This design comes from an exercise in tuning for small area on the open sky130 flow, not from production work.
Only simulation tests tie the RTL to the original design; equivalence was not proved.
The series may have gaps, and a smaller design here may also do less where the tests do not look.
Power figures rest on the tool's default switching activity, not on a simulated workload.

--- flow/config.mk ---
export PLATFORM = sky130hd
export DESIGN_NAME = QA
export DESIGN_NICKNAME = QA
export VERILOG_FILES = /design/flow/design.v
export SDC_FILE = /design/flow/constraint.sdc
export NUM_CORES = 4
export LEC_CHECK = 0
export CAP_MARGIN = 20
export CORE_MARGIN = 2
export CORE_UTILIZATION = 40
export SLEW_MARGIN = 20
--- flow/constraint.sdc ---
create_clock -name core_clock -period 6.0 [get_ports {clk}]
set_input_delay 1.2000 -clock core_clock [delete_from_list [all_inputs] [get_ports {clk}]]
set_output_delay 1.2000 -clock core_clock [all_outputs]
set_load 0.01 [all_outputs]
--- flow/design.v ---
`timescale 1ns / 1ps
module multiply(
    input wire [31:0] in0,
    input wire [2:0] c,
    output wire [31:0] out0
    );
    wire [1:0] i, j, k; 
    assign i = (c[2])? 2'd1 : 2'd0;  
    assign j = (c[1])? 2'd2 : 2'd0;  
    assign k = (c[0])? 2'd3 : 2'd0;  
    wire [31:0] w0, w1, w2, w3, w4;
    r_shift s0(.in0(in0),   .step(i),   .out0(w0));
    r_shift s1(.in0(in0),   .step(j),   .out0(w1));
    r_shift s3(.in0(in0),   .step(k),   .out0(w2));
    assign w3 = w0 + w1;
    assign w4 = w2 + w3;
    assign out0 = w4;
endmodule
module r_shift(
    input wire [31:0] in0,
    input wire [1:0] step,
    output wire [31:0] out0
    );
    assign out0 =
        (step == 2'd0)                      ? 32'd0 :
        (step == 2'd1) && (in0[31] == 1'b1) ? (in0 >> step)|32'h8000_0000 :
        (step == 2'd2) && (in0[31] == 1'b1) ? (in0 >> step)|32'hc000_0000 :
        (step == 2'd3) && (in0[31] == 1'b1) ? (in0 >> step)|32'he000_0000 :
        (in0 >> step) ;
endmodule
module lsfr_16bit(
    input wire  [15:0] in0,
    output wire [15:0] out0
    );
    wire w0;
    assign w0 = in0[15] ^ in0[13] ^ in0[12] ^ in0[10];
    assign out0 = {in0[14:0],w0};
endmodule
module lsfr_12bit(
    input wire  [11:0] in0,
    output wire [11:0] out0
    );
    wire w0;
    assign w0 = in0[11] ^ in0[10] ^ in0[9] ^ in0[3];
    assign out0 = {in0[10:0],w0};
endmodule
module lsfr_32bit(
    input wire  [31:0] in0,
    output wire [31:0] out0
    );
    wire w0, temp0;
    assign w0 = in0[31] ^~ in0[21] ^~ in0[1] ^~ in0[0];
    assign out0 = {in0[30:0],w0};
endmodule
`timescale 1ns / 1ps
module mux4to1_32bit(
    input   wire [31:0] in0, in1, in2, in3,
    input   wire [1:0] sel,
    output  wire [31:0] out0
    );
    assign  out0 =  (sel==2'd0)? in0:
                    (sel==2'd1)? in1:
                    (sel==2'd2)? in2:
                                 in3;
endmodule
`timescale 1ns / 1ps
module QA(
    input wire clk, rst,
    input wire [31:0] Q0_A, Q1_A, Q2_A, Q3_A,
    input wire [31:0] Q0_B, Q1_B, Q2_B, Q3_B,
    input wire [31:0] R,
    input wire [1:0] A_A, Amax_A, A_B, Amax_B,
    input wire [2:0] alpha, gamma,
    output reg [31:0] Qnew_A,Qnew_B
    );
    reg [31:0] Q0_reg0_A, Q1_reg0_A, Q2_reg0_A, Q3_reg0_A;
    reg [31:0] Q0_reg1_A, Q1_reg1_A, Q2_reg1_A, Q3_reg1_A;
    reg [1:0] Amax_reg0_A, A_reg0_A;
    reg [31:0] Q0_reg0_B, Q1_reg0_B, Q2_reg0_B, Q3_reg0_B;
    reg [31:0] Q0_reg1_B, Q1_reg1_B, Q2_reg1_B, Q3_reg1_B;
    reg [1:0] Amax_reg0_B, A_reg0_B;
    reg [31:0] R_reg0_A, R_reg0_B;
    always @(posedge clk) begin 
        Q0_reg0_A <= Q0_A;
        Q1_reg0_A <= Q1_A;
        Q2_reg0_A <= Q2_A;
        Q3_reg0_A <= Q3_A;
        Q0_reg1_A <= Q0_reg0_A;
        Q1_reg1_A <= Q1_reg0_A;
        Q2_reg1_A <= Q2_reg0_A;
        Q3_reg1_A <= Q3_reg0_A;
        Amax_reg0_A <= Amax_A;
        A_reg0_A <= A_A;
        R_reg0_A <= R;
        Q0_reg0_B <= Q0_B;
        Q1_reg0_B <= Q1_B;
        Q2_reg0_B <= Q2_B;
        Q3_reg0_B <= Q3_B;
        Q0_reg1_B <= Q0_reg0_B;
        Q1_reg1_B <= Q1_reg0_B;
        Q2_reg1_B <= Q2_reg0_B;
        Q3_reg1_B <= Q3_reg0_B;
        Amax_reg0_B <= Amax_B;
        A_reg0_B <= A_B;
        R_reg0_B <= R;
    end
    wire [31:0] Qmax_A;
    mux4to1_32bit max0_A( .in0(Q0_reg0_A),   .in1(Q1_reg0_A),   .in2(Q2_reg0_A),   .in3(Q3_reg0_A),
                       .sel(Amax_reg0_A),  .out0(Qmax_A)
                        );
    wire [31:0] Qsel_A;
    mux4to1_32bit mux0_A( .in0(Q0_reg1_A),   .in1(Q1_reg1_A),   .in2(Q2_reg1_A),   .in3(Q3_reg1_A),
                       .sel(A_reg0_A),    .out0(Qsel_A)
                        );
    wire [31:0] Qmax_B;
    mux4to1_32bit max0_B( .in0(Q0_reg0_B),   .in1(Q1_reg0_B),   .in2(Q2_reg0_B),   .in3(Q3_reg0_B),
                       .sel(Amax_reg0_B),  .out0(Qmax_B)
                        );
    wire [31:0] Qsel_B;
    mux4to1_32bit mux0_B( .in0(Q0_reg1_B),   .in1(Q1_reg1_B),   .in2(Q2_reg1_B),   .in3(Q3_reg1_B),
                       .sel(A_reg0_B),    .out0(Qsel_B)
                        );
    reg [31:0] Qsel_reg0_A, Qsel_reg1_A, Qsel_reg2_A, Qsel_reg3_A;  
    always @(posedge clk) begin
        Qsel_reg0_A <= Qsel_A;
        Qsel_reg1_A <= Qsel_reg0_A;
        Qsel_reg2_A <= Qsel_reg1_A;
        Qsel_reg3_A <= Qsel_reg2_A;
    end              
    reg [31:0] Qsel_reg0_B, Qsel_reg1_B, Qsel_reg2_B, Qsel_reg3_B;  
    always @(posedge clk) begin
        Qsel_reg0_B <= Qsel_B;
        Qsel_reg1_B <= Qsel_reg0_B;
        Qsel_reg2_B <= Qsel_reg1_B;
        Qsel_reg3_B <= Qsel_reg2_B;
    end
    wire [31:0] Gm_A, Gm_B;
    reg [31:0] Gm_reg0_A, Gm_reg0_B;
    multiply mul0_A(.in0(Qmax_A), .c(gamma), .out0(Gm_A));
    multiply mul0_B(.in0(Qmax_B), .c(gamma), .out0(Gm_B));
    always @(posedge clk) begin
        Gm_reg0_A <= Gm_A;
        Gm_reg0_B <= Gm_B;
    end
    wire [31:0] RQ_A, RQg_A, Ap_A;
    reg [31:0] Ap_reg0_A;
    wire [31:0] RQ_B, RQg_B, Ap_B;
    reg [31:0] Ap_reg0_B;
    assign RQ_A  = R_reg0_A - Qsel_reg1_A;
    assign RQg_A = RQ_A + Gm_reg0_A;
    assign RQ_B  = R_reg0_B - Qsel_reg1_B;
    assign RQg_B = RQ_B + Gm_reg0_B;
    reg [31:0] RQg_reg0_A, RQg_reg0_B;
    always @(posedge clk) begin
        RQg_reg0_A <= RQg_A;
        RQg_reg0_B <= RQg_B;
    end
    multiply mul1_A(.in0(RQg_reg0_A), .c(alpha), .out0(Ap_A));
    multiply mul1_B(.in0(RQg_reg0_B), .c(alpha), .out0(Ap_B));
    always @(posedge clk) begin
        Ap_reg0_A <= Ap_A;
        Ap_reg0_B <= Ap_B;
    end
    wire [31:0] Qnew_temp0_A, Qnew_temp0_B;
    assign Qnew_temp0_A = Ap_reg0_A + Qsel_reg3_A;
    assign Qnew_temp0_B = Ap_reg0_B + Qsel_reg3_B;
    always @(posedge clk) begin
        Qnew_A <= Qnew_temp0_A;
        Qnew_B <= Qnew_temp0_B;
    end
endmodule
--- flow/run.sh ---
#!/bin/bash
# synth_recipe.tcl (not shown) runs the flow's synth.tcl, then flattens the netlist and writes it again
# the make line also repeats each setting of config.mk as NAME=value (left out here)
make -C /OpenROAD-flow-scripts/flow DESIGN_CONFIG=/design/flow/config.mk WORK_HOME=/design/flow/orfs CLKGATE_MAP_FILE= SYNTH_SCRIPT=/design/flow/synth_recipe.tcl finish
Fig. 1: run 1, routed clock nets over the placement
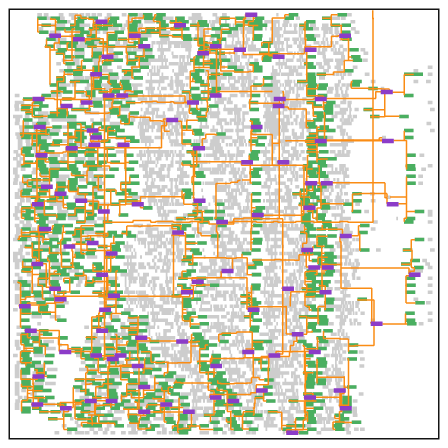
Purple marks clock drivers, count 107. Green marks flip-flops, count 1062. Orange marks clock wires, length 12200 um.
Position of the flops: widely spread. There are 108 routed clock nets.
clock power share: 0.259
Clock Skews: 33.5 ps
Clk power: 7.00 mW

Fig. 2: run 1, selected gate families
Scale bar: 100 um.
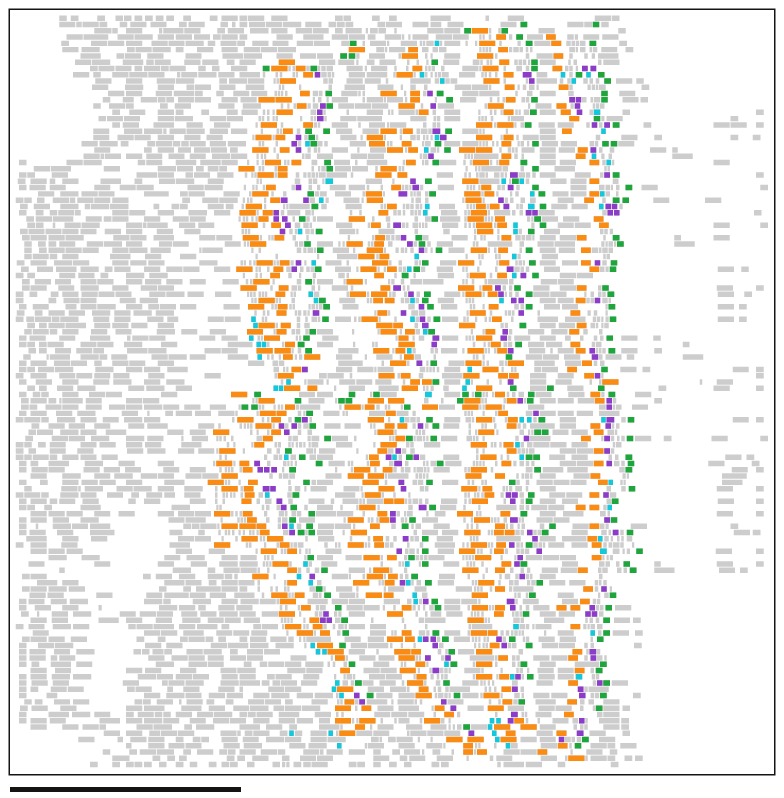
Green marks xor and xnor cells, cells 222. Orange marks fa/ha/maj cells, cells 437. Purple marks non-inverting ao/oa cells, cells 165. Cyan marks and/or cells, cells 93.
most common cell after layout, fill and taps aside: dfxtp_1
fraction of area in multi-input gates: 0.373

Fig. 3: run 1, pin placement
Pins as bars across the die edge, other pins in gray.
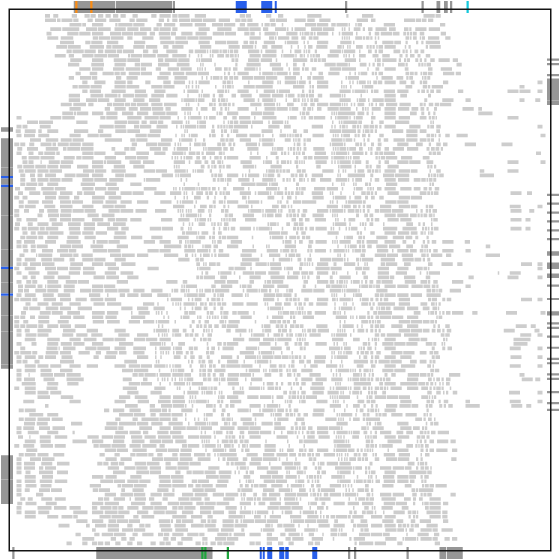
Cyan marks clk, pins 1, direction input, edge top. Green marks gamma, pins 3, direction input, edge bottom. Orange marks A_B, pins 2, direction input, edge top. Blue marks R, pins 32, direction input, edge 15 top, 13 bottom, 4 left.
All pins by edge: 128 left, 109 bottom, 88 top, 43 right.

==> qor.yml, run 1 <==
synth:
  muxShareOfSynthArea: 0.0669
  ys_seq_elements: 1062
  synth.distinct_cells: 64
  synth.avg_cell_area_um2: 11.0
  postSynthCellCount: 3883
  yosys_warnings: 1
  synth_top_area_cell: "dfxtp_1"
clock_tree:
  postCtsSetupRepairBufs: 0
  cts_num_sinks: 1062
  insertion_delay_ps: 700
  postCtsResizedCells: 0
critical_path:
  endpoint_kind: "register"
  crit_type: "reg -> reg"
  crit_start: "Amax_reg0_B[1]$_DFF_P_"
  path_max_fanout: 12
detailed_routing:
  dr_total_vias: 26600
  dr.pass1.iters: 5
grt:
  grt_max_degree: 62
  grt_use_met3: 0.0277
pwr:
  ir_worst_vdd_v: 0.000254
floorplan:
  ios: 368
  start_util: 0.402
finish:
  fin_util: 0.488
  seq_cell_count: 1062
  clkCellAreaFrac: 0.0736
hold_path:
  hold_depth: 0
placement:
  place_area_um2: 48200
  gp_congestion: 0.859
  hpwl_mm: 75.8
timing:
  setup_tns_ps: 0
outcome:
  status: "finished clean"
==> run 2, diff against run 1 <==
==> flow/design.v (replaced) <==
`timescale 1ns / 1ps
module QA(
    input wire clk, rst,
    input wire [31:0] Q0_A, Q1_A, Q2_A, Q3_A,
    input wire [31:0] Q0_B, Q1_B, Q2_B, Q3_B,
    input wire [31:0] R,
    input wire [1:0] A_A, Amax_A, A_B, Amax_B,
    input wire [2:0] alpha, gamma,
    output wire [31:0] Qnew_A, Qnew_B
    );
    qa_agent agA(.clk(clk), .Q0(Q0_A), .Q1(Q1_A), .Q2(Q2_A), .Q3(Q3_A),
                 .A(A_A), .Amax(Amax_A), .R(R), .alpha(alpha), .gamma(gamma),
                 .Qnew(Qnew_A));
    qa_agent agB(.clk(clk), .Q0(Q0_B), .Q1(Q1_B), .Q2(Q2_B), .Q3(Q3_B),
                 .A(A_B), .Amax(Amax_B), .R(R), .alpha(alpha), .gamma(gamma),
                 .Qnew(Qnew_B));
endmodule
module qa_agent(
    input wire clk,
    input wire [31:0] Q0, Q1, Q2, Q3,
    input wire [1:0] A, Amax,
    input wire [31:0] R,
    input wire [2:0] alpha, gamma,
    output reg [31:0] Qnew
    );
    reg [31:0] q0, q1, q2, q3;
    reg [31:0] qsel1, qsel2, qsel3, qsel4;
    reg [1:0]  amax1;
    reg [31:1] td3, td4;
    reg [31:0] res5;
    wire [31:0] qsel = (A == 2'd0) ? q0 : (A == 2'd1) ? q1 : (A == 2'd2) ? q2 : q3;
    wire [31:0] qmax = (amax1 == 2'd0) ? q0 : (amax1 == 2'd1) ? q1 : (amax1 == 2'd2) ? q2 : q3;
    wire [31:0] gq = (gamma[2] ? {qmax[31], qmax[31:1]} : 32'd0)
                   + (gamma[1] ? {{2{qmax[31]}}, qmax[31:2]} : 32'd0)
                   + (gamma[0] ? {{3{qmax[31]}}, qmax[31:3]} : 32'd0);
    wire [31:0] td = R - qsel2 + gq;
    wire [31:0] at = (alpha[2] ? {td4[31], td4[31:1]} : 32'd0)
                   + (alpha[1] ? {{2{td4[31]}}, td4[31:2]} : 32'd0)
                   + (alpha[0] ? {{3{td4[31]}}, td4[31:3]} : 32'd0);
    always @(posedge clk) begin
        q0 <= Q0; q1 <= Q1; q2 <= Q2; q3 <= Q3;
        qsel1 <= qsel;
        qsel2 <= qsel1;
        amax1 <= Amax;
        td3   <= td[31:1];
        qsel3 <= qsel2;
        td4   <= td3;
        qsel4 <= qsel3;
        res5  <= qsel4 + at;
        Qnew  <= res5;
    end
endmodule
Fig. 4: run 2, selected gate families
Scale bar: 100 um.
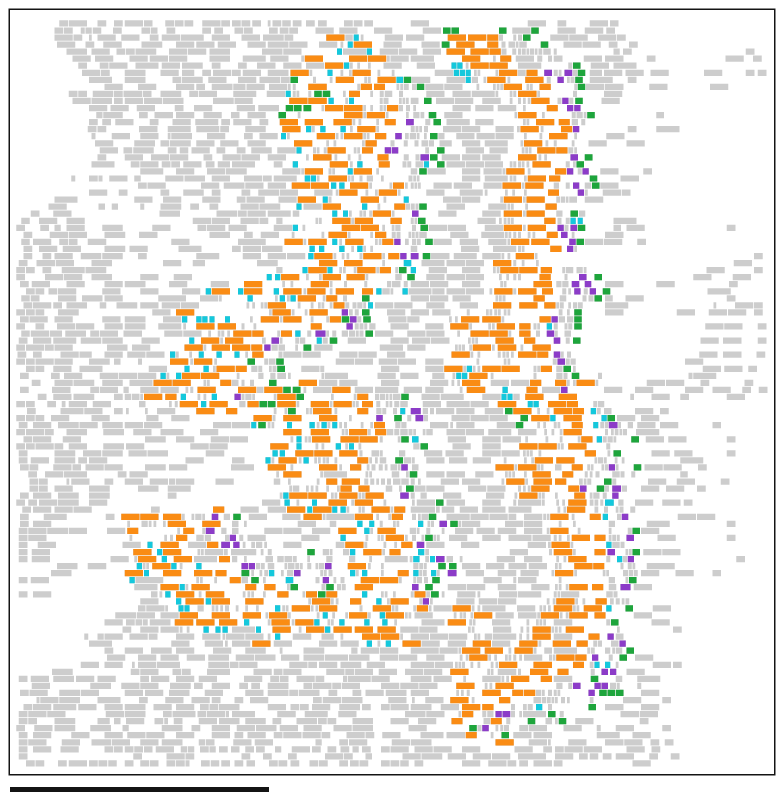
Green marks xor and xnor cells, cells 120. Purple marks non-inverting ao/oa cells, cells 87. Orange marks fa/ha/maj cells, cells 432. Cyan marks and/or cells, cells 168.

Fig. 5: run 2, cell placement
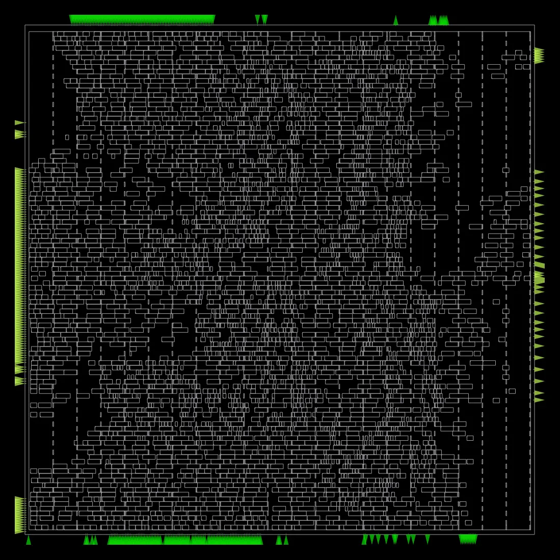
Finished Layout Cells: 4506
core area: 83700 um^2

Fig. 6: run 2, cell area per tile
Scale bar: 100 um. The die is cut into 29 by 29 equal tiles; dark purple is low, yellow is high, 0 to 100% covered.
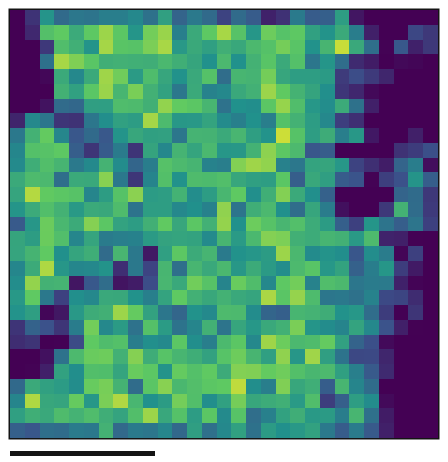
The fullest tile reaches 92%. The mean over all tiles is 47%. 11% of the tiles are nearly empty. The emptiest ninth of the die: upper right. 10% of the tiles are over 75% full.

==> run 2 against run 1 <==
Compared with the run above: global-route usage rose by 1.6 points; combinational power rose by 14%; count of clock-buffer cells in the layout fell by 25; via count fell by 23%; first-iteration DRC count rose by 12%; critical endpoint is now agA.td3[30]$_DFF_P_; register-to-register slack got worse by 610 ps; die area fell by 21%; area after synthesis fell by 21%; sequential share of layout area fell by 4.2 points.
==> qor.yml, run 2 <==
timing:
  setup_tns_ps: 0  # unchanged
  skew_ps: 19.5  # was 33.5 ps
synth:
  synth_top_area_cell: "dfxtp_1"  # unchanged
  ys_seq_elements: 768  # was 1062
  synth.distinct_cells: 66  # was 64
  postSynthCellCount: 2863  # was 3883
  synth.avg_cell_area_um2: 11.8  # was 11.0 um^2
  yosys_warnings: 1  # unchanged
  muxShareOfSynthArea: 0.0834  # was 0.0669
critical_path:
  endpoint_kind: "register"  # unchanged
  crit_start: "agA.amax1[0]$_DFF_P_"  # was Amax_reg0_B[1]$_DFF_P_
  path_max_fanout: 10  # was 12
outcome:
  status: "finished clean"  # unchanged
placement:
  place_area_um2: 39100  # was 48200 um^2
  gp_congestion: 0.855  # was 0.859
  hpwl_mm: 65.1  # was 75.8 mm
floorplan:
  start_util: 0.404  # was 0.402
  ios: 368  # unchanged
pwr:
  ir_worst_vdd_v: 0.000238  # was 0.000254 V
  clockPowerShare: 0.209  # was 0.259
  power_clock_mw: 5.11  # was 7.00 mW
clock_tree:
  postCtsResizedCells: 0  # unchanged
  postCtsSetupRepairBufs: 0  # unchanged
  cts_num_sinks: 768  # was 1062
  insertion_delay_ps: 630  # was 700 ps
finish:
  fin_util: 0.501  # was 0.488
  clkCellAreaFrac: 0.0663  # was 0.0736
grt:
  grt_use_met3: 0.0327  # was 0.0277
  grt_max_degree: 59  # was 62
detailed_routing:
  dr.pass1.iters: 5  # unchanged
hold_path:
  hold_depth: 0  # unchanged
==> run 3, diff against run 2 <==
--- a/flow/design.v
+++ b/flow/design.v
@@ -30,13 +30,22 @@
     reg [31:0] res5;
     wire [31:0] qsel = (A == 2'd0) ? q0 : (A == 2'd1) ? q1 : (A == 2'd2) ? q2 : q3;
     wire [31:0] qmax = (amax1 == 2'd0) ? q0 : (amax1 == 2'd1) ? q1 : (amax1 == 2'd2) ? q2 : q3;
-    wire [31:0] gq = (gamma[2] ? {qmax[31], qmax[31:1]} : 32'd0)
-                   + (gamma[1] ? {{2{qmax[31]}}, qmax[31:2]} : 32'd0)
-                   + (gamma[0] ? {{3{qmax[31]}}, qmax[31:3]} : 32'd0);
-    wire [31:0] td = R - qsel2 + gq;
-    wire [31:0] at = (alpha[2] ? {td4[31], td4[31:1]} : 32'd0)
-                   + (alpha[1] ? {{2{td4[31]}}, td4[31:2]} : 32'd0)
-                   + (alpha[0] ? {{3{td4[31]}}, td4[31:3]} : 32'd0);
+    wire [31:0] gp1, gp0;
+    wire [1:0]  gb;
+    mul_pp mg(.x(qmax), .c(gamma), .pp1(gp1), .pp0(gp0), .b(gb));
+    wire [31:0] s1, c1, s2, c2;
+    csa3 r1(.x(R), .y(~qsel2), .z(gp0), .s(s1), .c(c1));
+    csa3 r2(.x(gp1), .y(s1), .z({c1[30:0], 1'b1}), .s(s2), .c(c2));
+    wire [31:0] td;
+    cpa ad(.a(s2), .b({c2[30:0], gb[0]}), .ci(gb[1]), .s(td));
+    wire [31:0] tdx = {td4, 1'b0};   
+    wire [31:0] ap1, ap0;
+    wire [1:0]  ab;
+    mul_pp ma(.x(tdx), .c(alpha), .pp1(ap1), .pp0(ap0), .b(ab));
+    wire [31:0] s3, c3;
+    csa3 r3(.x(qsel4), .y(ap1), .z(ap0), .s(s3), .c(c3));
+    wire [31:0] res;
+    cpa ar(.a(s3), .b({c3[30:0], ab[0]}), .ci(ab[1]), .s(res));
     always @(posedge clk) begin
         q0 <= Q0; q1 <= Q1; q2 <= Q2; q3 <= Q3;
         qsel1 <= qsel;
@@ -46,7 +55,65 @@
         qsel3 <= qsel2;
         td4   <= td3;
         qsel4 <= qsel3;
-        res5  <= qsel4 + at;
+        res5  <= res;
         Qnew  <= res5;
     end
 endmodule
+module mul_pp(
+    input wire [31:0] x,
+    input wire [2:0] c,
+    output wire [31:0] pp1, pp0,
+    output wire [1:0] b
+    );
+    wire d1one = c[2] ^ c[1];
+    wire d1two = c[2] & c[1];
+    wire one = c[0];
+    wire two = c[1] & ~c[0];
+    wire neg = c[1];
+    wire [31:0] h  = {{3{x[31]}}, x[31:3]};
+    wire [31:0] h2 = {{2{x[31]}}, x[31:3], 1'b0};
+    wire [31:0] xs1 = {x[31], x[31:2], 1'b0};
+    wire [31:0] xs0 = {x[31:2], 2'b00};
+    assign pp1 = ({32{d1one}} & xs1) | ({32{d1two}} & xs0);
+    assign pp0 = (({32{one}} & h) | ({32{two}} & h2)) ^ {32{neg}};
+    assign b = {c[2] & x[1], c[1] & ~x[2]};
+endmodule
+module csa3(
+    input wire [31:0] x, y, z,
+    output wire [31:0] s, c
+    );
+    assign s = x ^ y ^ z;
+    assign c = (x & y) | (x & z) | (y & z);
+endmodule
+module cpa(
+    input wire [31:0] a, b,
+    input wire ci,
+    output wire [31:0] s
+    );
+    wire [31:0] p0 = a ^ b;
+    wire [31:0] g0 = {a[31:1] & b[31:1], (a[0] & b[0]) | (p0[0] & ci)};
+    wire [31:0] g1, p1, g2, p2, g3, p3, g4, p4, g5, p5;
+    sk_level #(.L(0)) l0(.gi(g0), .pi(p0), .go(g1), .po(p1));
+    sk_level #(.L(1)) l1(.gi(g1), .pi(p1), .go(g2), .po(p2));
+    sk_level #(.L(2)) l2(.gi(g2), .pi(p2), .go(g3), .po(p3));
+    sk_level #(.L(3)) l3(.gi(g3), .pi(p3), .go(g4), .po(p4));
+    sk_level #(.L(4)) l4(.gi(g4), .pi(p4), .go(g5), .po(p5));
+    assign s = p0 ^ {g5[30:0], ci};
+endmodule
+module sk_level #(parameter L = 0) (
+    input wire [31:0] gi, pi,
+    output wire [31:0] go, po
+    );
+    genvar i;
+    generate
+        for (i = 0; i < 32; i = i + 1) begin : bt
+            if (((i >> L) & 1) == 1) begin : m
+                assign go[i] = gi[i] | (pi[i] & gi[((i >> L) << L) - 1]);
+                assign po[i] = pi[i] & pi[((i >> L) << L) - 1];
+            end else begin : k
+                assign go[i] = gi[i];
+                assign po[i] = pi[i];
+            end
+        end
+    endgenerate
+endmodule
--- a/flow/config.mk
+++ b/flow/config.mk
@@ -8,4 +8,6 @@
 export CAP_MARGIN = 20
 export CORE_MARGIN = 2
 export CORE_UTILIZATION = 40
+export CTS_BUF_LIST = sky130_fd_sc_hd__clkbuf_4
+export CTS_CLUSTER_SIZE = 30
 export SLEW_MARGIN = 20
Fig. 7: run 3, cell placement
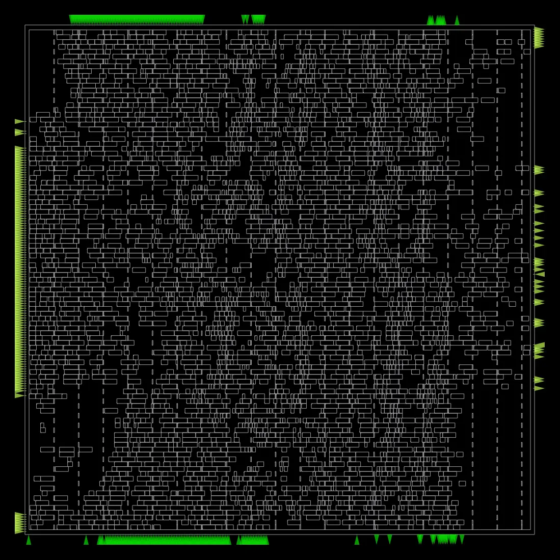
# rows: 103
core area: 78700 um^2
fraction of area in registers: 0.394
sequential cell count: 768

Fig. 8: run 3, selected gate families
Scale bar: 100 um.
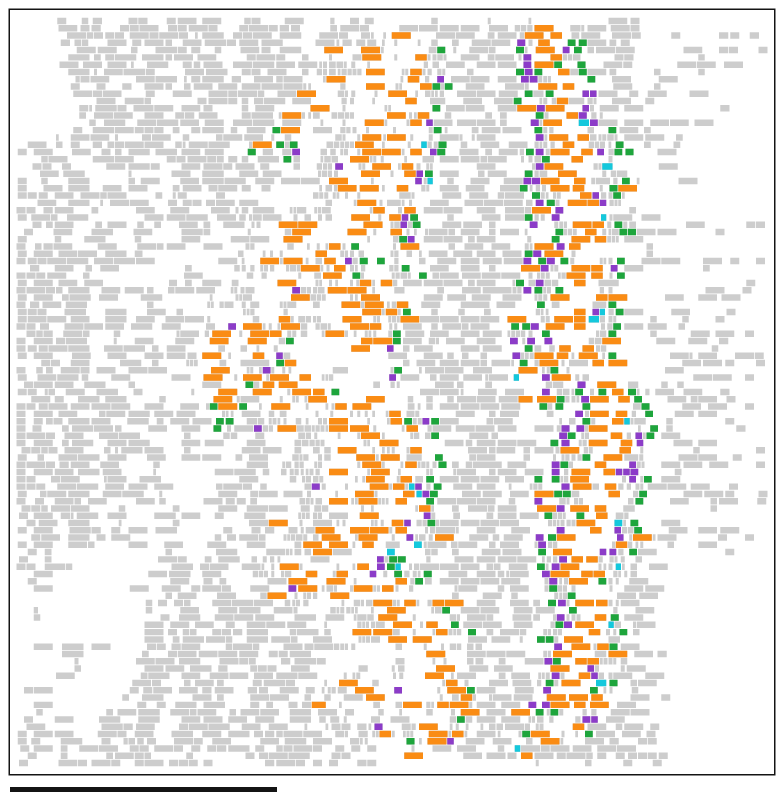
Purple marks non-inverting ao/oa cells, cells 117. Cyan marks and/or cells, cells 19. Green marks xor and xnor cells, cells 162. Orange marks fa/ha/maj cells, cells 326.
fraction of area in multi-input gates: 0.377
Finished Layout Cells: 4304

Fig. 9: run 3, cell area per tile
Scale bar: 100 um. The die is cut into 29 by 29 equal tiles; dark purple is low, yellow is high, 0 to 100% covered.
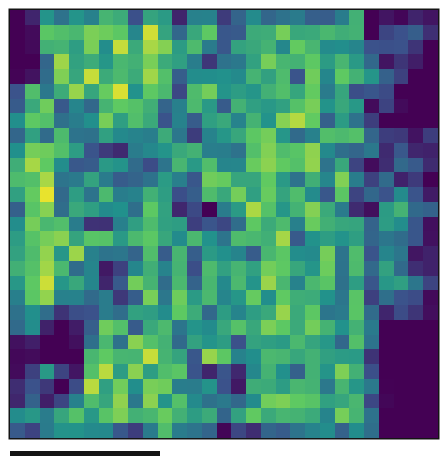
The fullest tile reaches 97%. The mean over all tiles is 46%. 7.6% of the tiles are nearly empty. 11% of the tiles are over 75% full.
starting density of the core: 0.403
Final Core Density: 0.496

==> run 3 against run 2 <==
Compared with the run above: power down 22%; worst setup slack improved by 300 ps; die area shrank 6.2%; synthesized cell count decreased by 8.8%; hold slack worse by 63 ps; first-iteration DRC count up 12%; fmax increased by 5.8%; highest routed layer unchanged.
==> qor.yml, run 3 <==
outcome:
  status: "finished clean"  # unchanged
hold_path:
  hold_start: "agB.qsel1[14]$_DFF_P_"  # was agB.qsel1[21]$_DFF_P_
  hold_depth: 0  # unchanged
pwr:
  power_leader: "combinational cells"  # unchanged
  seqPwrFrac: 0.369  # was 0.286
  p_total_mw: 19.1  # was 24.5 mW
  clockPowerShare: 0.223  # was 0.209
  ir_worst_vdd_v: 0.000169  # was 0.000238 V
  power_clock_mw: 4.26  # was 5.11 mW
synth:
  synth.distinct_cells: 60  # was 66
  async_reset_ff_frac: 0  # unchanged
  synthXorXnorAreaFrac: 0.0447  # was 0.0311
  synth_top_area_cell: "dfxtp_1"  # unchanged
  yosys.area_share.simple: 0.0481  # was 0.0845
  postSynthCellCount: 2612  # was 2863
  yosys_warnings: 1  # unchanged
  synth_top_area_frac: 0.485  # was 0.454
  synth_top_family_by_area: "adder cells"  # unchanged
  muxShareOfSynthArea: 0.0978  # was 0.0834
  synth.avg_cell_area_um2: 12.1  # was 11.8 um^2
  ys_seq_elements: 768  # unchanged
grt:
  grt_max_degree: 61  # was 59
  grt-busiest-layer: "met2"  # unchanged
  grt_use_met3: 0.0410  # was 0.0327
  use_met1: 0.275  # was 0.266
  grtUsageMet2: 0.293  # was 0.290
timing:
  skew_ps: 89.8  # was 19.5 ps
  slew_headroom: 0.489  # was 0.538
  whs_ps: 257  # was 320 ps
  setup_tns_ps: 0  # unchanged
  fmax_ghz: 0.191  # was 0.180 GHz
critical_path:
  arrival_ps: 6080  # was 6030 ps
  crit_type: "reg -> reg"  # unchanged
  reg2reg_depth: 17  # unchanged
  r2r-start: "agA.amax1[0]$_DFF_P_"  # unchanged
  path_max_fanout: 14  # was 10
  crit_start: "agA.amax1[0]$_DFF_P_"  # unchanged
  endpoint_kind: "register"  # unchanged
  path_delay_family: "compound AO/OA/AOI/OAI gates"  # unchanged
floorplan:
  die_area_um2: 81600  # was 87000 um^2
  ios: 368  # unchanged
  fp.dieW_um: 286  # was 295 um
finish:
  fillers: 7033  # was 7366
  nets: 3732  # was 4039
  clkCellAreaFrac: 0.0618  # was 0.0663
  layout.nonclk_buf_frac: 0.101  # was 0.0988
  final_common_cell: "dfxtp_1"  # unchanged
detailed_routing:
  dr.pass1.iters: 7  # was 5
  dr_total_vias: 20100  # was 20500
  dr_wl_met3_mm: 3.87  # was 3.96 mm
  drt_iter0_markers: 1197  # was 1072
placement:
  gp_congestion: 0.877  # was 0.855
  place_area_um2: 36600  # was 39100 um^2
  hpwl_mm: 63.4  # was 65.1 mm
  pre_cts_ws_ps: 363  # was -39.7 ps
clock_tree:
  cts_num_sinks: 768  # unchanged
  postCtsResizedCells: 0  # unchanged
  insertion_delay_ps: 1010  # was 630 ps
  postCtsSetupRepairBufs: 0  # unchanged
  hold_buffers: 0  # unchanged
==> run 4, diff against run 3 <==
--- a/flow/config.mk
+++ b/flow/config.mk
@@ -8,6 +8,4 @@
 export CAP_MARGIN = 20
 export CORE_MARGIN = 2
 export CORE_UTILIZATION = 40
-export CTS_BUF_LIST = sky130_fd_sc_hd__clkbuf_4
-export CTS_CLUSTER_SIZE = 30
 export SLEW_MARGIN = 20
Fig. 10: run 4, routed clock nets over the placement
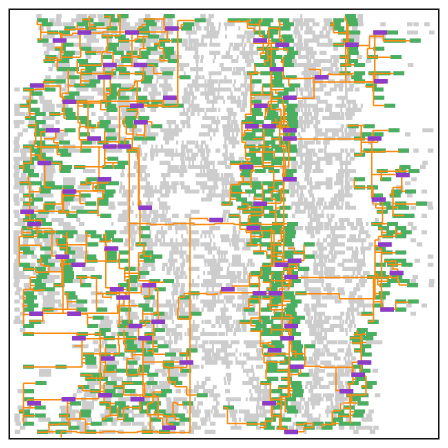
Purple marks clock drivers, count 80. Green marks flip-flops, count 768. Orange marks clock wires, length 8690 um.
There are 81 routed clock nets. Position of the flops: widely spread.
Clk power: 5.07 mW
clock power share: 0.254
Clock Skews: 25.2 ps
clock latency at the later pin of the worst-skew pair: 620 ps

Fig. 11: run 4, pin placement
Pins as bars across the die edge, other pins in gray.
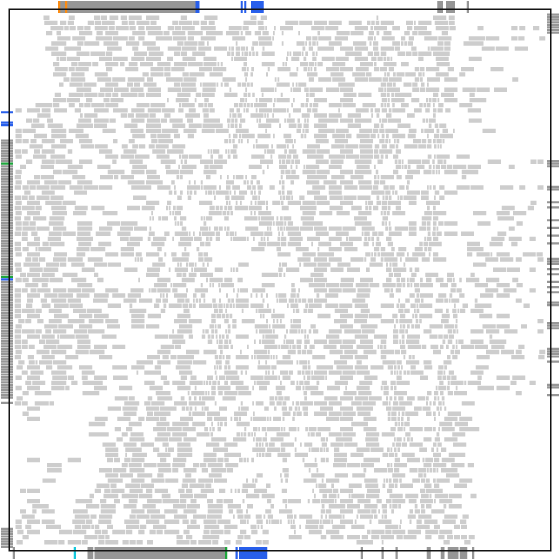
Cyan marks clk, pins 1, direction input, edge bottom. Orange marks A_B, pins 2, direction input, edge top. Green marks gamma, pins 3, direction input, edge 2 left, 1 bottom. Blue marks R, pins 32, direction input, edge 17 bottom, 11 top, 4 left.
Buffers on Ports: 366
Die Ht: 286 um
Die Wd: 286 um

Fig. 12: run 4, cell area per tile
Scale bar: 100 um. The die is cut into 29 by 29 equal tiles; dark purple is low, yellow is high, 0 to 100% covered.
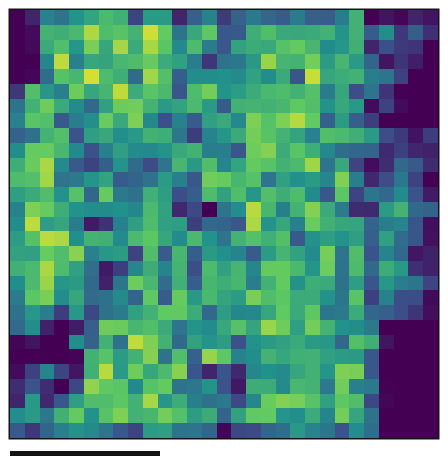
11% of the tiles are over 75% full. The fullest tile reaches 93%. The mean over all tiles is 47%. 7.8% of the tiles are nearly empty.
Final Core Density: 0.500

==> run 4 against run 3 <==
Compared with the run above: count of clock-buffer cells in the layout shrank 161; power grew 4.2%; area after synthesis is the same; still clean on timing, DRC and antenna; utilization grew 0.43 points; clock power grew 19%.
==> qor.yml, run 4 <==
finish:
  seq_share: 0.391  # was 0.394
  seq_cell_count: 768  # unchanged
  final_cells: 4117  # was 4304
  layout.nonclk_buf_frac: 0.100  # was 0.101
  fillers: 6849  # was 7033
timing:
  whs_ps: 318  # was 257 ps
  setup_tns_ps: 0  # unchanged
  fmax_ghz: 0.193  # was 0.191 GHz
synth:
  postSynthCellCount: 2612  # unchanged
  synth_top_area_cell: "dfxtp_1"  # unchanged
  yosys.area_share.simple: 0.0481  # unchanged
  synth.distinct_cells: 60  # unchanged
  synth.avg_cell_area_um2: 12.1  # unchanged
  async_reset_ff_frac: 0  # unchanged
  muxShareOfSynthArea: 0.0978  # unchanged
  synthXorXnorAreaFrac: 0.0447  # unchanged
  synth_top_family_by_area: "adder cells"  # unchanged
  yosys_warnings: 1  # unchanged
  synth_top_area_frac: 0.485  # unchanged
grt:
  grt-busiest-layer: "met2"  # unchanged
  grt_use_met3: 0.0294  # was 0.0410
  grtUsageMet2: 0.289  # was 0.293
critical_path:
  crit_start: "agA.amax1[0]$_DFF_P_"  # unchanged
  reg2reg_depth: 17  # unchanged
  crit_type: "reg -> reg"  # unchanged
  r2r-start: "agA.amax1[0]$_DFF_P_"  # unchanged
  endpoint_kind: "register"  # unchanged
  arrival_ps: 5670  # was 6080 ps
floorplan:
  start_util: 0.403  # unchanged
  core_um2: 78700  # unchanged
  row_count: 103  # unchanged
  die_area_um2: 81600  # unchanged
clock_tree:
  postCtsResizedCells: 0  # unchanged
  hold_buffers: 0  # unchanged
  cts_num_sinks: 768  # unchanged
placement:
  gp_congestion: 0.877  # unchanged
  place_area_um2: 36600  # unchanged
  hpwl_mm: 63.4  # unchanged
  pre_cts_ws_ps: 363  # unchanged
pwr:
  p_total_mw: 19.9  # was 19.1 mW
  ir_worst_vdd_v: 0.000221  # was 0.000169 V
  seqPwrFrac: 0.354  # was 0.369
  power_leader: "combinational cells"  # unchanged
detailed_routing:
  drt_iter0_markers: 1111  # was 1197
  dr_total_vias: 19400  # was 20100
  dr_wl_met3_mm: 3.43  # was 3.87 mm
hold_path:
  hold_start: "agA.td3[19]$_DFF_P_"  # was agB.qsel1[14]$_DFF_P_
  hold_depth: 0  # unchanged
outcome:
  status: "finished clean"  # unchanged
==> run 5, diff against run 4 <==
==> flow/flow/run.sh (new file) <==
#!/bin/bash
# The standard flow, with 1x buffers on the ports and a clock tree without dummy loads.
set -euo pipefail
bash standard.sh synth > synth.log 2>&1
bash standard.sh \
  "BUFFER_PORTS_ARGS=-buffer_cell sky130_fd_sc_hd__buf_1" \
  "CTS_ARGS=-sink_clustering_enable -repair_clock_nets -dont_use_dummy_load" \
  finish > finish.log 2>&1
==> flow/standard.sh (new file) <==
#!/bin/bash
# synth_recipe.tcl (not shown) runs the flow's synth.tcl, then flattens the netlist and writes it again
# the make line also repeats each setting of config.mk as NAME=value (left out here)
make -C /OpenROAD-flow-scripts/flow DESIGN_CONFIG=/design/flow/config.mk WORK_HOME=/design/flow/orfs CLKGATE_MAP_FILE= SYNTH_SCRIPT=/design/flow/synth_recipe.tcl "${@:-finish}"
removed: flow/run.sh
Fig. 13: run 5, routed clock nets over the placement
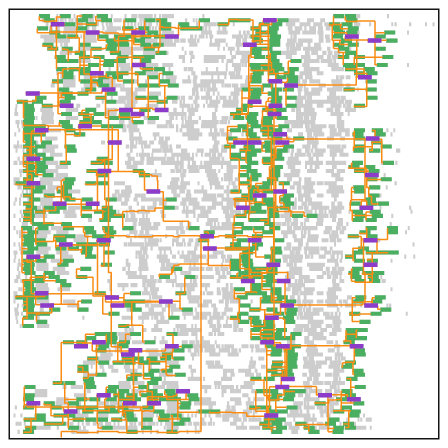
Green marks flip-flops, count 768. Orange marks clock wires, length 8110 um. Purple marks clock drivers, count 79.
There are 80 routed clock nets. Position of the flops: widely spread.

Fig. 14: run 5, selected gate families
Scale bar: 100 um.
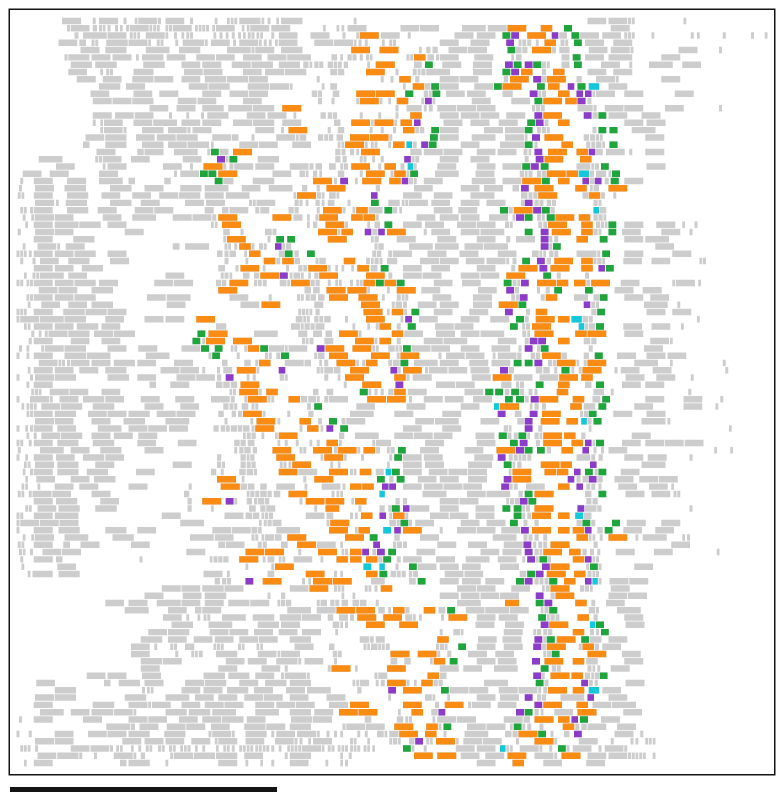
Cyan marks and/or cells, cells 19. Purple marks non-inverting ao/oa cells, cells 117. Green marks xor and xnor cells, cells 162. Orange marks fa/ha/maj cells, cells 326.
fraction of area in multi-input gates: 0.405
Finished Layout Cells: 4043

Fig. 15: run 5, cell placement
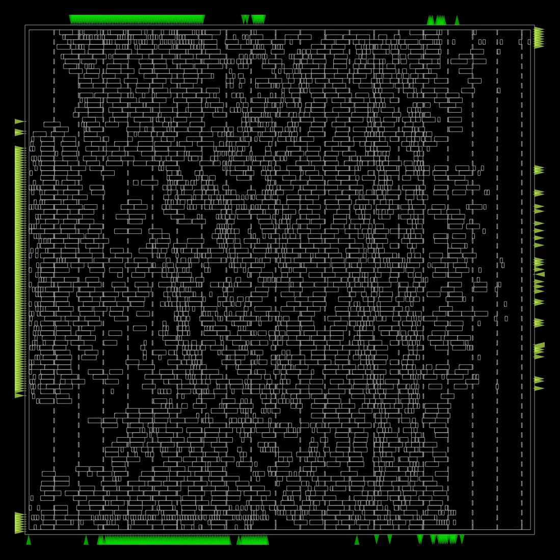
Well Taps: 1050
fraction of area in registers: 0.423
fill count: 7133
Final Core Density: 0.461

==> run 5 against run 4 <==
Compared with the run above: die area unchanged; sequential share of layout area up 3.3 points; register-to-register slack worse by 120 ps; fmax down 2.3%; utilization down 3.9 points; synthesized cell count unchanged.
==> qor.yml, run 5 <==
synth:
  ys_seq_elements: 768  # unchanged
  synth.distinct_cells: 60  # unchanged
  yosys.area_share.simple: 0.0481  # unchanged
  synth.avg_cell_area_um2: 12.1  # unchanged
  yosys_warnings: 1  # unchanged
  synth_top_area_frac: 0.485  # unchanged
  synthXorXnorAreaFrac: 0.0447  # unchanged
placement:
  hpwl_mm: 62.7  # was 63.4 mm
  gp_congestion: 0.854  # was 0.877
clock_tree:
  cts_num_sinks: 768  # unchanged
  postCtsResizedCells: 0  # unchanged
detailed_routing:
  drt_iter0_markers: 1451  # was 1111
  dr_total_vias: 19500  # was 19400
hold_path:
  hold_depth: 0  # unchanged
  hold_start: "agA.qsel1[14]$_DFF_P_"  # was agA.td3[19]$_DFF_P_
outcome:
  status: "finished clean"  # unchanged
timing:
  setup_tns_ps: 0  # unchanged
  slew_headroom: 0.337  # was 0.492
  whs_ps: 302  # was 318 ps
grt:
  grt_use_met3: 0.0310  # was 0.0294
  grt_max_degree: 77  # was 61
  grt-busiest-layer: "met2"  # unchanged
  use_met1: 0.272  # was 0.279
finish:
  final_common_cell: "dfxtp_1"  # unchanged
  seq_cell_count: 768  # unchanged
floorplan:
  row_count: 103  # unchanged
  start_util: 0.403  # unchanged
critical_path:
  endpoint_kind: "register"  # unchanged
  arrival_ps: 5750  # was 5670 ps
  crit_start: "agB.amax1[0]$_DFF_P_"  # was agA.amax1[0]$_DFF_P_
pwr:
  ir_worst_vdd_v: 0.000240  # was 0.000221 V
  power_leader: "combinational cells"  # unchanged
  p_total_mw: 18.5  # was 19.9 mW
==> run 6, diff against run 5 <==
==> flow/flow/run.sh (replaced) <==
#!/bin/bash
# The standard flow, with 1x buffers on the ports and a clock tree of larger
# sink clusters without dummy loads.
set -euo pipefail
bash standard.sh synth > synth.log 2>&1
bash standard.sh \
  "BUFFER_PORTS_ARGS=-buffer_cell sky130_fd_sc_hd__buf_1" \
  "CTS_ARGS=-sink_clustering_enable -repair_clock_nets -dont_use_dummy_load -buf_list sky130_fd_sc_hd__clkbuf_8 -sink_clustering_size 18 -sink_clustering_max_diameter 50" \
  finish > finish.log 2>&1
Fig. 16: run 6, cell area per tile
Scale bar: 100 um. The die is cut into 29 by 29 equal tiles; dark purple is low, yellow is high, 0 to 100% covered.
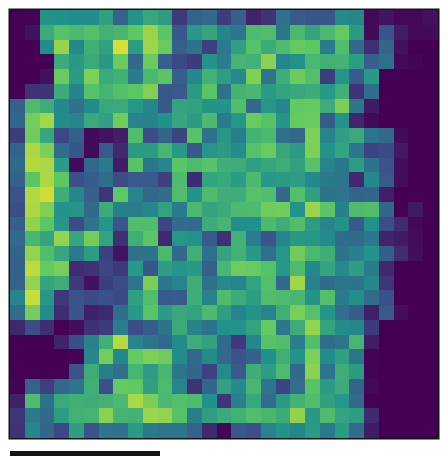
8.6% of the tiles are over 75% full. The fullest tile reaches 94%. The mean over all tiles is 42%. 13% of the tiles are nearly empty.

Fig. 17: run 6, selected gate families
Scale bar: 100 um.
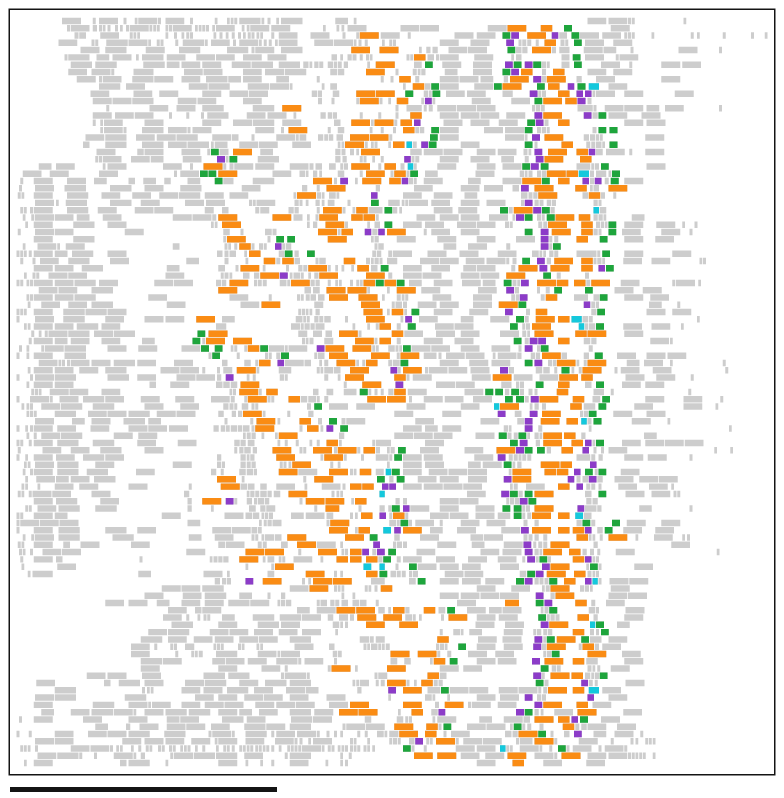
Cyan marks and/or cells, cells 19. Orange marks fa/ha/maj cells, cells 326. Purple marks non-inverting ao/oa cells, cells 117. Green marks xor and xnor cells, cells 162.
fraction of area in multi-input gates: 0.416
Finished Layout Cells: 4038

Fig. 18: run 6, routed clock nets over the placement
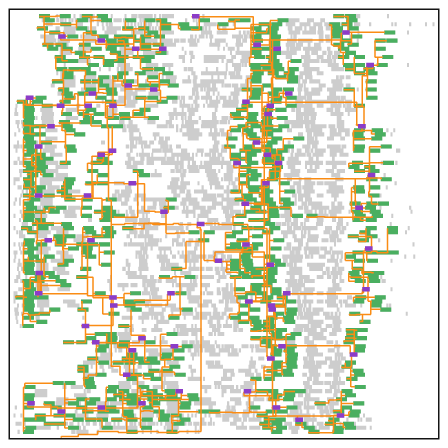
Purple marks clock drivers, count 72. Green marks flip-flops, count 768. Orange marks clock wires, length 8060 um.
Position of the flops: widely spread.

==> run 6 against run 5 <==
Compared with the run above: global-route usage about the same; final area decreased by 2.7%; power decreased by 7.7%; critical path type unchanged; sequential power about the same.
==> qor.yml, run 6 <==
synth:
  synthXorXnorAreaFrac: 0.0447  # unchanged
  muxShareOfSynthArea: 0.0978  # unchanged
  synth.avg_cell_area_um2: 12.1  # unchanged
  synth.distinct_cells: 60  # unchanged
  ys_seq_elements: 768  # unchanged
  synth_top_area_cell: "dfxtp_1"  # unchanged
  synth_top_area_frac: 0.485  # unchanged
  yosys_warnings: 1  # unchanged
  yosys.area_share.simple: 0.0481  # unchanged
  synth_top_family_by_area: "adder cells"  # unchanged
floorplan:
  die_area_um2: 81600  # unchanged
  start_util: 0.403  # unchanged
  ios: 368  # unchanged
  fp.dieW_um: 286  # unchanged
  taps: 1050  # unchanged
  die_h_um: 286  # unchanged
  core_um2: 78700  # unchanged
clock_tree:
  cts_num_sinks: 768  # unchanged
  insertion_delay_ps: 680  # was 600 ps
  postCtsSetupRepairBufs: 0  # unchanged
  hold_buffers: 0  # unchanged
detailed_routing:
  dr.pass1.iters: 6  # unchanged
  dr_total_vias: 19300  # was 19500
  drt_iter0_markers: 1492  # was 1451
finish:
  nets: 3616  # was 3623
  layout.nonclk_buf_frac: 0.0481  # was 0.0468
  fillers: 7243  # was 7133
  seq_cell_count: 768  # unchanged
  seq_share: 0.435  # was 0.423
pwr:
  p_total_mw: 17.1  # was 18.5 mW
  power_clock_mw: 2.61  # was 4.02 mW
  power_leader: "combinational cells"  # unchanged
  seqPwrFrac: 0.414  # was 0.383
  ir_worst_vdd_v: 0.000180  # was 0.000240 V
placement:
  gp_congestion: 0.854  # unchanged
  io_buffer_count: 366  # unchanged
  hpwl_mm: 62.7  # unchanged
  pre_cts_ws_ps: 455  # unchanged
critical_path:
  path_max_fanout: 16  # was 15
  r2r-start: "agA.amax1[0]$_DFF_P_"  # was agB.amax1[0]$_DFF_P_
  endpoint_kind: "register"  # unchanged
  reg2reg_depth: 17  # was 18
  crit_start: "agA.amax1[0]$_DFF_P_"  # was agB.amax1[0]$_DFF_P_
  path_delay_family: "compound AO/OA/AOI/OAI gates"  # unchanged
  arrival_ps: 5840  # was 5750 ps
grt:
  grt_use_met3: 0.0321  # was 0.0310
  grt_max_degree: 77  # unchanged
  use_met1: 0.272  # about the same
timing:
  fmax_ghz: 0.189  # about the same
  slew_headroom: 0.336  # was 0.337
  setup_tns_ps: 0  # unchanged
  whs_ps: 262  # was 302 ps
outcome:
  status: "finished clean"  # unchanged
hold_path:
  hold_depth: 0  # unchanged
  hold_start: "agB.qsel1[25]$_DFF_P_"  # was agA.qsel1[14]$_DFF_P_
==> run 7, diff against run 6 <==
==> flow/flow/run.sh (replaced) <==
#!/bin/bash
# The standard flow, with 1x buffers on the ports and a clock tree of larger
# sink clusters without dummy loads.
set -euo pipefail
bash standard.sh synth > synth.log 2>&1
bash standard.sh \
  "BUFFER_PORTS_ARGS=-buffer_cell sky130_fd_sc_hd__buf_1" \
  "CTS_ARGS=-sink_clustering_enable -repair_clock_nets -dont_use_dummy_load -buf_list sky130_fd_sc_hd__clkbuf_16 -sink_clustering_size 32 -sink_clustering_max_diameter 60" \
  finish > finish.log 2>&1
Fig. 19: run 7, cell area per tile
Scale bar: 100 um. The die is cut into 29 by 29 equal tiles; dark purple is low, yellow is high, 0 to 100% covered.
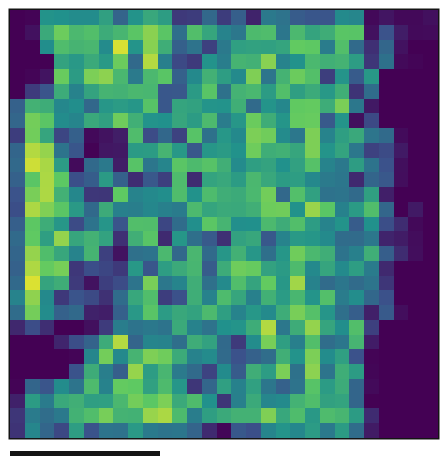
The fullest tile reaches 95%. 8.8% of the tiles are over 75% full. The mean over all tiles is 42%. 13% of the tiles are nearly empty.
Final Core Density: 0.451

Fig. 20: run 7, routed clock nets over the placement
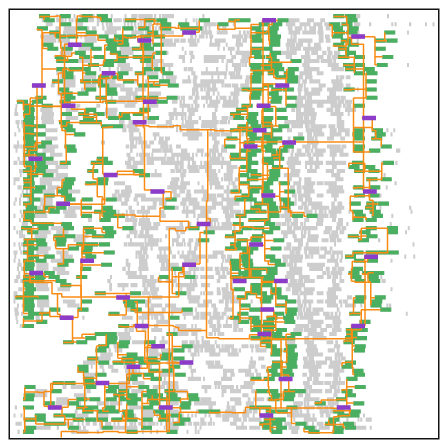
Purple marks clock drivers, count 45. Orange marks clock wires, length 7650 um. Green marks flip-flops, count 768.
Position of the flops: widely spread.
Clock Skews: 77.0 ps
clock power share: 0.166
Clk power: 2.87 mW

Fig. 21: run 7, pin placement
Pins as bars across the die edge, other pins in gray.
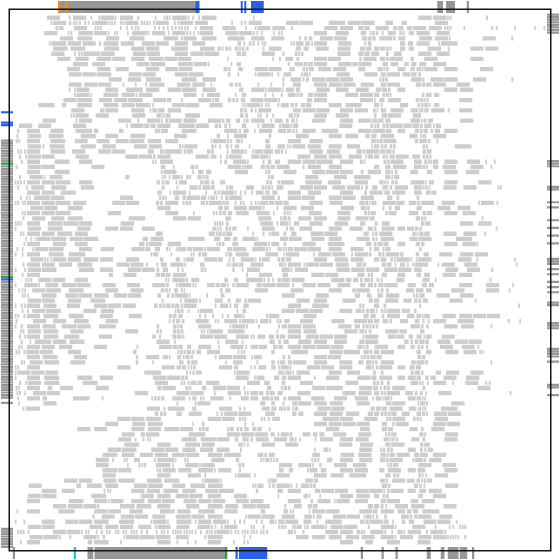
Green marks gamma, pins 3, direction input, edge 2 left, 1 bottom. Cyan marks clk, pins 1, direction input, edge bottom. Blue marks R, pins 32, direction input, edge 17 bottom, 11 top, 4 left. Orange marks A_B, pins 2, direction input, edge top.
All pins by edge: 116 bottom, 113 left, 99 top, 40 right.

==> run 7 against run 6 <==
Compared with the run above: sequential share of layout area shrank 0.17 points; via count decreased by 0.35%; non-clock buffer count did not move; synthesized cell count did not move; power increased by 1.6%; combinational power about the same; utilization increased by 0.17 points; final area increased by 0.38%; final cell count decreased by 0.67%; clock power is about 10% higher; hold slack is essentially flat; sequential power hardly changed; critical endpoint is now agB.td3[15]$_DFF_P_; largest cell class unchanged.
==> qor.yml, run 7 <==
outcome:
  status: "finished clean"  # unchanged
timing:
  whs_ps: 262  # about the same
  setup_tns_ps: 0  # unchanged
  slew_headroom: 0.351  # was 0.336
  fmax_ghz: 0.187  # was 0.189 GHz
placement:
  pre_cts_ws_ps: 455  # unchanged
  place_area_um2: 34300  # unchanged
  gp_congestion: 0.854  # unchanged
  io_buffer_count: 366  # unchanged
  hpwl_mm: 62.7  # unchanged
synth:
  postSynthCellCount: 2612  # unchanged
  ys_seq_elements: 768  # unchanged
  synth_top_area_frac: 0.485  # unchanged
  synthXorXnorAreaFrac: 0.0447  # unchanged
  muxShareOfSynthArea: 0.0978  # unchanged
  synth_top_area_cell: "dfxtp_1"  # unchanged
  async_reset_ff_frac: 0  # unchanged
  synth.distinct_cells: 60  # unchanged
floorplan:
  die_h_um: 286  # unchanged
  core_um2: 78700  # unchanged
  row_count: 103  # unchanged
  fp.dieW_um: 286  # unchanged
  die_area_um2: 81600  # unchanged
hold_path:
  hold_depth: 0  # unchanged
clock_tree:
  hold_buffers: 0  # unchanged
  postCtsSetupRepairBufs: 0  # unchanged
  insertion_delay_ps: 620  # was 680 ps
  postCtsResizedCells: 0  # unchanged
finish:
  final_common_cell: "dfxtp_1"  # unchanged
  fillers: 7211  # was 7243
  final_cells: 4011  # was 4038
  clkCellAreaFrac: 0.0317  # was 0.0280
  seq_share: 0.433  # was 0.435
  nets: 3589  # was 3616
grt:
  grt-busiest-layer: "met2"  # unchanged
  grtUsageMet2: 0.286  # was 0.284
  grt_use_met3: 0.0256  # was 0.0321
  grt_max_degree: 77  # unchanged
critical_path:
  reg2reg_depth: 18  # was 17
  r2r-start: "agB.amax1[0]$_DFF_P_"  # was agA.amax1[0]$_DFF_P_
  crit_type: "reg -> reg"  # unchanged
pwr:
  ir_worst_vdd_v: 0.000276  # was 0.000180 V
detailed_routing:
  dr_wl_met3_mm: 3.39  # was 4.01 mm
  dr_total_vias: 19200  # was 19300
  drt_iter0_markers: 1541  # was 1492
==> run 8, diff against run 7 <==
--- a/flow/design.v
+++ b/flow/design.v
@@ -26,7 +26,7 @@
     reg [31:0] q0, q1, q2, q3;
     reg [31:0] qsel1, qsel2, qsel3, qsel4;
     reg [1:0]  amax1;
-    reg [31:1] td3, td4;
+    reg [31:1] tdn3, tdn4;    
     reg [31:0] res5;
     wire [31:0] qsel = (A == 2'd0) ? q0 : (A == 2'd1) ? q1 : (A == 2'd2) ? q2 : q3;
     wire [31:0] qmax = (amax1 == 2'd0) ? q0 : (amax1 == 2'd1) ? q1 : (amax1 == 2'd2) ? q2 : q3;
@@ -34,11 +34,11 @@
     wire [1:0]  gb;
     mul_pp mg(.x(qmax), .c(gamma), .pp1(gp1), .pp0(gp0), .b(gb));
     wire [31:0] s1, c1, s2, c2;
-    csa3 r1(.x(R), .y(~qsel2), .z(gp0), .s(s1), .c(c1));
-    csa3 r2(.x(gp1), .y(s1), .z({c1[30:0], 1'b1}), .s(s2), .c(c2));
-    wire [31:0] td;
-    cpa ad(.a(s2), .b({c2[30:0], gb[0]}), .ci(gb[1]), .s(td));
-    wire [31:0] tdx = {td4, 1'b0};   
+    csa3 r1(.x(~R), .y(qsel2), .z(~gp0), .s(s1), .c(c1));
+    csa3 r2(.x(~gp1), .y(s1), .z({c1[30:0], 1'b0}), .s(s2), .c(c2));
+    wire [31:0] tdn;
+    cpa ad(.a(s2), .b({c2[30:0], ~gb[0]}), .ci(~gb[1]), .s(tdn));
+    wire [31:0] tdx = {~tdn4, 1'b0};   
     wire [31:0] ap1, ap0;
     wire [1:0]  ab;
     mul_pp ma(.x(tdx), .c(alpha), .pp1(ap1), .pp0(ap0), .b(ab));
@@ -51,9 +51,9 @@
         qsel1 <= qsel;
         qsel2 <= qsel1;
         amax1 <= Amax;
-        td3   <= td[31:1];
+        tdn3  <= tdn[31:1];
         qsel3 <= qsel2;
-        td4   <= td3;
+        tdn4  <= tdn3;
         qsel4 <= qsel3;
         res5  <= res;
         Qnew  <= res5;
==> flow/flow/run.sh (replaced) <==
#!/bin/bash
# The standard flow, with 1x buffers on the ports and a clock tree of larger
# sink clusters without dummy loads.
set -euo pipefail
bash standard.sh synth > synth.log 2>&1
bash standard.sh \
  "BUFFER_PORTS_ARGS=-buffer_cell sky130_fd_sc_hd__buf_1" \
  "CTS_ARGS=-sink_clustering_enable -repair_clock_nets -dont_use_dummy_load -buf_list sky130_fd_sc_hd__clkbuf_8 -sink_clustering_size 22 -sink_clustering_max_diameter 45" \
  finish > finish.log 2>&1
--- a/flow/config.mk
+++ b/flow/config.mk
@@ -7,5 +7,5 @@
 export LEC_CHECK = 0
 export CAP_MARGIN = 20
 export CORE_MARGIN = 2
-export CORE_UTILIZATION = 40
+export CORE_UTILIZATION = 65
 export SLEW_MARGIN = 20
Fig. 22: run 8, routed clock nets over the placement
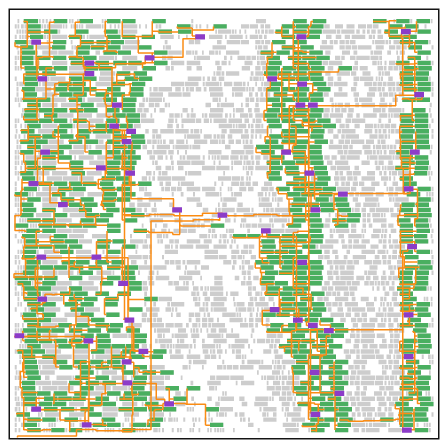
Green marks flip-flops, count 768. Orange marks clock wires, length 6340 um. Purple marks clock drivers, count 56.
There are 57 routed clock nets.
clock power share: 0.132
Clk power: 2.23 mW

Fig. 23: run 8, cell area per tile
Scale bar: 50 um. The die is cut into 22 by 22 equal tiles; dark purple is low, yellow is high, 0 to 100% covered.
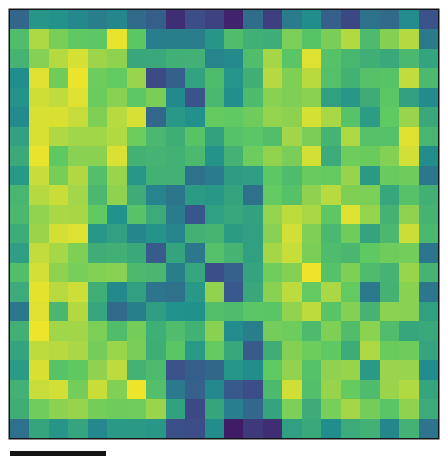
41% of the tiles are over 75% full. The fullest tile reaches 98%. The mean over all tiles is 67%.

Fig. 24: run 8, pin placement
Pins as bars across the die edge, other pins in gray.
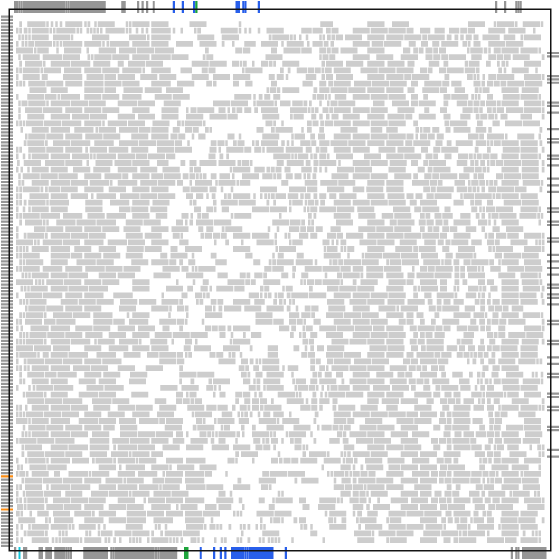
Blue marks R, pins 32, direction input, edge 24 bottom, 8 top. Orange marks A_B, pins 2, direction input, edge left. Green marks gamma, pins 3, direction input, edge 2 bottom, 1 top. Cyan marks clk, pins 1, direction input, edge bottom.
Die Wd: 222 um
Die Ht: 222 um

==> run 8 against run 7 <==
Compared with the run above: sequential cell count stayed put; hold slack improved by 16 ps; non-clock buffer count is 9 lower; clock skew up 14 ps; power shrank 2.7%; clock power fell by 22%; via count decreased by 2.8%; utilization up 27 points; sequential power barely moved; routed wire length decreased by 9.1%; die area decreased by 40%; synthesized cell count shrank 8.7%; critical endpoint is now agA.tdn3[31]$_DFF_P_; largest power group unchanged.
==> qor.yml, run 8 <==
outcome:
  status: "finished clean"  # unchanged
finish:
  fin_util: 0.722  # was 0.451
  final_cells: 3357  # was 4011
  seq_share: 0.455  # was 0.433
  final_common_cell: "dfxtp_1"  # unchanged
  clkCellAreaFrac: 0.0228  # was 0.0317
  seq_cell_count: 768  # unchanged
  layout.nonclk_buf_frac: 0.0496  # was 0.0479
timing:
  fmax_ghz: 0.186  # was 0.187 GHz
  skew_ps: 90.9  # was 77.0 ps
  slew_headroom: 0.339  # was 0.351
  whs_ps: 278  # was 262 ps
  setup_tns_ps: 0  # unchanged
critical_path:
  crit_type: "reg -> reg"  # unchanged
  reg2reg_depth: 17  # was 18
  path_delay_family: "adder cells"  # was compound AO/OA/AOI/OAI gates
  endpoint_kind: "register"  # unchanged
  r2r-start: "agA.amax1[0]$_DFF_P_"  # was agB.amax1[0]$_DFF_P_
  arrival_ps: 5880  # was 5780 ps
  crit_start: "agA.amax1[0]$_DFF_P_"  # was agB.amax1[0]$_DFF_P_
grt:
  use_met1: 0.433  # was 0.274
  grt_max_degree: 64  # was 77
  grt-busiest-layer: "met1"  # was met2
detailed_routing:
  dr_wl_met3_mm: 4.49  # was 3.39 mm
  dr_total_vias: 18700  # was 19200
  dr.pass1.iters: 6  # unchanged
synth:
  async_reset_ff_frac: 0  # unchanged
  postSynthCellCount: 2386  # was 2612
  synth.distinct_cells: 57  # was 60
  synth_top_family_by_area: "adder cells"  # unchanged
  ys_seq_elements: 768  # unchanged
  synth_top_area_frac: 0.498  # was 0.485
  synthXorXnorAreaFrac: 0.0624  # was 0.0447
  synth.avg_cell_area_um2: 12.9  # was 12.1 um^2
placement:
  hpwl_mm: 56.8  # was 62.7 mm
  io_buffer_count: 366  # unchanged
  place_area_um2: 33000  # was 34300 um^2
  gp_congestion: 0.928  # was 0.854
floorplan:
  die_area_um2: 49300  # was 81600 um^2
  core_um2: 46800  # was 78700 um^2
  start_util: 0.661  # was 0.403
  taps: 607  # was 1050
clock_tree:
  postCtsResizedCells: 0  # unchanged
  hold_buffers: 0  # unchanged
  insertion_delay_ps: 700  # was 620 ps
pwr:
  ir_worst_vdd_v: 0.000292  # was 0.000276 V
hold_path:
  hold_depth: 0  # unchanged
  hold_start: "agB.res5[18]$_DFF_P_"  # was agA.td3[20]$_DFF_P_
==> run 9, diff against run 8 <==
--- a/flow/config.mk
+++ b/flow/config.mk
@@ -7,5 +7,5 @@
 export LEC_CHECK = 0
 export CAP_MARGIN = 20
 export CORE_MARGIN = 2
-export CORE_UTILIZATION = 65
+export CORE_UTILIZATION = 40
 export SLEW_MARGIN = 20
Fig. 25: run 9, cell area per tile
Scale bar: 100 um. The die is cut into 28 by 28 equal tiles; dark purple is low, yellow is high, 0 to 100% covered.
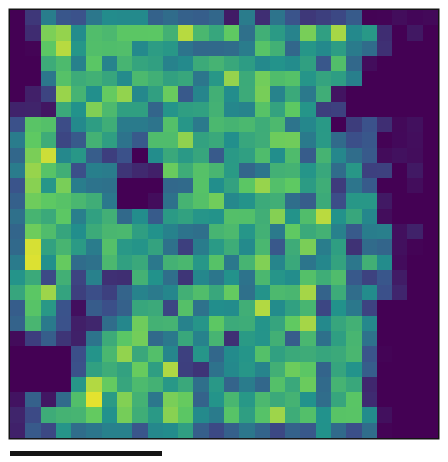
The fullest tile reaches 96%. 15% of the tiles are nearly empty. The emptiest ninth of the die: upper right.

Fig. 26: run 9, routed clock nets over the placement
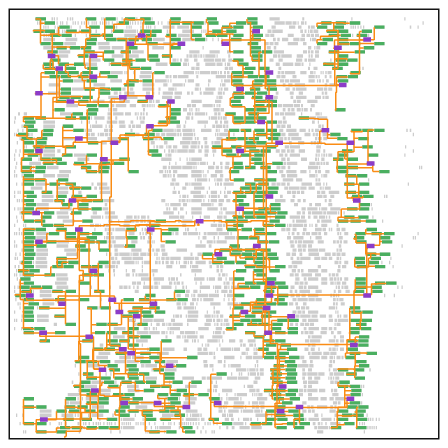
Purple marks clock drivers, count 74. Orange marks clock wires, length 7800 um. Green marks flip-flops, count 768.
Position of the flops: widely spread.
Clock Skews: 127 ps
clock power share: 0.152
clock latency at the later pin of the worst-skew pair: 720 ps
Clk power: 2.62 mW

Fig. 27: run 9, selected gate families
Scale bar: 100 um.
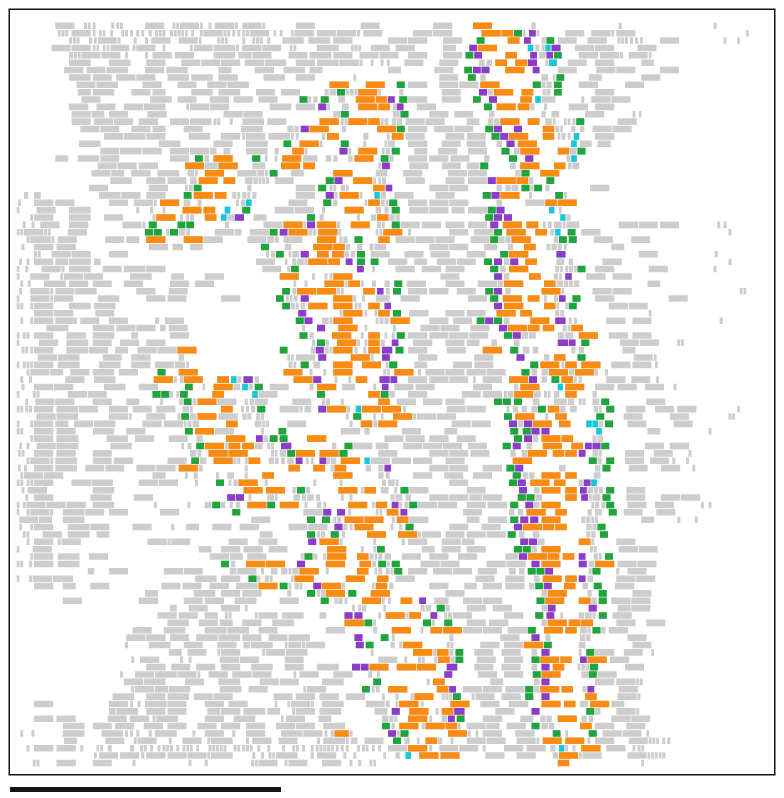
Orange marks fa/ha/maj cells, cells 326. Cyan marks and/or cells, cells 26. Green marks xor and xnor cells, cells 220. Purple marks non-inverting ao/oa cells, cells 141.
fraction of area in multi-input gates: 0.417
Finished Layout Cells: 3797

==> run 9 against run 8 <==
Compared with the run above: die area increased by 61%; synthesized cell count unchanged; clock power increased by 17%; sequential share of layout area decreased by 1.1 points; sequential cell count unchanged; sequential power increased by 0.9%; area after synthesis unchanged; final area increased by 2.4%; critical path depth unchanged; largest cell class unchanged; highest routed layer is now met5.
==> qor.yml, run 9 <==
clock_tree:
  cts_num_sinks: 768  # unchanged
floorplan:
  die_area_um2: 79500  # was 49300 um^2
  start_util: 0.405  # was 0.661
synth:
  postSynthCellCount: 2386  # unchanged
  synth_top_area_cell: "dfxtp_1"  # unchanged
  synth.avg_cell_area_um2: 12.9  # unchanged
  synth.distinct_cells: 57  # unchanged
  synth_top_area_frac: 0.498  # unchanged
  ys_seq_elements: 768  # unchanged
  yosys.area_share.simple: 0.0349  # unchanged
  async_reset_ff_frac: 0  # unchanged
pwr:
  ir_worst_vdd_v: 0.000201  # was 0.000292 V
  seqPwrFrac: 0.410  # was 0.417
placement:
  hpwl_mm: 61.1  # was 56.8 mm
  place_area_um2: 33500  # was 33000 um^2
  pre_cts_ws_ps: 383  # was 416 ps
finish:
  final_common_cell: "dfxtp_1"  # unchanged
  nets: 3396  # was 3378
  fillers: 6878  # was 3161
  clkCellAreaFrac: 0.0295  # was 0.0228
outcome:
  status: "finished clean"  # unchanged
grt:
  grt-busiest-layer: "met2"  # was met1
critical_path:
  crit_start: "agB.amax1[0]$_DFF_P_"  # was agA.amax1[0]$_DFF_P_
detailed_routing:
  dr_total_vias: 18300  # was 18700
  drt_iter0_markers: 1143  # was 1431
  dr_wl_met3_mm: 3.95  # was 4.49 mm
hold_path:
  hold_depth: 0  # unchanged
==> run 10, diff against run 9 <==
==> flow/flow/run.sh (replaced) <==
#!/bin/bash
# The standard flow, with 1x buffers on the ports and a clock tree of larger
# sink clusters without dummy loads.
set -euo pipefail
bash standard.sh synth > synth.log 2>&1
bash standard.sh \
  "BUFFER_PORTS_ARGS=-buffer_cell sky130_fd_sc_hd__buf_1" \
  "CTS_ARGS=-sink_clustering_enable -repair_clock_nets -dont_use_dummy_load -buf_list sky130_fd_sc_hd__clkbuf_16 -sink_clustering_size 36 -sink_clustering_max_diameter 50" \
  finish > finish.log 2>&1
--- a/flow/config.mk
+++ b/flow/config.mk
@@ -7,5 +7,5 @@
 export LEC_CHECK = 0
 export CAP_MARGIN = 20
 export CORE_MARGIN = 2
-export CORE_UTILIZATION = 40
+export CORE_UTILIZATION = 65
 export SLEW_MARGIN = 20
Fig. 28: run 10, selected gate families
Scale bar: 50 um.
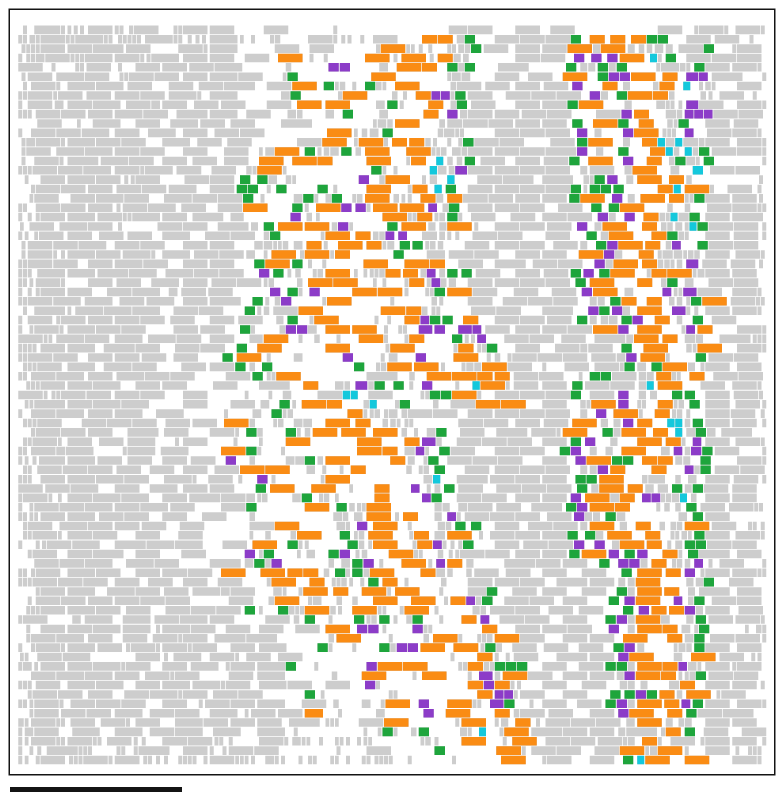
Purple marks non-inverting ao/oa cells, cells 141. Green marks xor and xnor cells, cells 220. Cyan marks and/or cells, cells 26. Orange marks fa/ha/maj cells, cells 326.

Fig. 29: run 10, routed clock nets over the placement
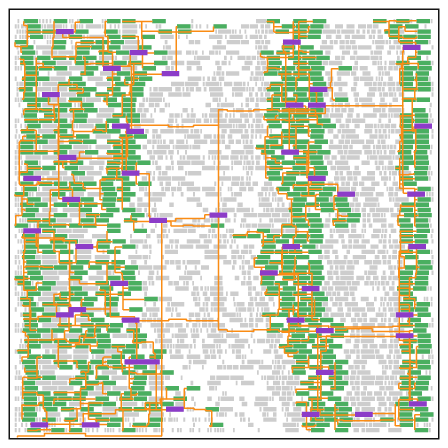
Orange marks clock wires, length 6450 um. Purple marks clock drivers, count 46. Green marks flip-flops, count 768.
Position of the flops: widely spread. There are 47 routed clock nets.

Fig. 30: run 10, cell placement
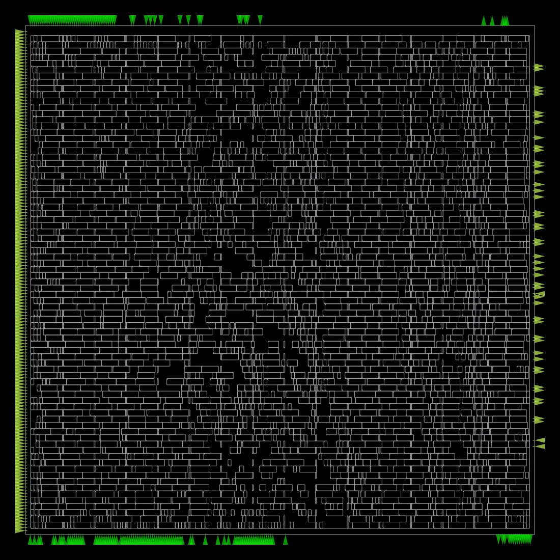
core area: 46800 um^2
Well Taps: 607
Final Core Density: 0.730
Finished Layout Cells: 3346
# rows: 79

==> run 10 against run 9 <==
Compared with the run above: still clean on timing, DRC and antenna; register-to-register slack about the same; sequential share of layout area increased by 0.55 points; via count increased by 2.4%; die area decreased by 38%; worst setup slack improved by 1.7 ps; sequential power decreased by 0.7%; synthesized cell count unchanged; routed wire length decreased by 5.0%; hold slack improved by 8.4 ps; final cell count decreased by 12%; largest cell class unchanged; largest power group unchanged.
==> qor.yml, run 10 <==
timing:
  whs_ps: 269  # was 261 ps
  skew_ps: 77.7  # was 127 ps
  fmax_ghz: 0.187  # about the same
  slew_headroom: 0.341  # was 0.339
synth:
  ys_seq_elements: 768  # unchanged
  yosys_warnings: 1  # unchanged
  synth_top_family_by_area: "adder cells"  # unchanged
  muxShareOfSynthArea: 0.0926  # unchanged
  synthXorXnorAreaFrac: 0.0624  # unchanged
  synth_top_area_cell: "dfxtp_1"  # unchanged
  yosys.area_share.simple: 0.0349  # unchanged
  postSynthCellCount: 2386  # unchanged
  synth_top_area_frac: 0.498  # unchanged
  synth.distinct_cells: 57  # unchanged
hold_path:
  hold_depth: 0  # unchanged
  hold_start: "agB.tdn3[21]$_DFF_P_"  # was agB.qsel3[26]$_DFF_P_
critical_path:
  path_delay_family: "adder cells"  # was compound AO/OA/AOI/OAI gates
  arrival_ps: 5800  # was 5850 ps
  crit_start: "agA.amax1[0]$_DFF_P_"  # was agB.amax1[0]$_DFF_P_
  r2r-start: "agA.amax1[0]$_DFF_P_"  # was agB.amax1[0]$_DFF_P_
  reg2reg_depth: 17  # unchanged
  rrSetupSlack_ps: 660  # about the same
  path_max_fanout: 16  # was 12
finish:
  clkCellAreaFrac: 0.0337  # was 0.0295
  layout.nonclk_buf_frac: 0.0490  # was 0.0492
  fillers: 3088  # was 6878
  seq_share: 0.450  # was 0.445
  nets: 3368  # was 3396
  multi_input_area_share: 0.423  # was 0.417
  seq_cell_count: 768  # unchanged
clock_tree:
  hold_buffers: 0  # unchanged
  insertion_delay_ps: 610  # was 720 ps
  cts_num_sinks: 768  # unchanged
  cts_tree: "built"  # unchanged
pwr:
  power_leader: "combinational cells"  # unchanged
  clockPowerShare: 0.162  # was 0.152
  power_clock_mw: 2.84  # was 2.62 mW
  ir_worst_vdd_v: 0.000320  # was 0.000201 V
  p_total_mw: 17.5  # was 17.3 mW
detailed_routing:
  drt_iter0_markers: 1437  # was 1143
  met2WireLength_mm: 30.7  # was 32.9 mm
  dr.pass1.iters: 7  # was 5
placement:
  hpwl_mm: 56.8  # was 61.1 mm
  place_area_um2: 33000  # was 33500 um^2
  io_buffer_count: 366  # unchanged
  gp_congestion: 0.928  # was 0.873
  pre_cts_ws_ps: 416  # was 383 ps
floorplan:
  die_h_um: 222  # was 282 um
  ios: 368  # unchanged
  start_util: 0.661  # was 0.405
  fp.dieW_um: 222  # was 282 um
grt:
  grt-busiest-layer: "met1"  # was met2
  use_met1: 0.443  # was 0.266
  grt_use_met3: 0.0403  # was 0.0342
  grtUsageMet2: 0.433  # was 0.287
  grt_max_degree: 64  # was 70
outcome:
  status: "finished clean"  # unchanged
==> run 11, diff against run 10 <==
==> flow/flow/run.sh (replaced) <==
#!/bin/bash
# The standard flow, with 1x buffers on the ports and a clock tree of larger
# sink clusters without dummy loads.
set -euo pipefail
bash standard.sh synth > synth.log 2>&1
bash standard.sh \
  "BUFFER_PORTS_ARGS=-buffer_cell sky130_fd_sc_hd__buf_1" \
  "CTS_ARGS=-sink_clustering_enable -repair_clock_nets -dont_use_dummy_load -buf_list {sky130_fd_sc_hd__clkbuf_4 sky130_fd_sc_hd__clkbuf_8} -sink_clustering_size 14 -sink_clustering_max_diameter 32" \
  finish > finish.log 2>&1
Fig. 31: run 11, pin placement
Pins as bars across the die edge, other pins in gray.
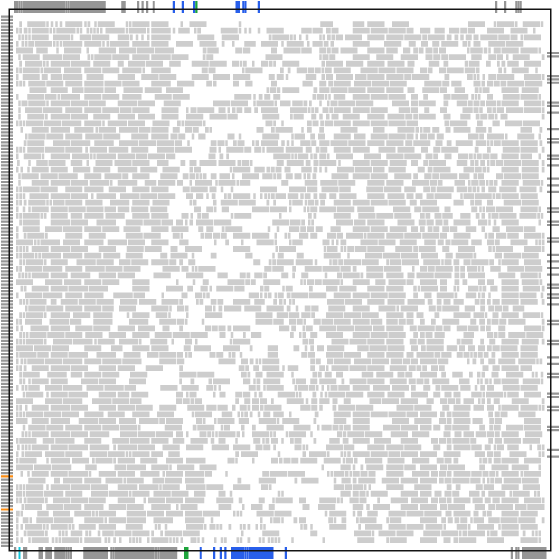
Green marks gamma, pins 3, direction input, edge 2 bottom, 1 top. Cyan marks clk, pins 1, direction input, edge bottom. Blue marks R, pins 32, direction input, edge 24 bottom, 8 top. Orange marks A_B, pins 2, direction input, edge left.

Fig. 32: run 11, cell placement
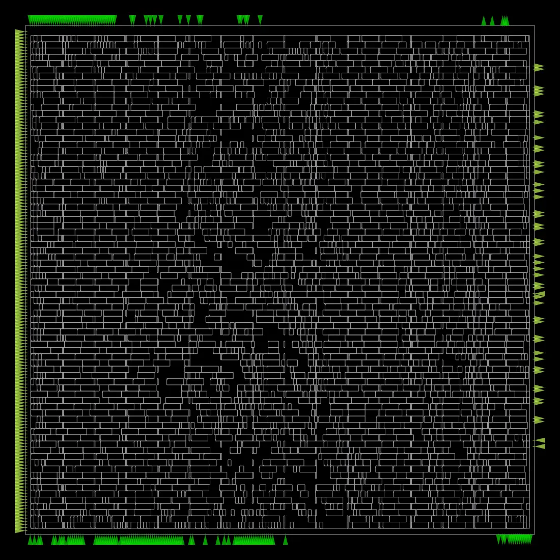
fraction of area in registers: 0.448
Final Core Density: 0.734
fill count: 3069

Fig. 33: run 11, selected gate families
Scale bar: 50 um.
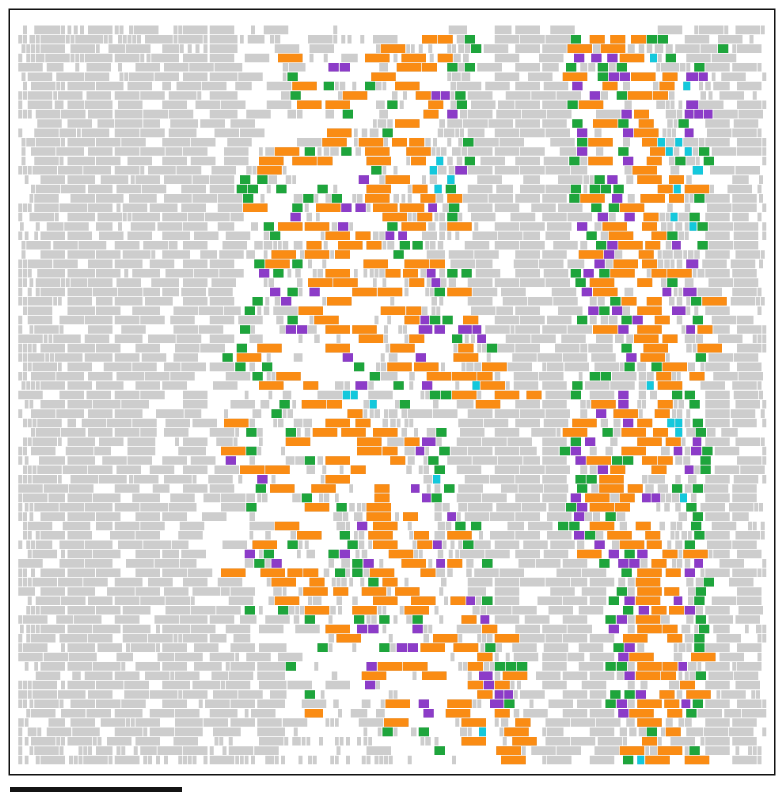
Orange marks fa/ha/maj cells, cells 326. Green marks xor and xnor cells, cells 220. Purple marks non-inverting ao/oa cells, cells 141. Cyan marks and/or cells, cells 26.

==> run 11 against run 10 <==
Compared with the run above: global-route usage grew 0.20 points; power is 0.45% higher; sequential cell count stayed put; synthesized cell count is the same; final cell count up 1.5%; die area unchanged; register-to-register slack better by 50 ps; area after synthesis unchanged; via count increased by 1.3%; routed wire length barely moved.
==> qor.yml, run 11 <==
synth:
  yosys.area_share.simple: 0.0349  # unchanged
  muxShareOfSynthArea: 0.0926  # unchanged
  postSynthCellCount: 2386  # unchanged
  synth.avg_cell_area_um2: 12.9  # unchanged
  synth.distinct_cells: 57  # unchanged
  synth_top_area_cell: "dfxtp_1"  # unchanged
  yosys_warnings: 1  # unchanged
  ys_seq_elements: 768  # unchanged
  synth_top_area_frac: 0.498  # unchanged
  async_reset_ff_frac: 0  # unchanged
placement:
  gp_congestion: 0.928  # unchanged
  io_buffer_count: 366  # unchanged
  place_area_um2: 33000  # unchanged
hold_path:
  hold_depth: 0  # unchanged
  hold_start: "agA.qsel3[7]$_DFF_P_"  # was agB.tdn3[21]$_DFF_P_
pwr:
  clockPowerShare: 0.167  # was 0.162
  power_leader: "combinational cells"  # unchanged
  power_clock_mw: 2.93  # was 2.84 mW
  ir_worst_vdd_v: 0.000268  # was 0.000320 V
clock_tree:
  postCtsResizedCells: 0  # unchanged
  hold_buffers: 0  # unchanged
  cts_tree: "built"  # unchanged
  insertion_delay_ps: 670  # was 610 ps
  cts_num_sinks: 768  # unchanged
  postCtsSetupRepairBufs: 0  # unchanged
floorplan:
  ios: 368  # unchanged
  start_util: 0.661  # unchanged
  fp.dieW_um: 222  # unchanged
  core_um2: 46800  # unchanged
grt:
  grt-busiest-layer: "met1"  # unchanged
  grt_max_degree: 64  # unchanged
detailed_routing:
  dr_wl_met3_mm: 5.00  # was 4.53 mm
  drt_iter0_markers: 1410  # was 1437
  met2WireLength_mm: 30.7  # about the same
  dr_total_vias: 18900  # was 18700
  dr.pass1.iters: 5  # was 7
timing:
  slew_headroom: 0.344  # was 0.341
  skew_ps: 77.2  # was 77.7 ps
  fmax_ghz: 0.189  # was 0.187 GHz
  whs_ps: 275  # was 269 ps
outcome:
  status: "finished clean"  # unchanged
critical_path:
  arrival_ps: 5820  # was 5800 ps
  path_delay_family: "adder cells"  # unchanged
  endpoint_kind: "register"  # unchanged
finish:
  seq_cell_count: 768  # unchanged
==> run 12, diff against run 11 <==
==> flow/flow/run.sh (replaced) <==
#!/bin/bash
# The standard flow, with 1x buffers on the ports and a clock tree of larger
# sink clusters without dummy loads.
set -euo pipefail
bash standard.sh synth > synth.log 2>&1
bash standard.sh \
  "BUFFER_PORTS_ARGS=-buffer_cell sky130_fd_sc_hd__buf_1" \
  "CTS_ARGS=-sink_clustering_enable -repair_clock_nets -dont_use_dummy_load -buf_list sky130_fd_sc_hd__clkbuf_4 -sink_clustering_size 12 -sink_clustering_max_diameter 30" \
  finish > finish.log 2>&1
--- a/flow/config.mk
+++ b/flow/config.mk
@@ -7,5 +7,5 @@
 export LEC_CHECK = 0
 export CAP_MARGIN = 20
 export CORE_MARGIN = 2
-export CORE_UTILIZATION = 65
+export CORE_UTILIZATION = 55
 export SLEW_MARGIN = 20
Fig. 34: run 12, cell area per tile
Scale bar: 50 um. The die is cut into 24 by 24 equal tiles; dark purple is low, yellow is high, 0 to 100% covered.
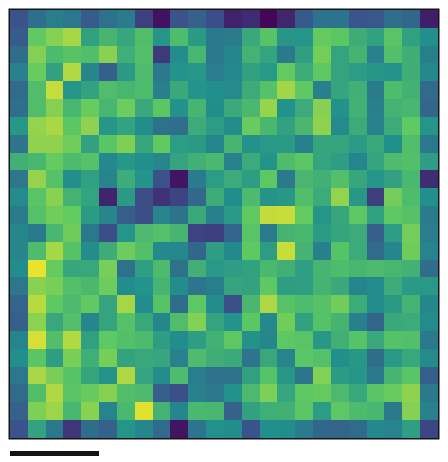
14% of the tiles are over 75% full. 0.20% of the tiles are nearly empty. The fullest tile reaches 97%. The mean over all tiles is 57%.

Fig. 35: run 12, selected gate families
Scale bar: 50 um.
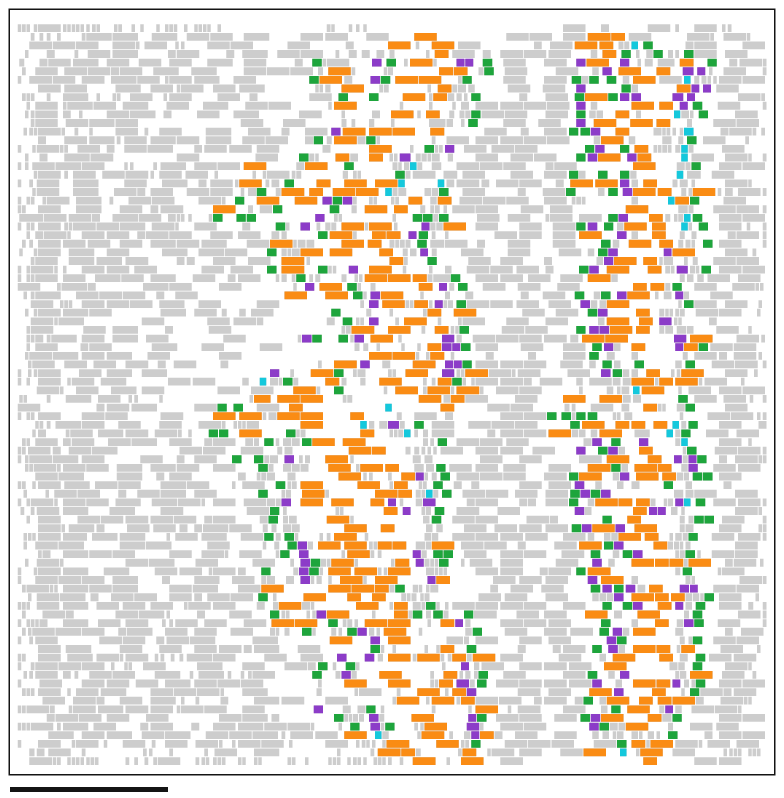
Orange marks fa/ha/maj cells, cells 326. Green marks xor and xnor cells, cells 220. Cyan marks and/or cells, cells 26. Purple marks non-inverting ao/oa cells, cells 141.

Fig. 36: run 12, cell placement
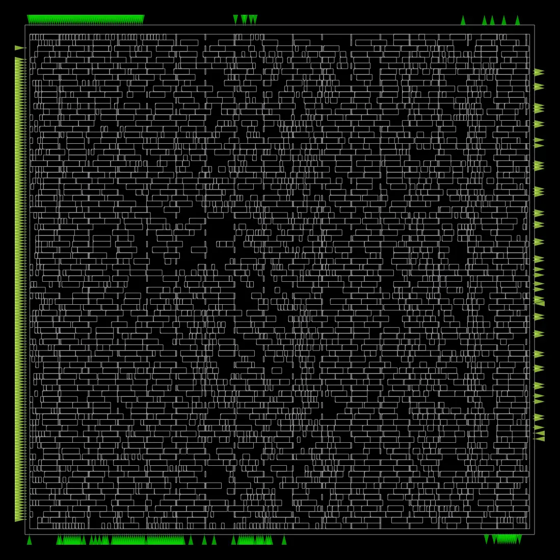
Finished Layout Cells: 3551
fill count: 4565

==> run 12 against run 11 <==
Compared with the run above: via count down 2.7%; synthesized cell count unchanged; power down 4.2%; final area down 0.92%; final cell count up 4.5%; critical path depth down 2; sequential power about the same; routed wire length up 0.15%; worst setup slack better by 36 ps; global-route usage down 4.4 points.
==> qor.yml, run 12 <==
synth:
  synthXorXnorAreaFrac: 0.0624  # unchanged
  async_reset_ff_frac: 0  # unchanged
  synth.distinct_cells: 57  # unchanged
  muxShareOfSynthArea: 0.0926  # unchanged
  ys_seq_elements: 768  # unchanged
  synth_top_area_frac: 0.498  # unchanged
  yosys_warnings: 1  # unchanged
critical_path:
  arrival_ps: 5890  # was 5820 ps
  endpoint_kind: "register"  # unchanged
  path_delay_family: "compound AO/OA/AOI/OAI gates"  # was adder cells
  r2r-start: "agB.amax1[0]$_DFF_P_"  # was agA.amax1[0]$_DFF_P_
finish:
  multi_input_area_share: 0.425  # was 0.421
  fin_util: 0.615  # was 0.734
  clkCellAreaFrac: 0.0236  # was 0.0381
  layout.nonclk_buf_frac: 0.0497  # was 0.0488
  seq_cell_count: 768  # unchanged
  nets: 3431  # was 3417
detailed_routing:
  met2WireLength_mm: 28.9  # was 30.7 mm
  dr_total_vias: 18400  # was 18900
pwr:
  p_total_mw: 16.8  # was 17.6 mW
  clockPowerShare: 0.135  # was 0.167
  power_leader: "combinational cells"  # unchanged
  ir_worst_vdd_v: 0.000247  # was 0.000268 V
outcome:
  status: "finished clean"  # unchanged
clock_tree:
  postCtsSetupRepairBufs: 0  # unchanged
  cts_num_sinks: 768  # unchanged
  cts_tree: "built"  # unchanged
  insertion_delay_ps: 880  # was 670 ps
hold_path:
  hold_start: "agB.qsel1[19]$_DFF_P_"  # was agA.qsel3[7]$_DFF_P_
timing:
  setup_tns_ps: 0  # unchanged
  fmax_ghz: 0.190  # was 0.189 GHz
  slew_headroom: 0.363  # was 0.344
floorplan:
  fp.dieW_um: 241  # was 222 um
  die_h_um: 241  # was 222 um
  die_area_um2: 58100  # was 49300 um^2
  taps: 748  # was 607
  row_count: 86  # was 79
placement:
  pre_cts_ws_ps: 519  # was 416 ps
grt:
  use_met1: 0.377  # was 0.435
  grt-busiest-layer: "met1"  # unchanged
==> run 13, diff against run 12 <==
--- a/flow/config.mk
+++ b/flow/config.mk
@@ -7,5 +7,5 @@
 export LEC_CHECK = 0
 export CAP_MARGIN = 20
 export CORE_MARGIN = 2
-export CORE_UTILIZATION = 55
+export CORE_UTILIZATION = 60
 export SLEW_MARGIN = 20
Fig. 37: run 13, routed clock nets over the placement
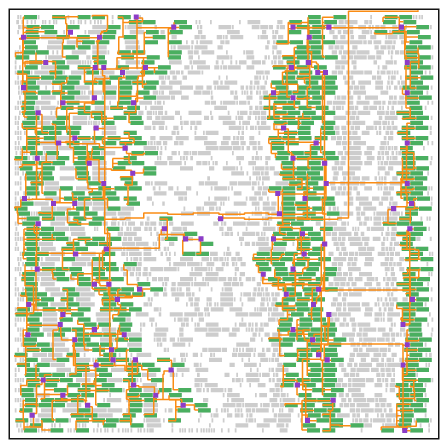
Purple marks clock drivers, count 104. Green marks flip-flops, count 768. Orange marks clock wires, length 6800 um.
Position of the flops: widely spread. There are 105 routed clock nets.

Fig. 38: run 13, pin placement
Pins as bars across the die edge, other pins in gray.
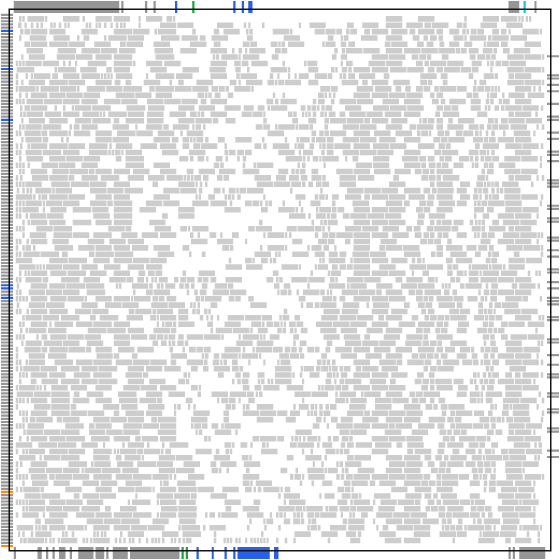
Green marks gamma, pins 3, direction input, edge 2 bottom, 1 top. Cyan marks clk, pins 1, direction input, edge top. Orange marks A_B, pins 2, direction input, edge left. Blue marks R, pins 32, direction input, edge 21 bottom, 6 left, 5 top.
All pins by edge: 168 left, 88 bottom, 65 top, 47 right.

Fig. 39: run 13, selected gate families
Scale bar: 50 um.
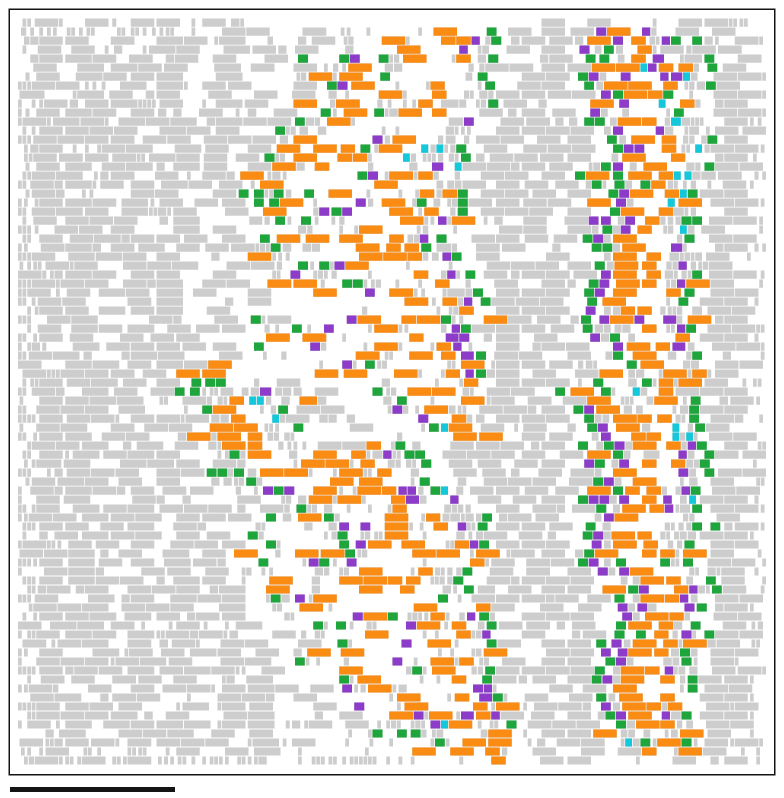
Cyan marks and/or cells, cells 26. Purple marks non-inverting ao/oa cells, cells 141. Orange marks fa/ha/maj cells, cells 326. Green marks xor and xnor cells, cells 220.
Finished Layout Cells: 3475
fraction of area in multi-input gates: 0.427

==> run 13 against run 12 <==
Compared with the run above: highest routed layer unchanged; power down 0.28%; via count up 1.9%; routed wire length down 0.82%; clock power down 2%; critical path depth unchanged; sequential share of layout area up 0.23 points; synthesized cell count unchanged; non-clock buffer count down 5; largest power group unchanged; first-iteration DRC count down 0.34%; final area down 0.50%; fmax down 4.5%.
==> qor.yml, run 13 <==
critical_path:
  path_max_fanout: 17  # was 15
  endpoint_kind: "register"  # unchanged
  crit_type: "reg -> reg"  # unchanged
floorplan:
  taps: 680  # was 748
detailed_routing:
  dr_wl_met3_mm: 5.02  # was 4.84 mm
timing:
  whs_ps: 262  # was 253 ps
  slew_headroom: 0.393  # was 0.363
  fmax_ghz: 0.182  # was 0.190 GHz
synth:
  synth.distinct_cells: 57  # unchanged
  synth_top_area_cell: "dfxtp_1"  # unchanged
  postSynthCellCount: 2386  # unchanged
  yosys_warnings: 1  # unchanged
  yosys.area_share.simple: 0.0349  # unchanged
  synth_top_family_by_area: "adder cells"  # unchanged
pwr:
  clockPowerShare: 0.133  # was 0.135
finish:
  clkCellAreaFrac: 0.0231  # was 0.0236
  fin_util: 0.662  # was 0.615
  final_common_cell: "dfxtp_1"  # unchanged
  fillers: 3903  # was 4565
grt:
  grt_use_met3: 0.0525  # was 0.0594
  grtUsageMet2: 0.373  # was 0.342
clock_tree:
  cts_num_sinks: 768  # unchanged
  hold_buffers: 0  # unchanged
  postCtsSetupRepairBufs: 0  # unchanged
outcome:
  status: "finished clean"  # unchanged
==> run 14, diff against run 13 <==
--- a/flow/config.mk
+++ b/flow/config.mk
@@ -7,5 +7,5 @@
 export LEC_CHECK = 0
 export CAP_MARGIN = 20
 export CORE_MARGIN = 2
-export CORE_UTILIZATION = 60
+export CORE_UTILIZATION = 65
 export SLEW_MARGIN = 20
Fig. 40: run 14, cell area per tile
Scale bar: 50 um. The die is cut into 22 by 22 equal tiles; dark purple is low, yellow is high, 0 to 100% covered.
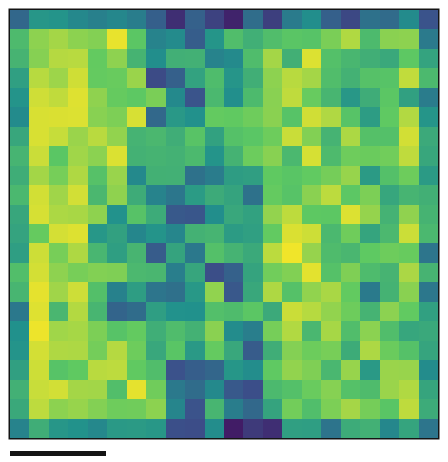
The mean over all tiles is 67%. 40% of the tiles are over 75% full. The fullest tile reaches 98%.
starting density of the core: 0.661
Final Core Density: 0.722

Fig. 41: run 14, selected gate families
Scale bar: 50 um.
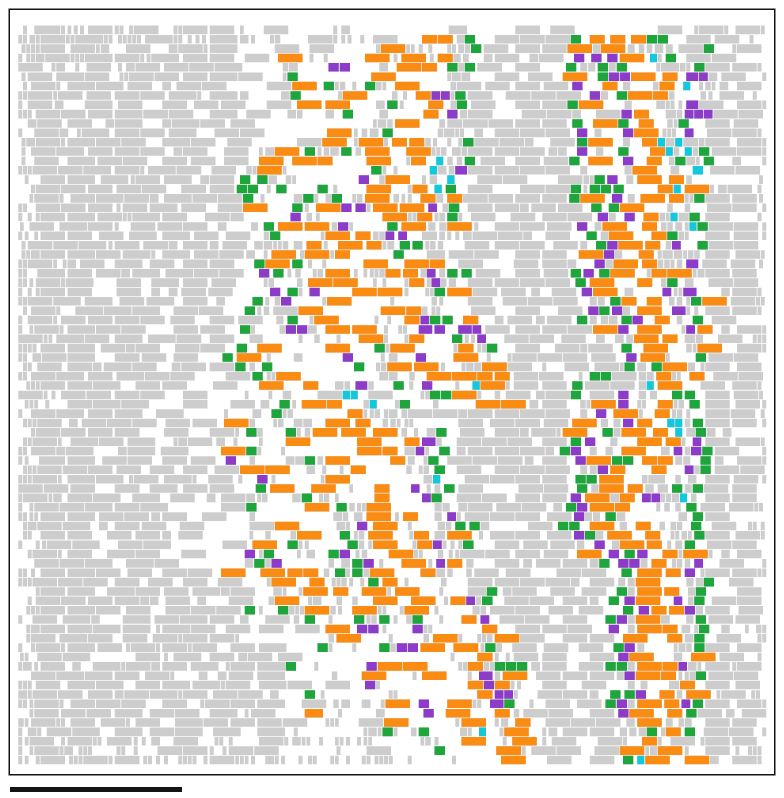
Orange marks fa/ha/maj cells, cells 326. Green marks xor and xnor cells, cells 220. Cyan marks and/or cells, cells 26. Purple marks non-inverting ao/oa cells, cells 141.

Fig. 42: run 14, routed clock nets over the placement
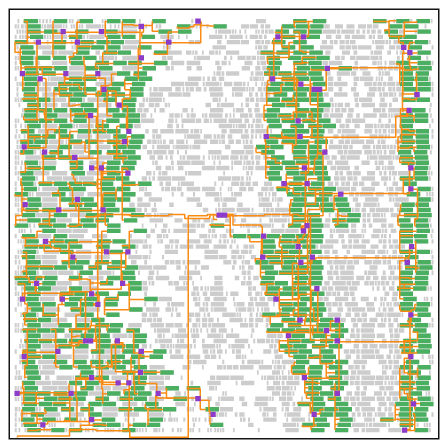
Orange marks clock wires, length 6680 um. Purple marks clock drivers, count 100. Green marks flip-flops, count 768.
Position of the flops: widely spread.
Clk power: 2.19 mW
Clock Skews: 86.6 ps

==> run 14 against run 13 <==
Compared with the run above: still clean; final area fell by 0.23%; area after synthesis did not move; clock power fell by 2%; sequential power barely moved; count of clock-buffer cells in the layout fell by 4; clock skew fell by 19 ps; die area fell by 7.6%; register-to-register slack improved by 150 ps; global-route usage rose by 1.9 points; via count barely moved; critical endpoint unchanged.
==> qor.yml, run 14 <==
clock_tree:
  postCtsSetupRepairBufs: 0  # unchanged
  cts_num_sinks: 768  # unchanged
  insertion_delay_ps: 840  # was 880 ps
  cts_tree: "built"  # unchanged
finish:
  final_common_cell: "dfxtp_1"  # unchanged
  seq_cell_count: 768  # unchanged
  multi_input_area_share: 0.428  # was 0.427
  fillers: 3196  # was 3903
  final_cells: 3400  # was 3475
  nets: 3422  # was 3423
  seq_share: 0.456  # was 0.455
  layout.nonclk_buf_frac: 0.0496  # was 0.0482
synth:
  ys_seq_elements: 768  # unchanged
  synth_top_area_frac: 0.498  # unchanged
  synthXorXnorAreaFrac: 0.0624  # unchanged
  synth.avg_cell_area_um2: 12.9  # unchanged
  synth.distinct_cells: 57  # unchanged
  synth_top_area_cell: "dfxtp_1"  # unchanged
  muxShareOfSynthArea: 0.0926  # unchanged
  yosys_warnings: 1  # unchanged
  async_reset_ff_frac: 0  # unchanged
  yosys.area_share.simple: 0.0349  # unchanged
pwr:
  p_total_mw: 16.8  # about the same
  power_leader: "combinational cells"  # unchanged
  clockPowerShare: 0.130  # was 0.133
  ir_worst_vdd_v: 0.000244  # was 0.000212 V
  power_density_nw_per_um2: 498  # was 497 nW/um^2
detailed_routing:
  met2WireLength_mm: 29.5  # was 28.7 mm
  drt_iter0_markers: 1585  # was 1177
  dr_total_vias: 18800  # about the same
  dr.pass1.iters: 5  # unchanged
hold_path:
  hold_depth: 0  # unchanged
  hold_start: "agA.qsel3[7]$_DFF_P_"  # was agA.qsel3[5]$_DFF_P_
critical_path:
  path_delay_family: "compound AO/OA/AOI/OAI gates"  # unchanged
  arrival_ps: 5980  # was 6170 ps
  rrSetupSlack_ps: 650  # was 500 ps
  crit_type: "reg -> reg"  # unchanged
  endpoint_kind: "register"  # unchanged
  path_max_fanout: 16  # was 17
timing:
  fmax_ghz: 0.187  # was 0.182 GHz
  whs_ps: 258  # was 262 ps
placement:
  place_area_um2: 33000  # about the same
  pre_cts_ws_ps: 416  # was 445 ps
floorplan:
  core_um2: 46800  # was 51100 um^2
  taps: 607  # was 680
  ios: 368  # unchanged
  row_count: 79  # was 83
outcome:
  status: "finished clean"  # unchanged
grt:
  grtUsageMet2: 0.412  # was 0.373
  grt_max_degree: 64  # was 61
  use_met1: 0.429  # was 0.404
  grt-busiest-layer: "met1"  # unchanged

==> gallery <==
Cell area per tile.
(a)
Scale bar: 100 um. The die is cut into 29 by 29 equal tiles; dark purple is low, yellow is high, 0 to 100% covered.
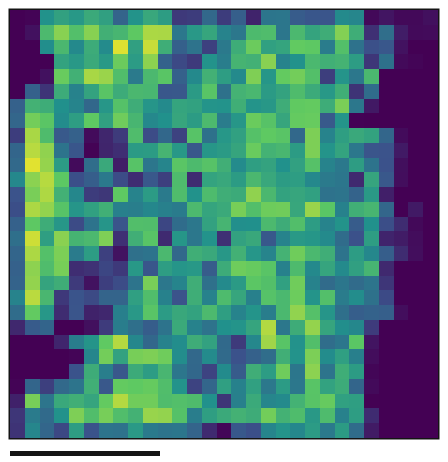
(b)
Scale bar: 50 um. The die is cut into 22 by 22 equal tiles; dark purple is low, yellow is high, 0 to 100% covered.
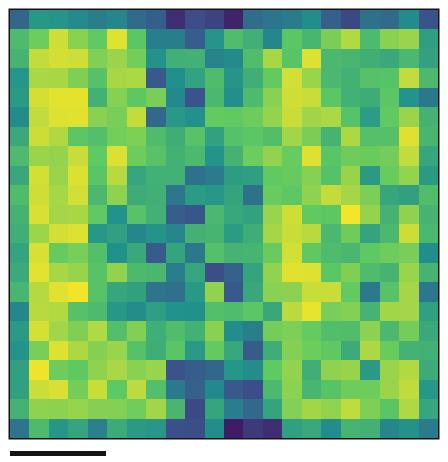
(c)
Scale bar: 50 um. The die is cut into 23 by 23 equal tiles; dark purple is low, yellow is high, 0 to 100% covered.
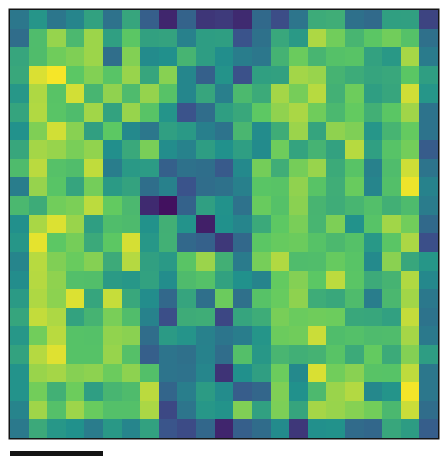
run 5 -> (a)
run 13 -> (c)
run 10 -> (b)
- largest die: (a)
- lowest utilization: (a)


==> notes/layouts.md <==
Pictures saved along the way, in no particular order.

Selected gate families.
image #1
Scale bar: 100 um.
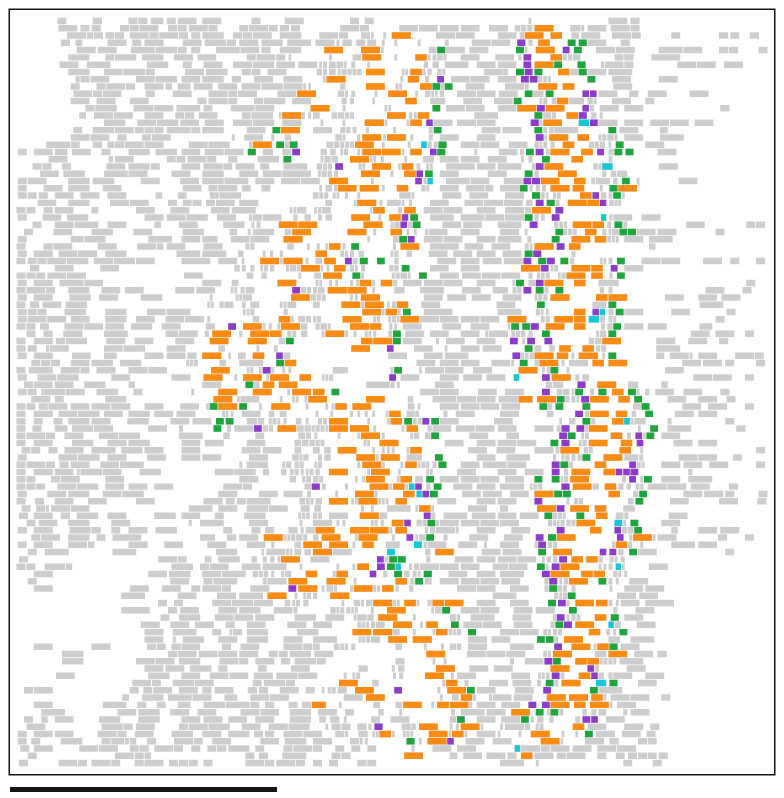
image #2
Scale bar: 50 um.
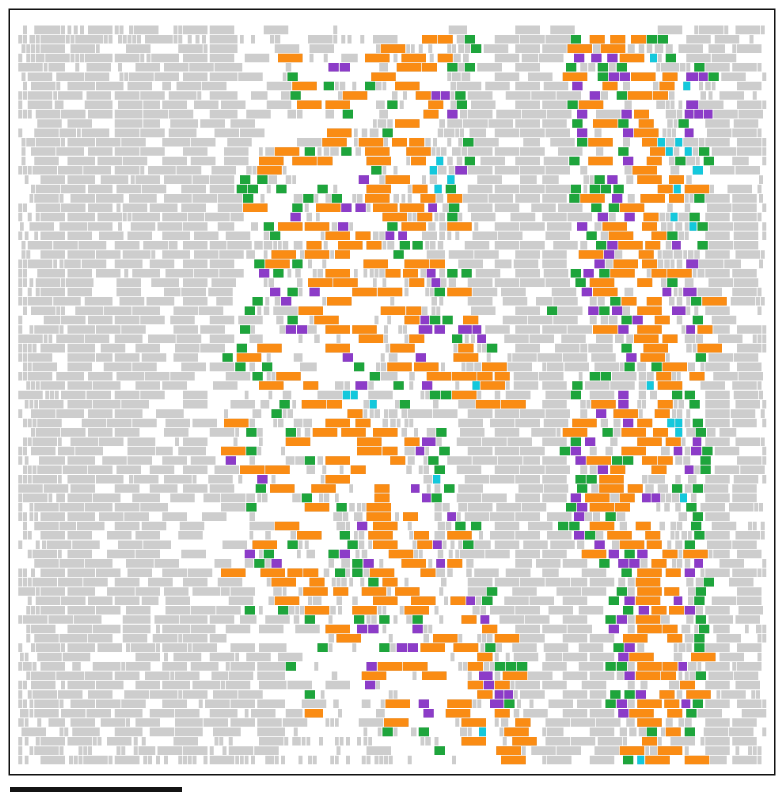
- image #2 = run 8
- image #1 = run 4
The one with the most cells is image #1.
The one with the largest die is image #1.

afterwards: timing with drivers on the ports:
How much do the figures lean on ideal ports? The routed layouts below were timed once more, with nothing changed but the port constraints. Step 1 assumes that a clkbuf_16 drives the clock port and a buf_2 every other input. Step 2 times the ports against the registers' clock, not the clock port: input delays grow and output delays shrink by t, the midpoint of the rising clock arrivals with the driver on. Three values: ideal ports, drivers, drivers and shift; two values: the first two.
run | t, ns | slack for setup (ns) | worst setup path after step 2 | latest minus earliest clock arrival (ns) | cell pins on the clock port's net
run 1 | 0.746 | 1.065 / 1.065 / 0.500 | input to register | 0.039 / 0.039 | 1
run 2 | 0.682 | 0.451 / 0.451 / -0.048 | input to register | 0.025 / 0.026 | 1
run 3 | 1.029 | 0.755 / 0.755 / 0.368 | input to register | 0.095 / 0.094 | 1
run 4 | 0.671 | 0.828 / 0.828 / 0.381 | input to register | 0.027 / 0.027 | 1
run 5 | 0.639 | 0.706 / 0.706 / 0.386 | input to register | 0.067 / 0.067 | 1
run 6 | 0.689 | 0.698 / 0.698 / 0.403 | input to register | 0.103 / 0.103 | 1
run 7 | 0.646 | 0.661 / 0.661 / 0.346 | input to register | 0.084 / 0.084 | 1
run 8 | 0.700 | 0.636 / 0.636 / 0.352 | input to register | 0.112 / 0.113 | 1
run 9 | 0.713 | 0.663 / 0.663 / 0.241 | input to register | 0.127 / 0.127 | 1
run 10 | 0.633 | 0.665 / 0.665 / 0.334 | input to register | 0.078 / 0.078 | 1
run 11 | 0.680 | 0.715 / 0.715 / 0.316 | input to register | 0.084 / 0.083 | 1
run 12 | 0.854 | 0.751 / 0.751 / 0.413 | input to register | 0.164 / 0.164 | 1
run 13 | 0.872 | 0.504 / 0.504 / 0.383 | input to register | 0.129 / 0.130 | 1
run 14 | 0.848 | 0.654 / 0.654 / 0.313 | input to register | 0.107 / 0.108 | 1
With both steps, setup timing fails in run 2, where it was met with ideal ports. For run 1, which loses most, drivers alone change the setup slack by 0.000 ns; drivers and shift together by -0.565 ns.
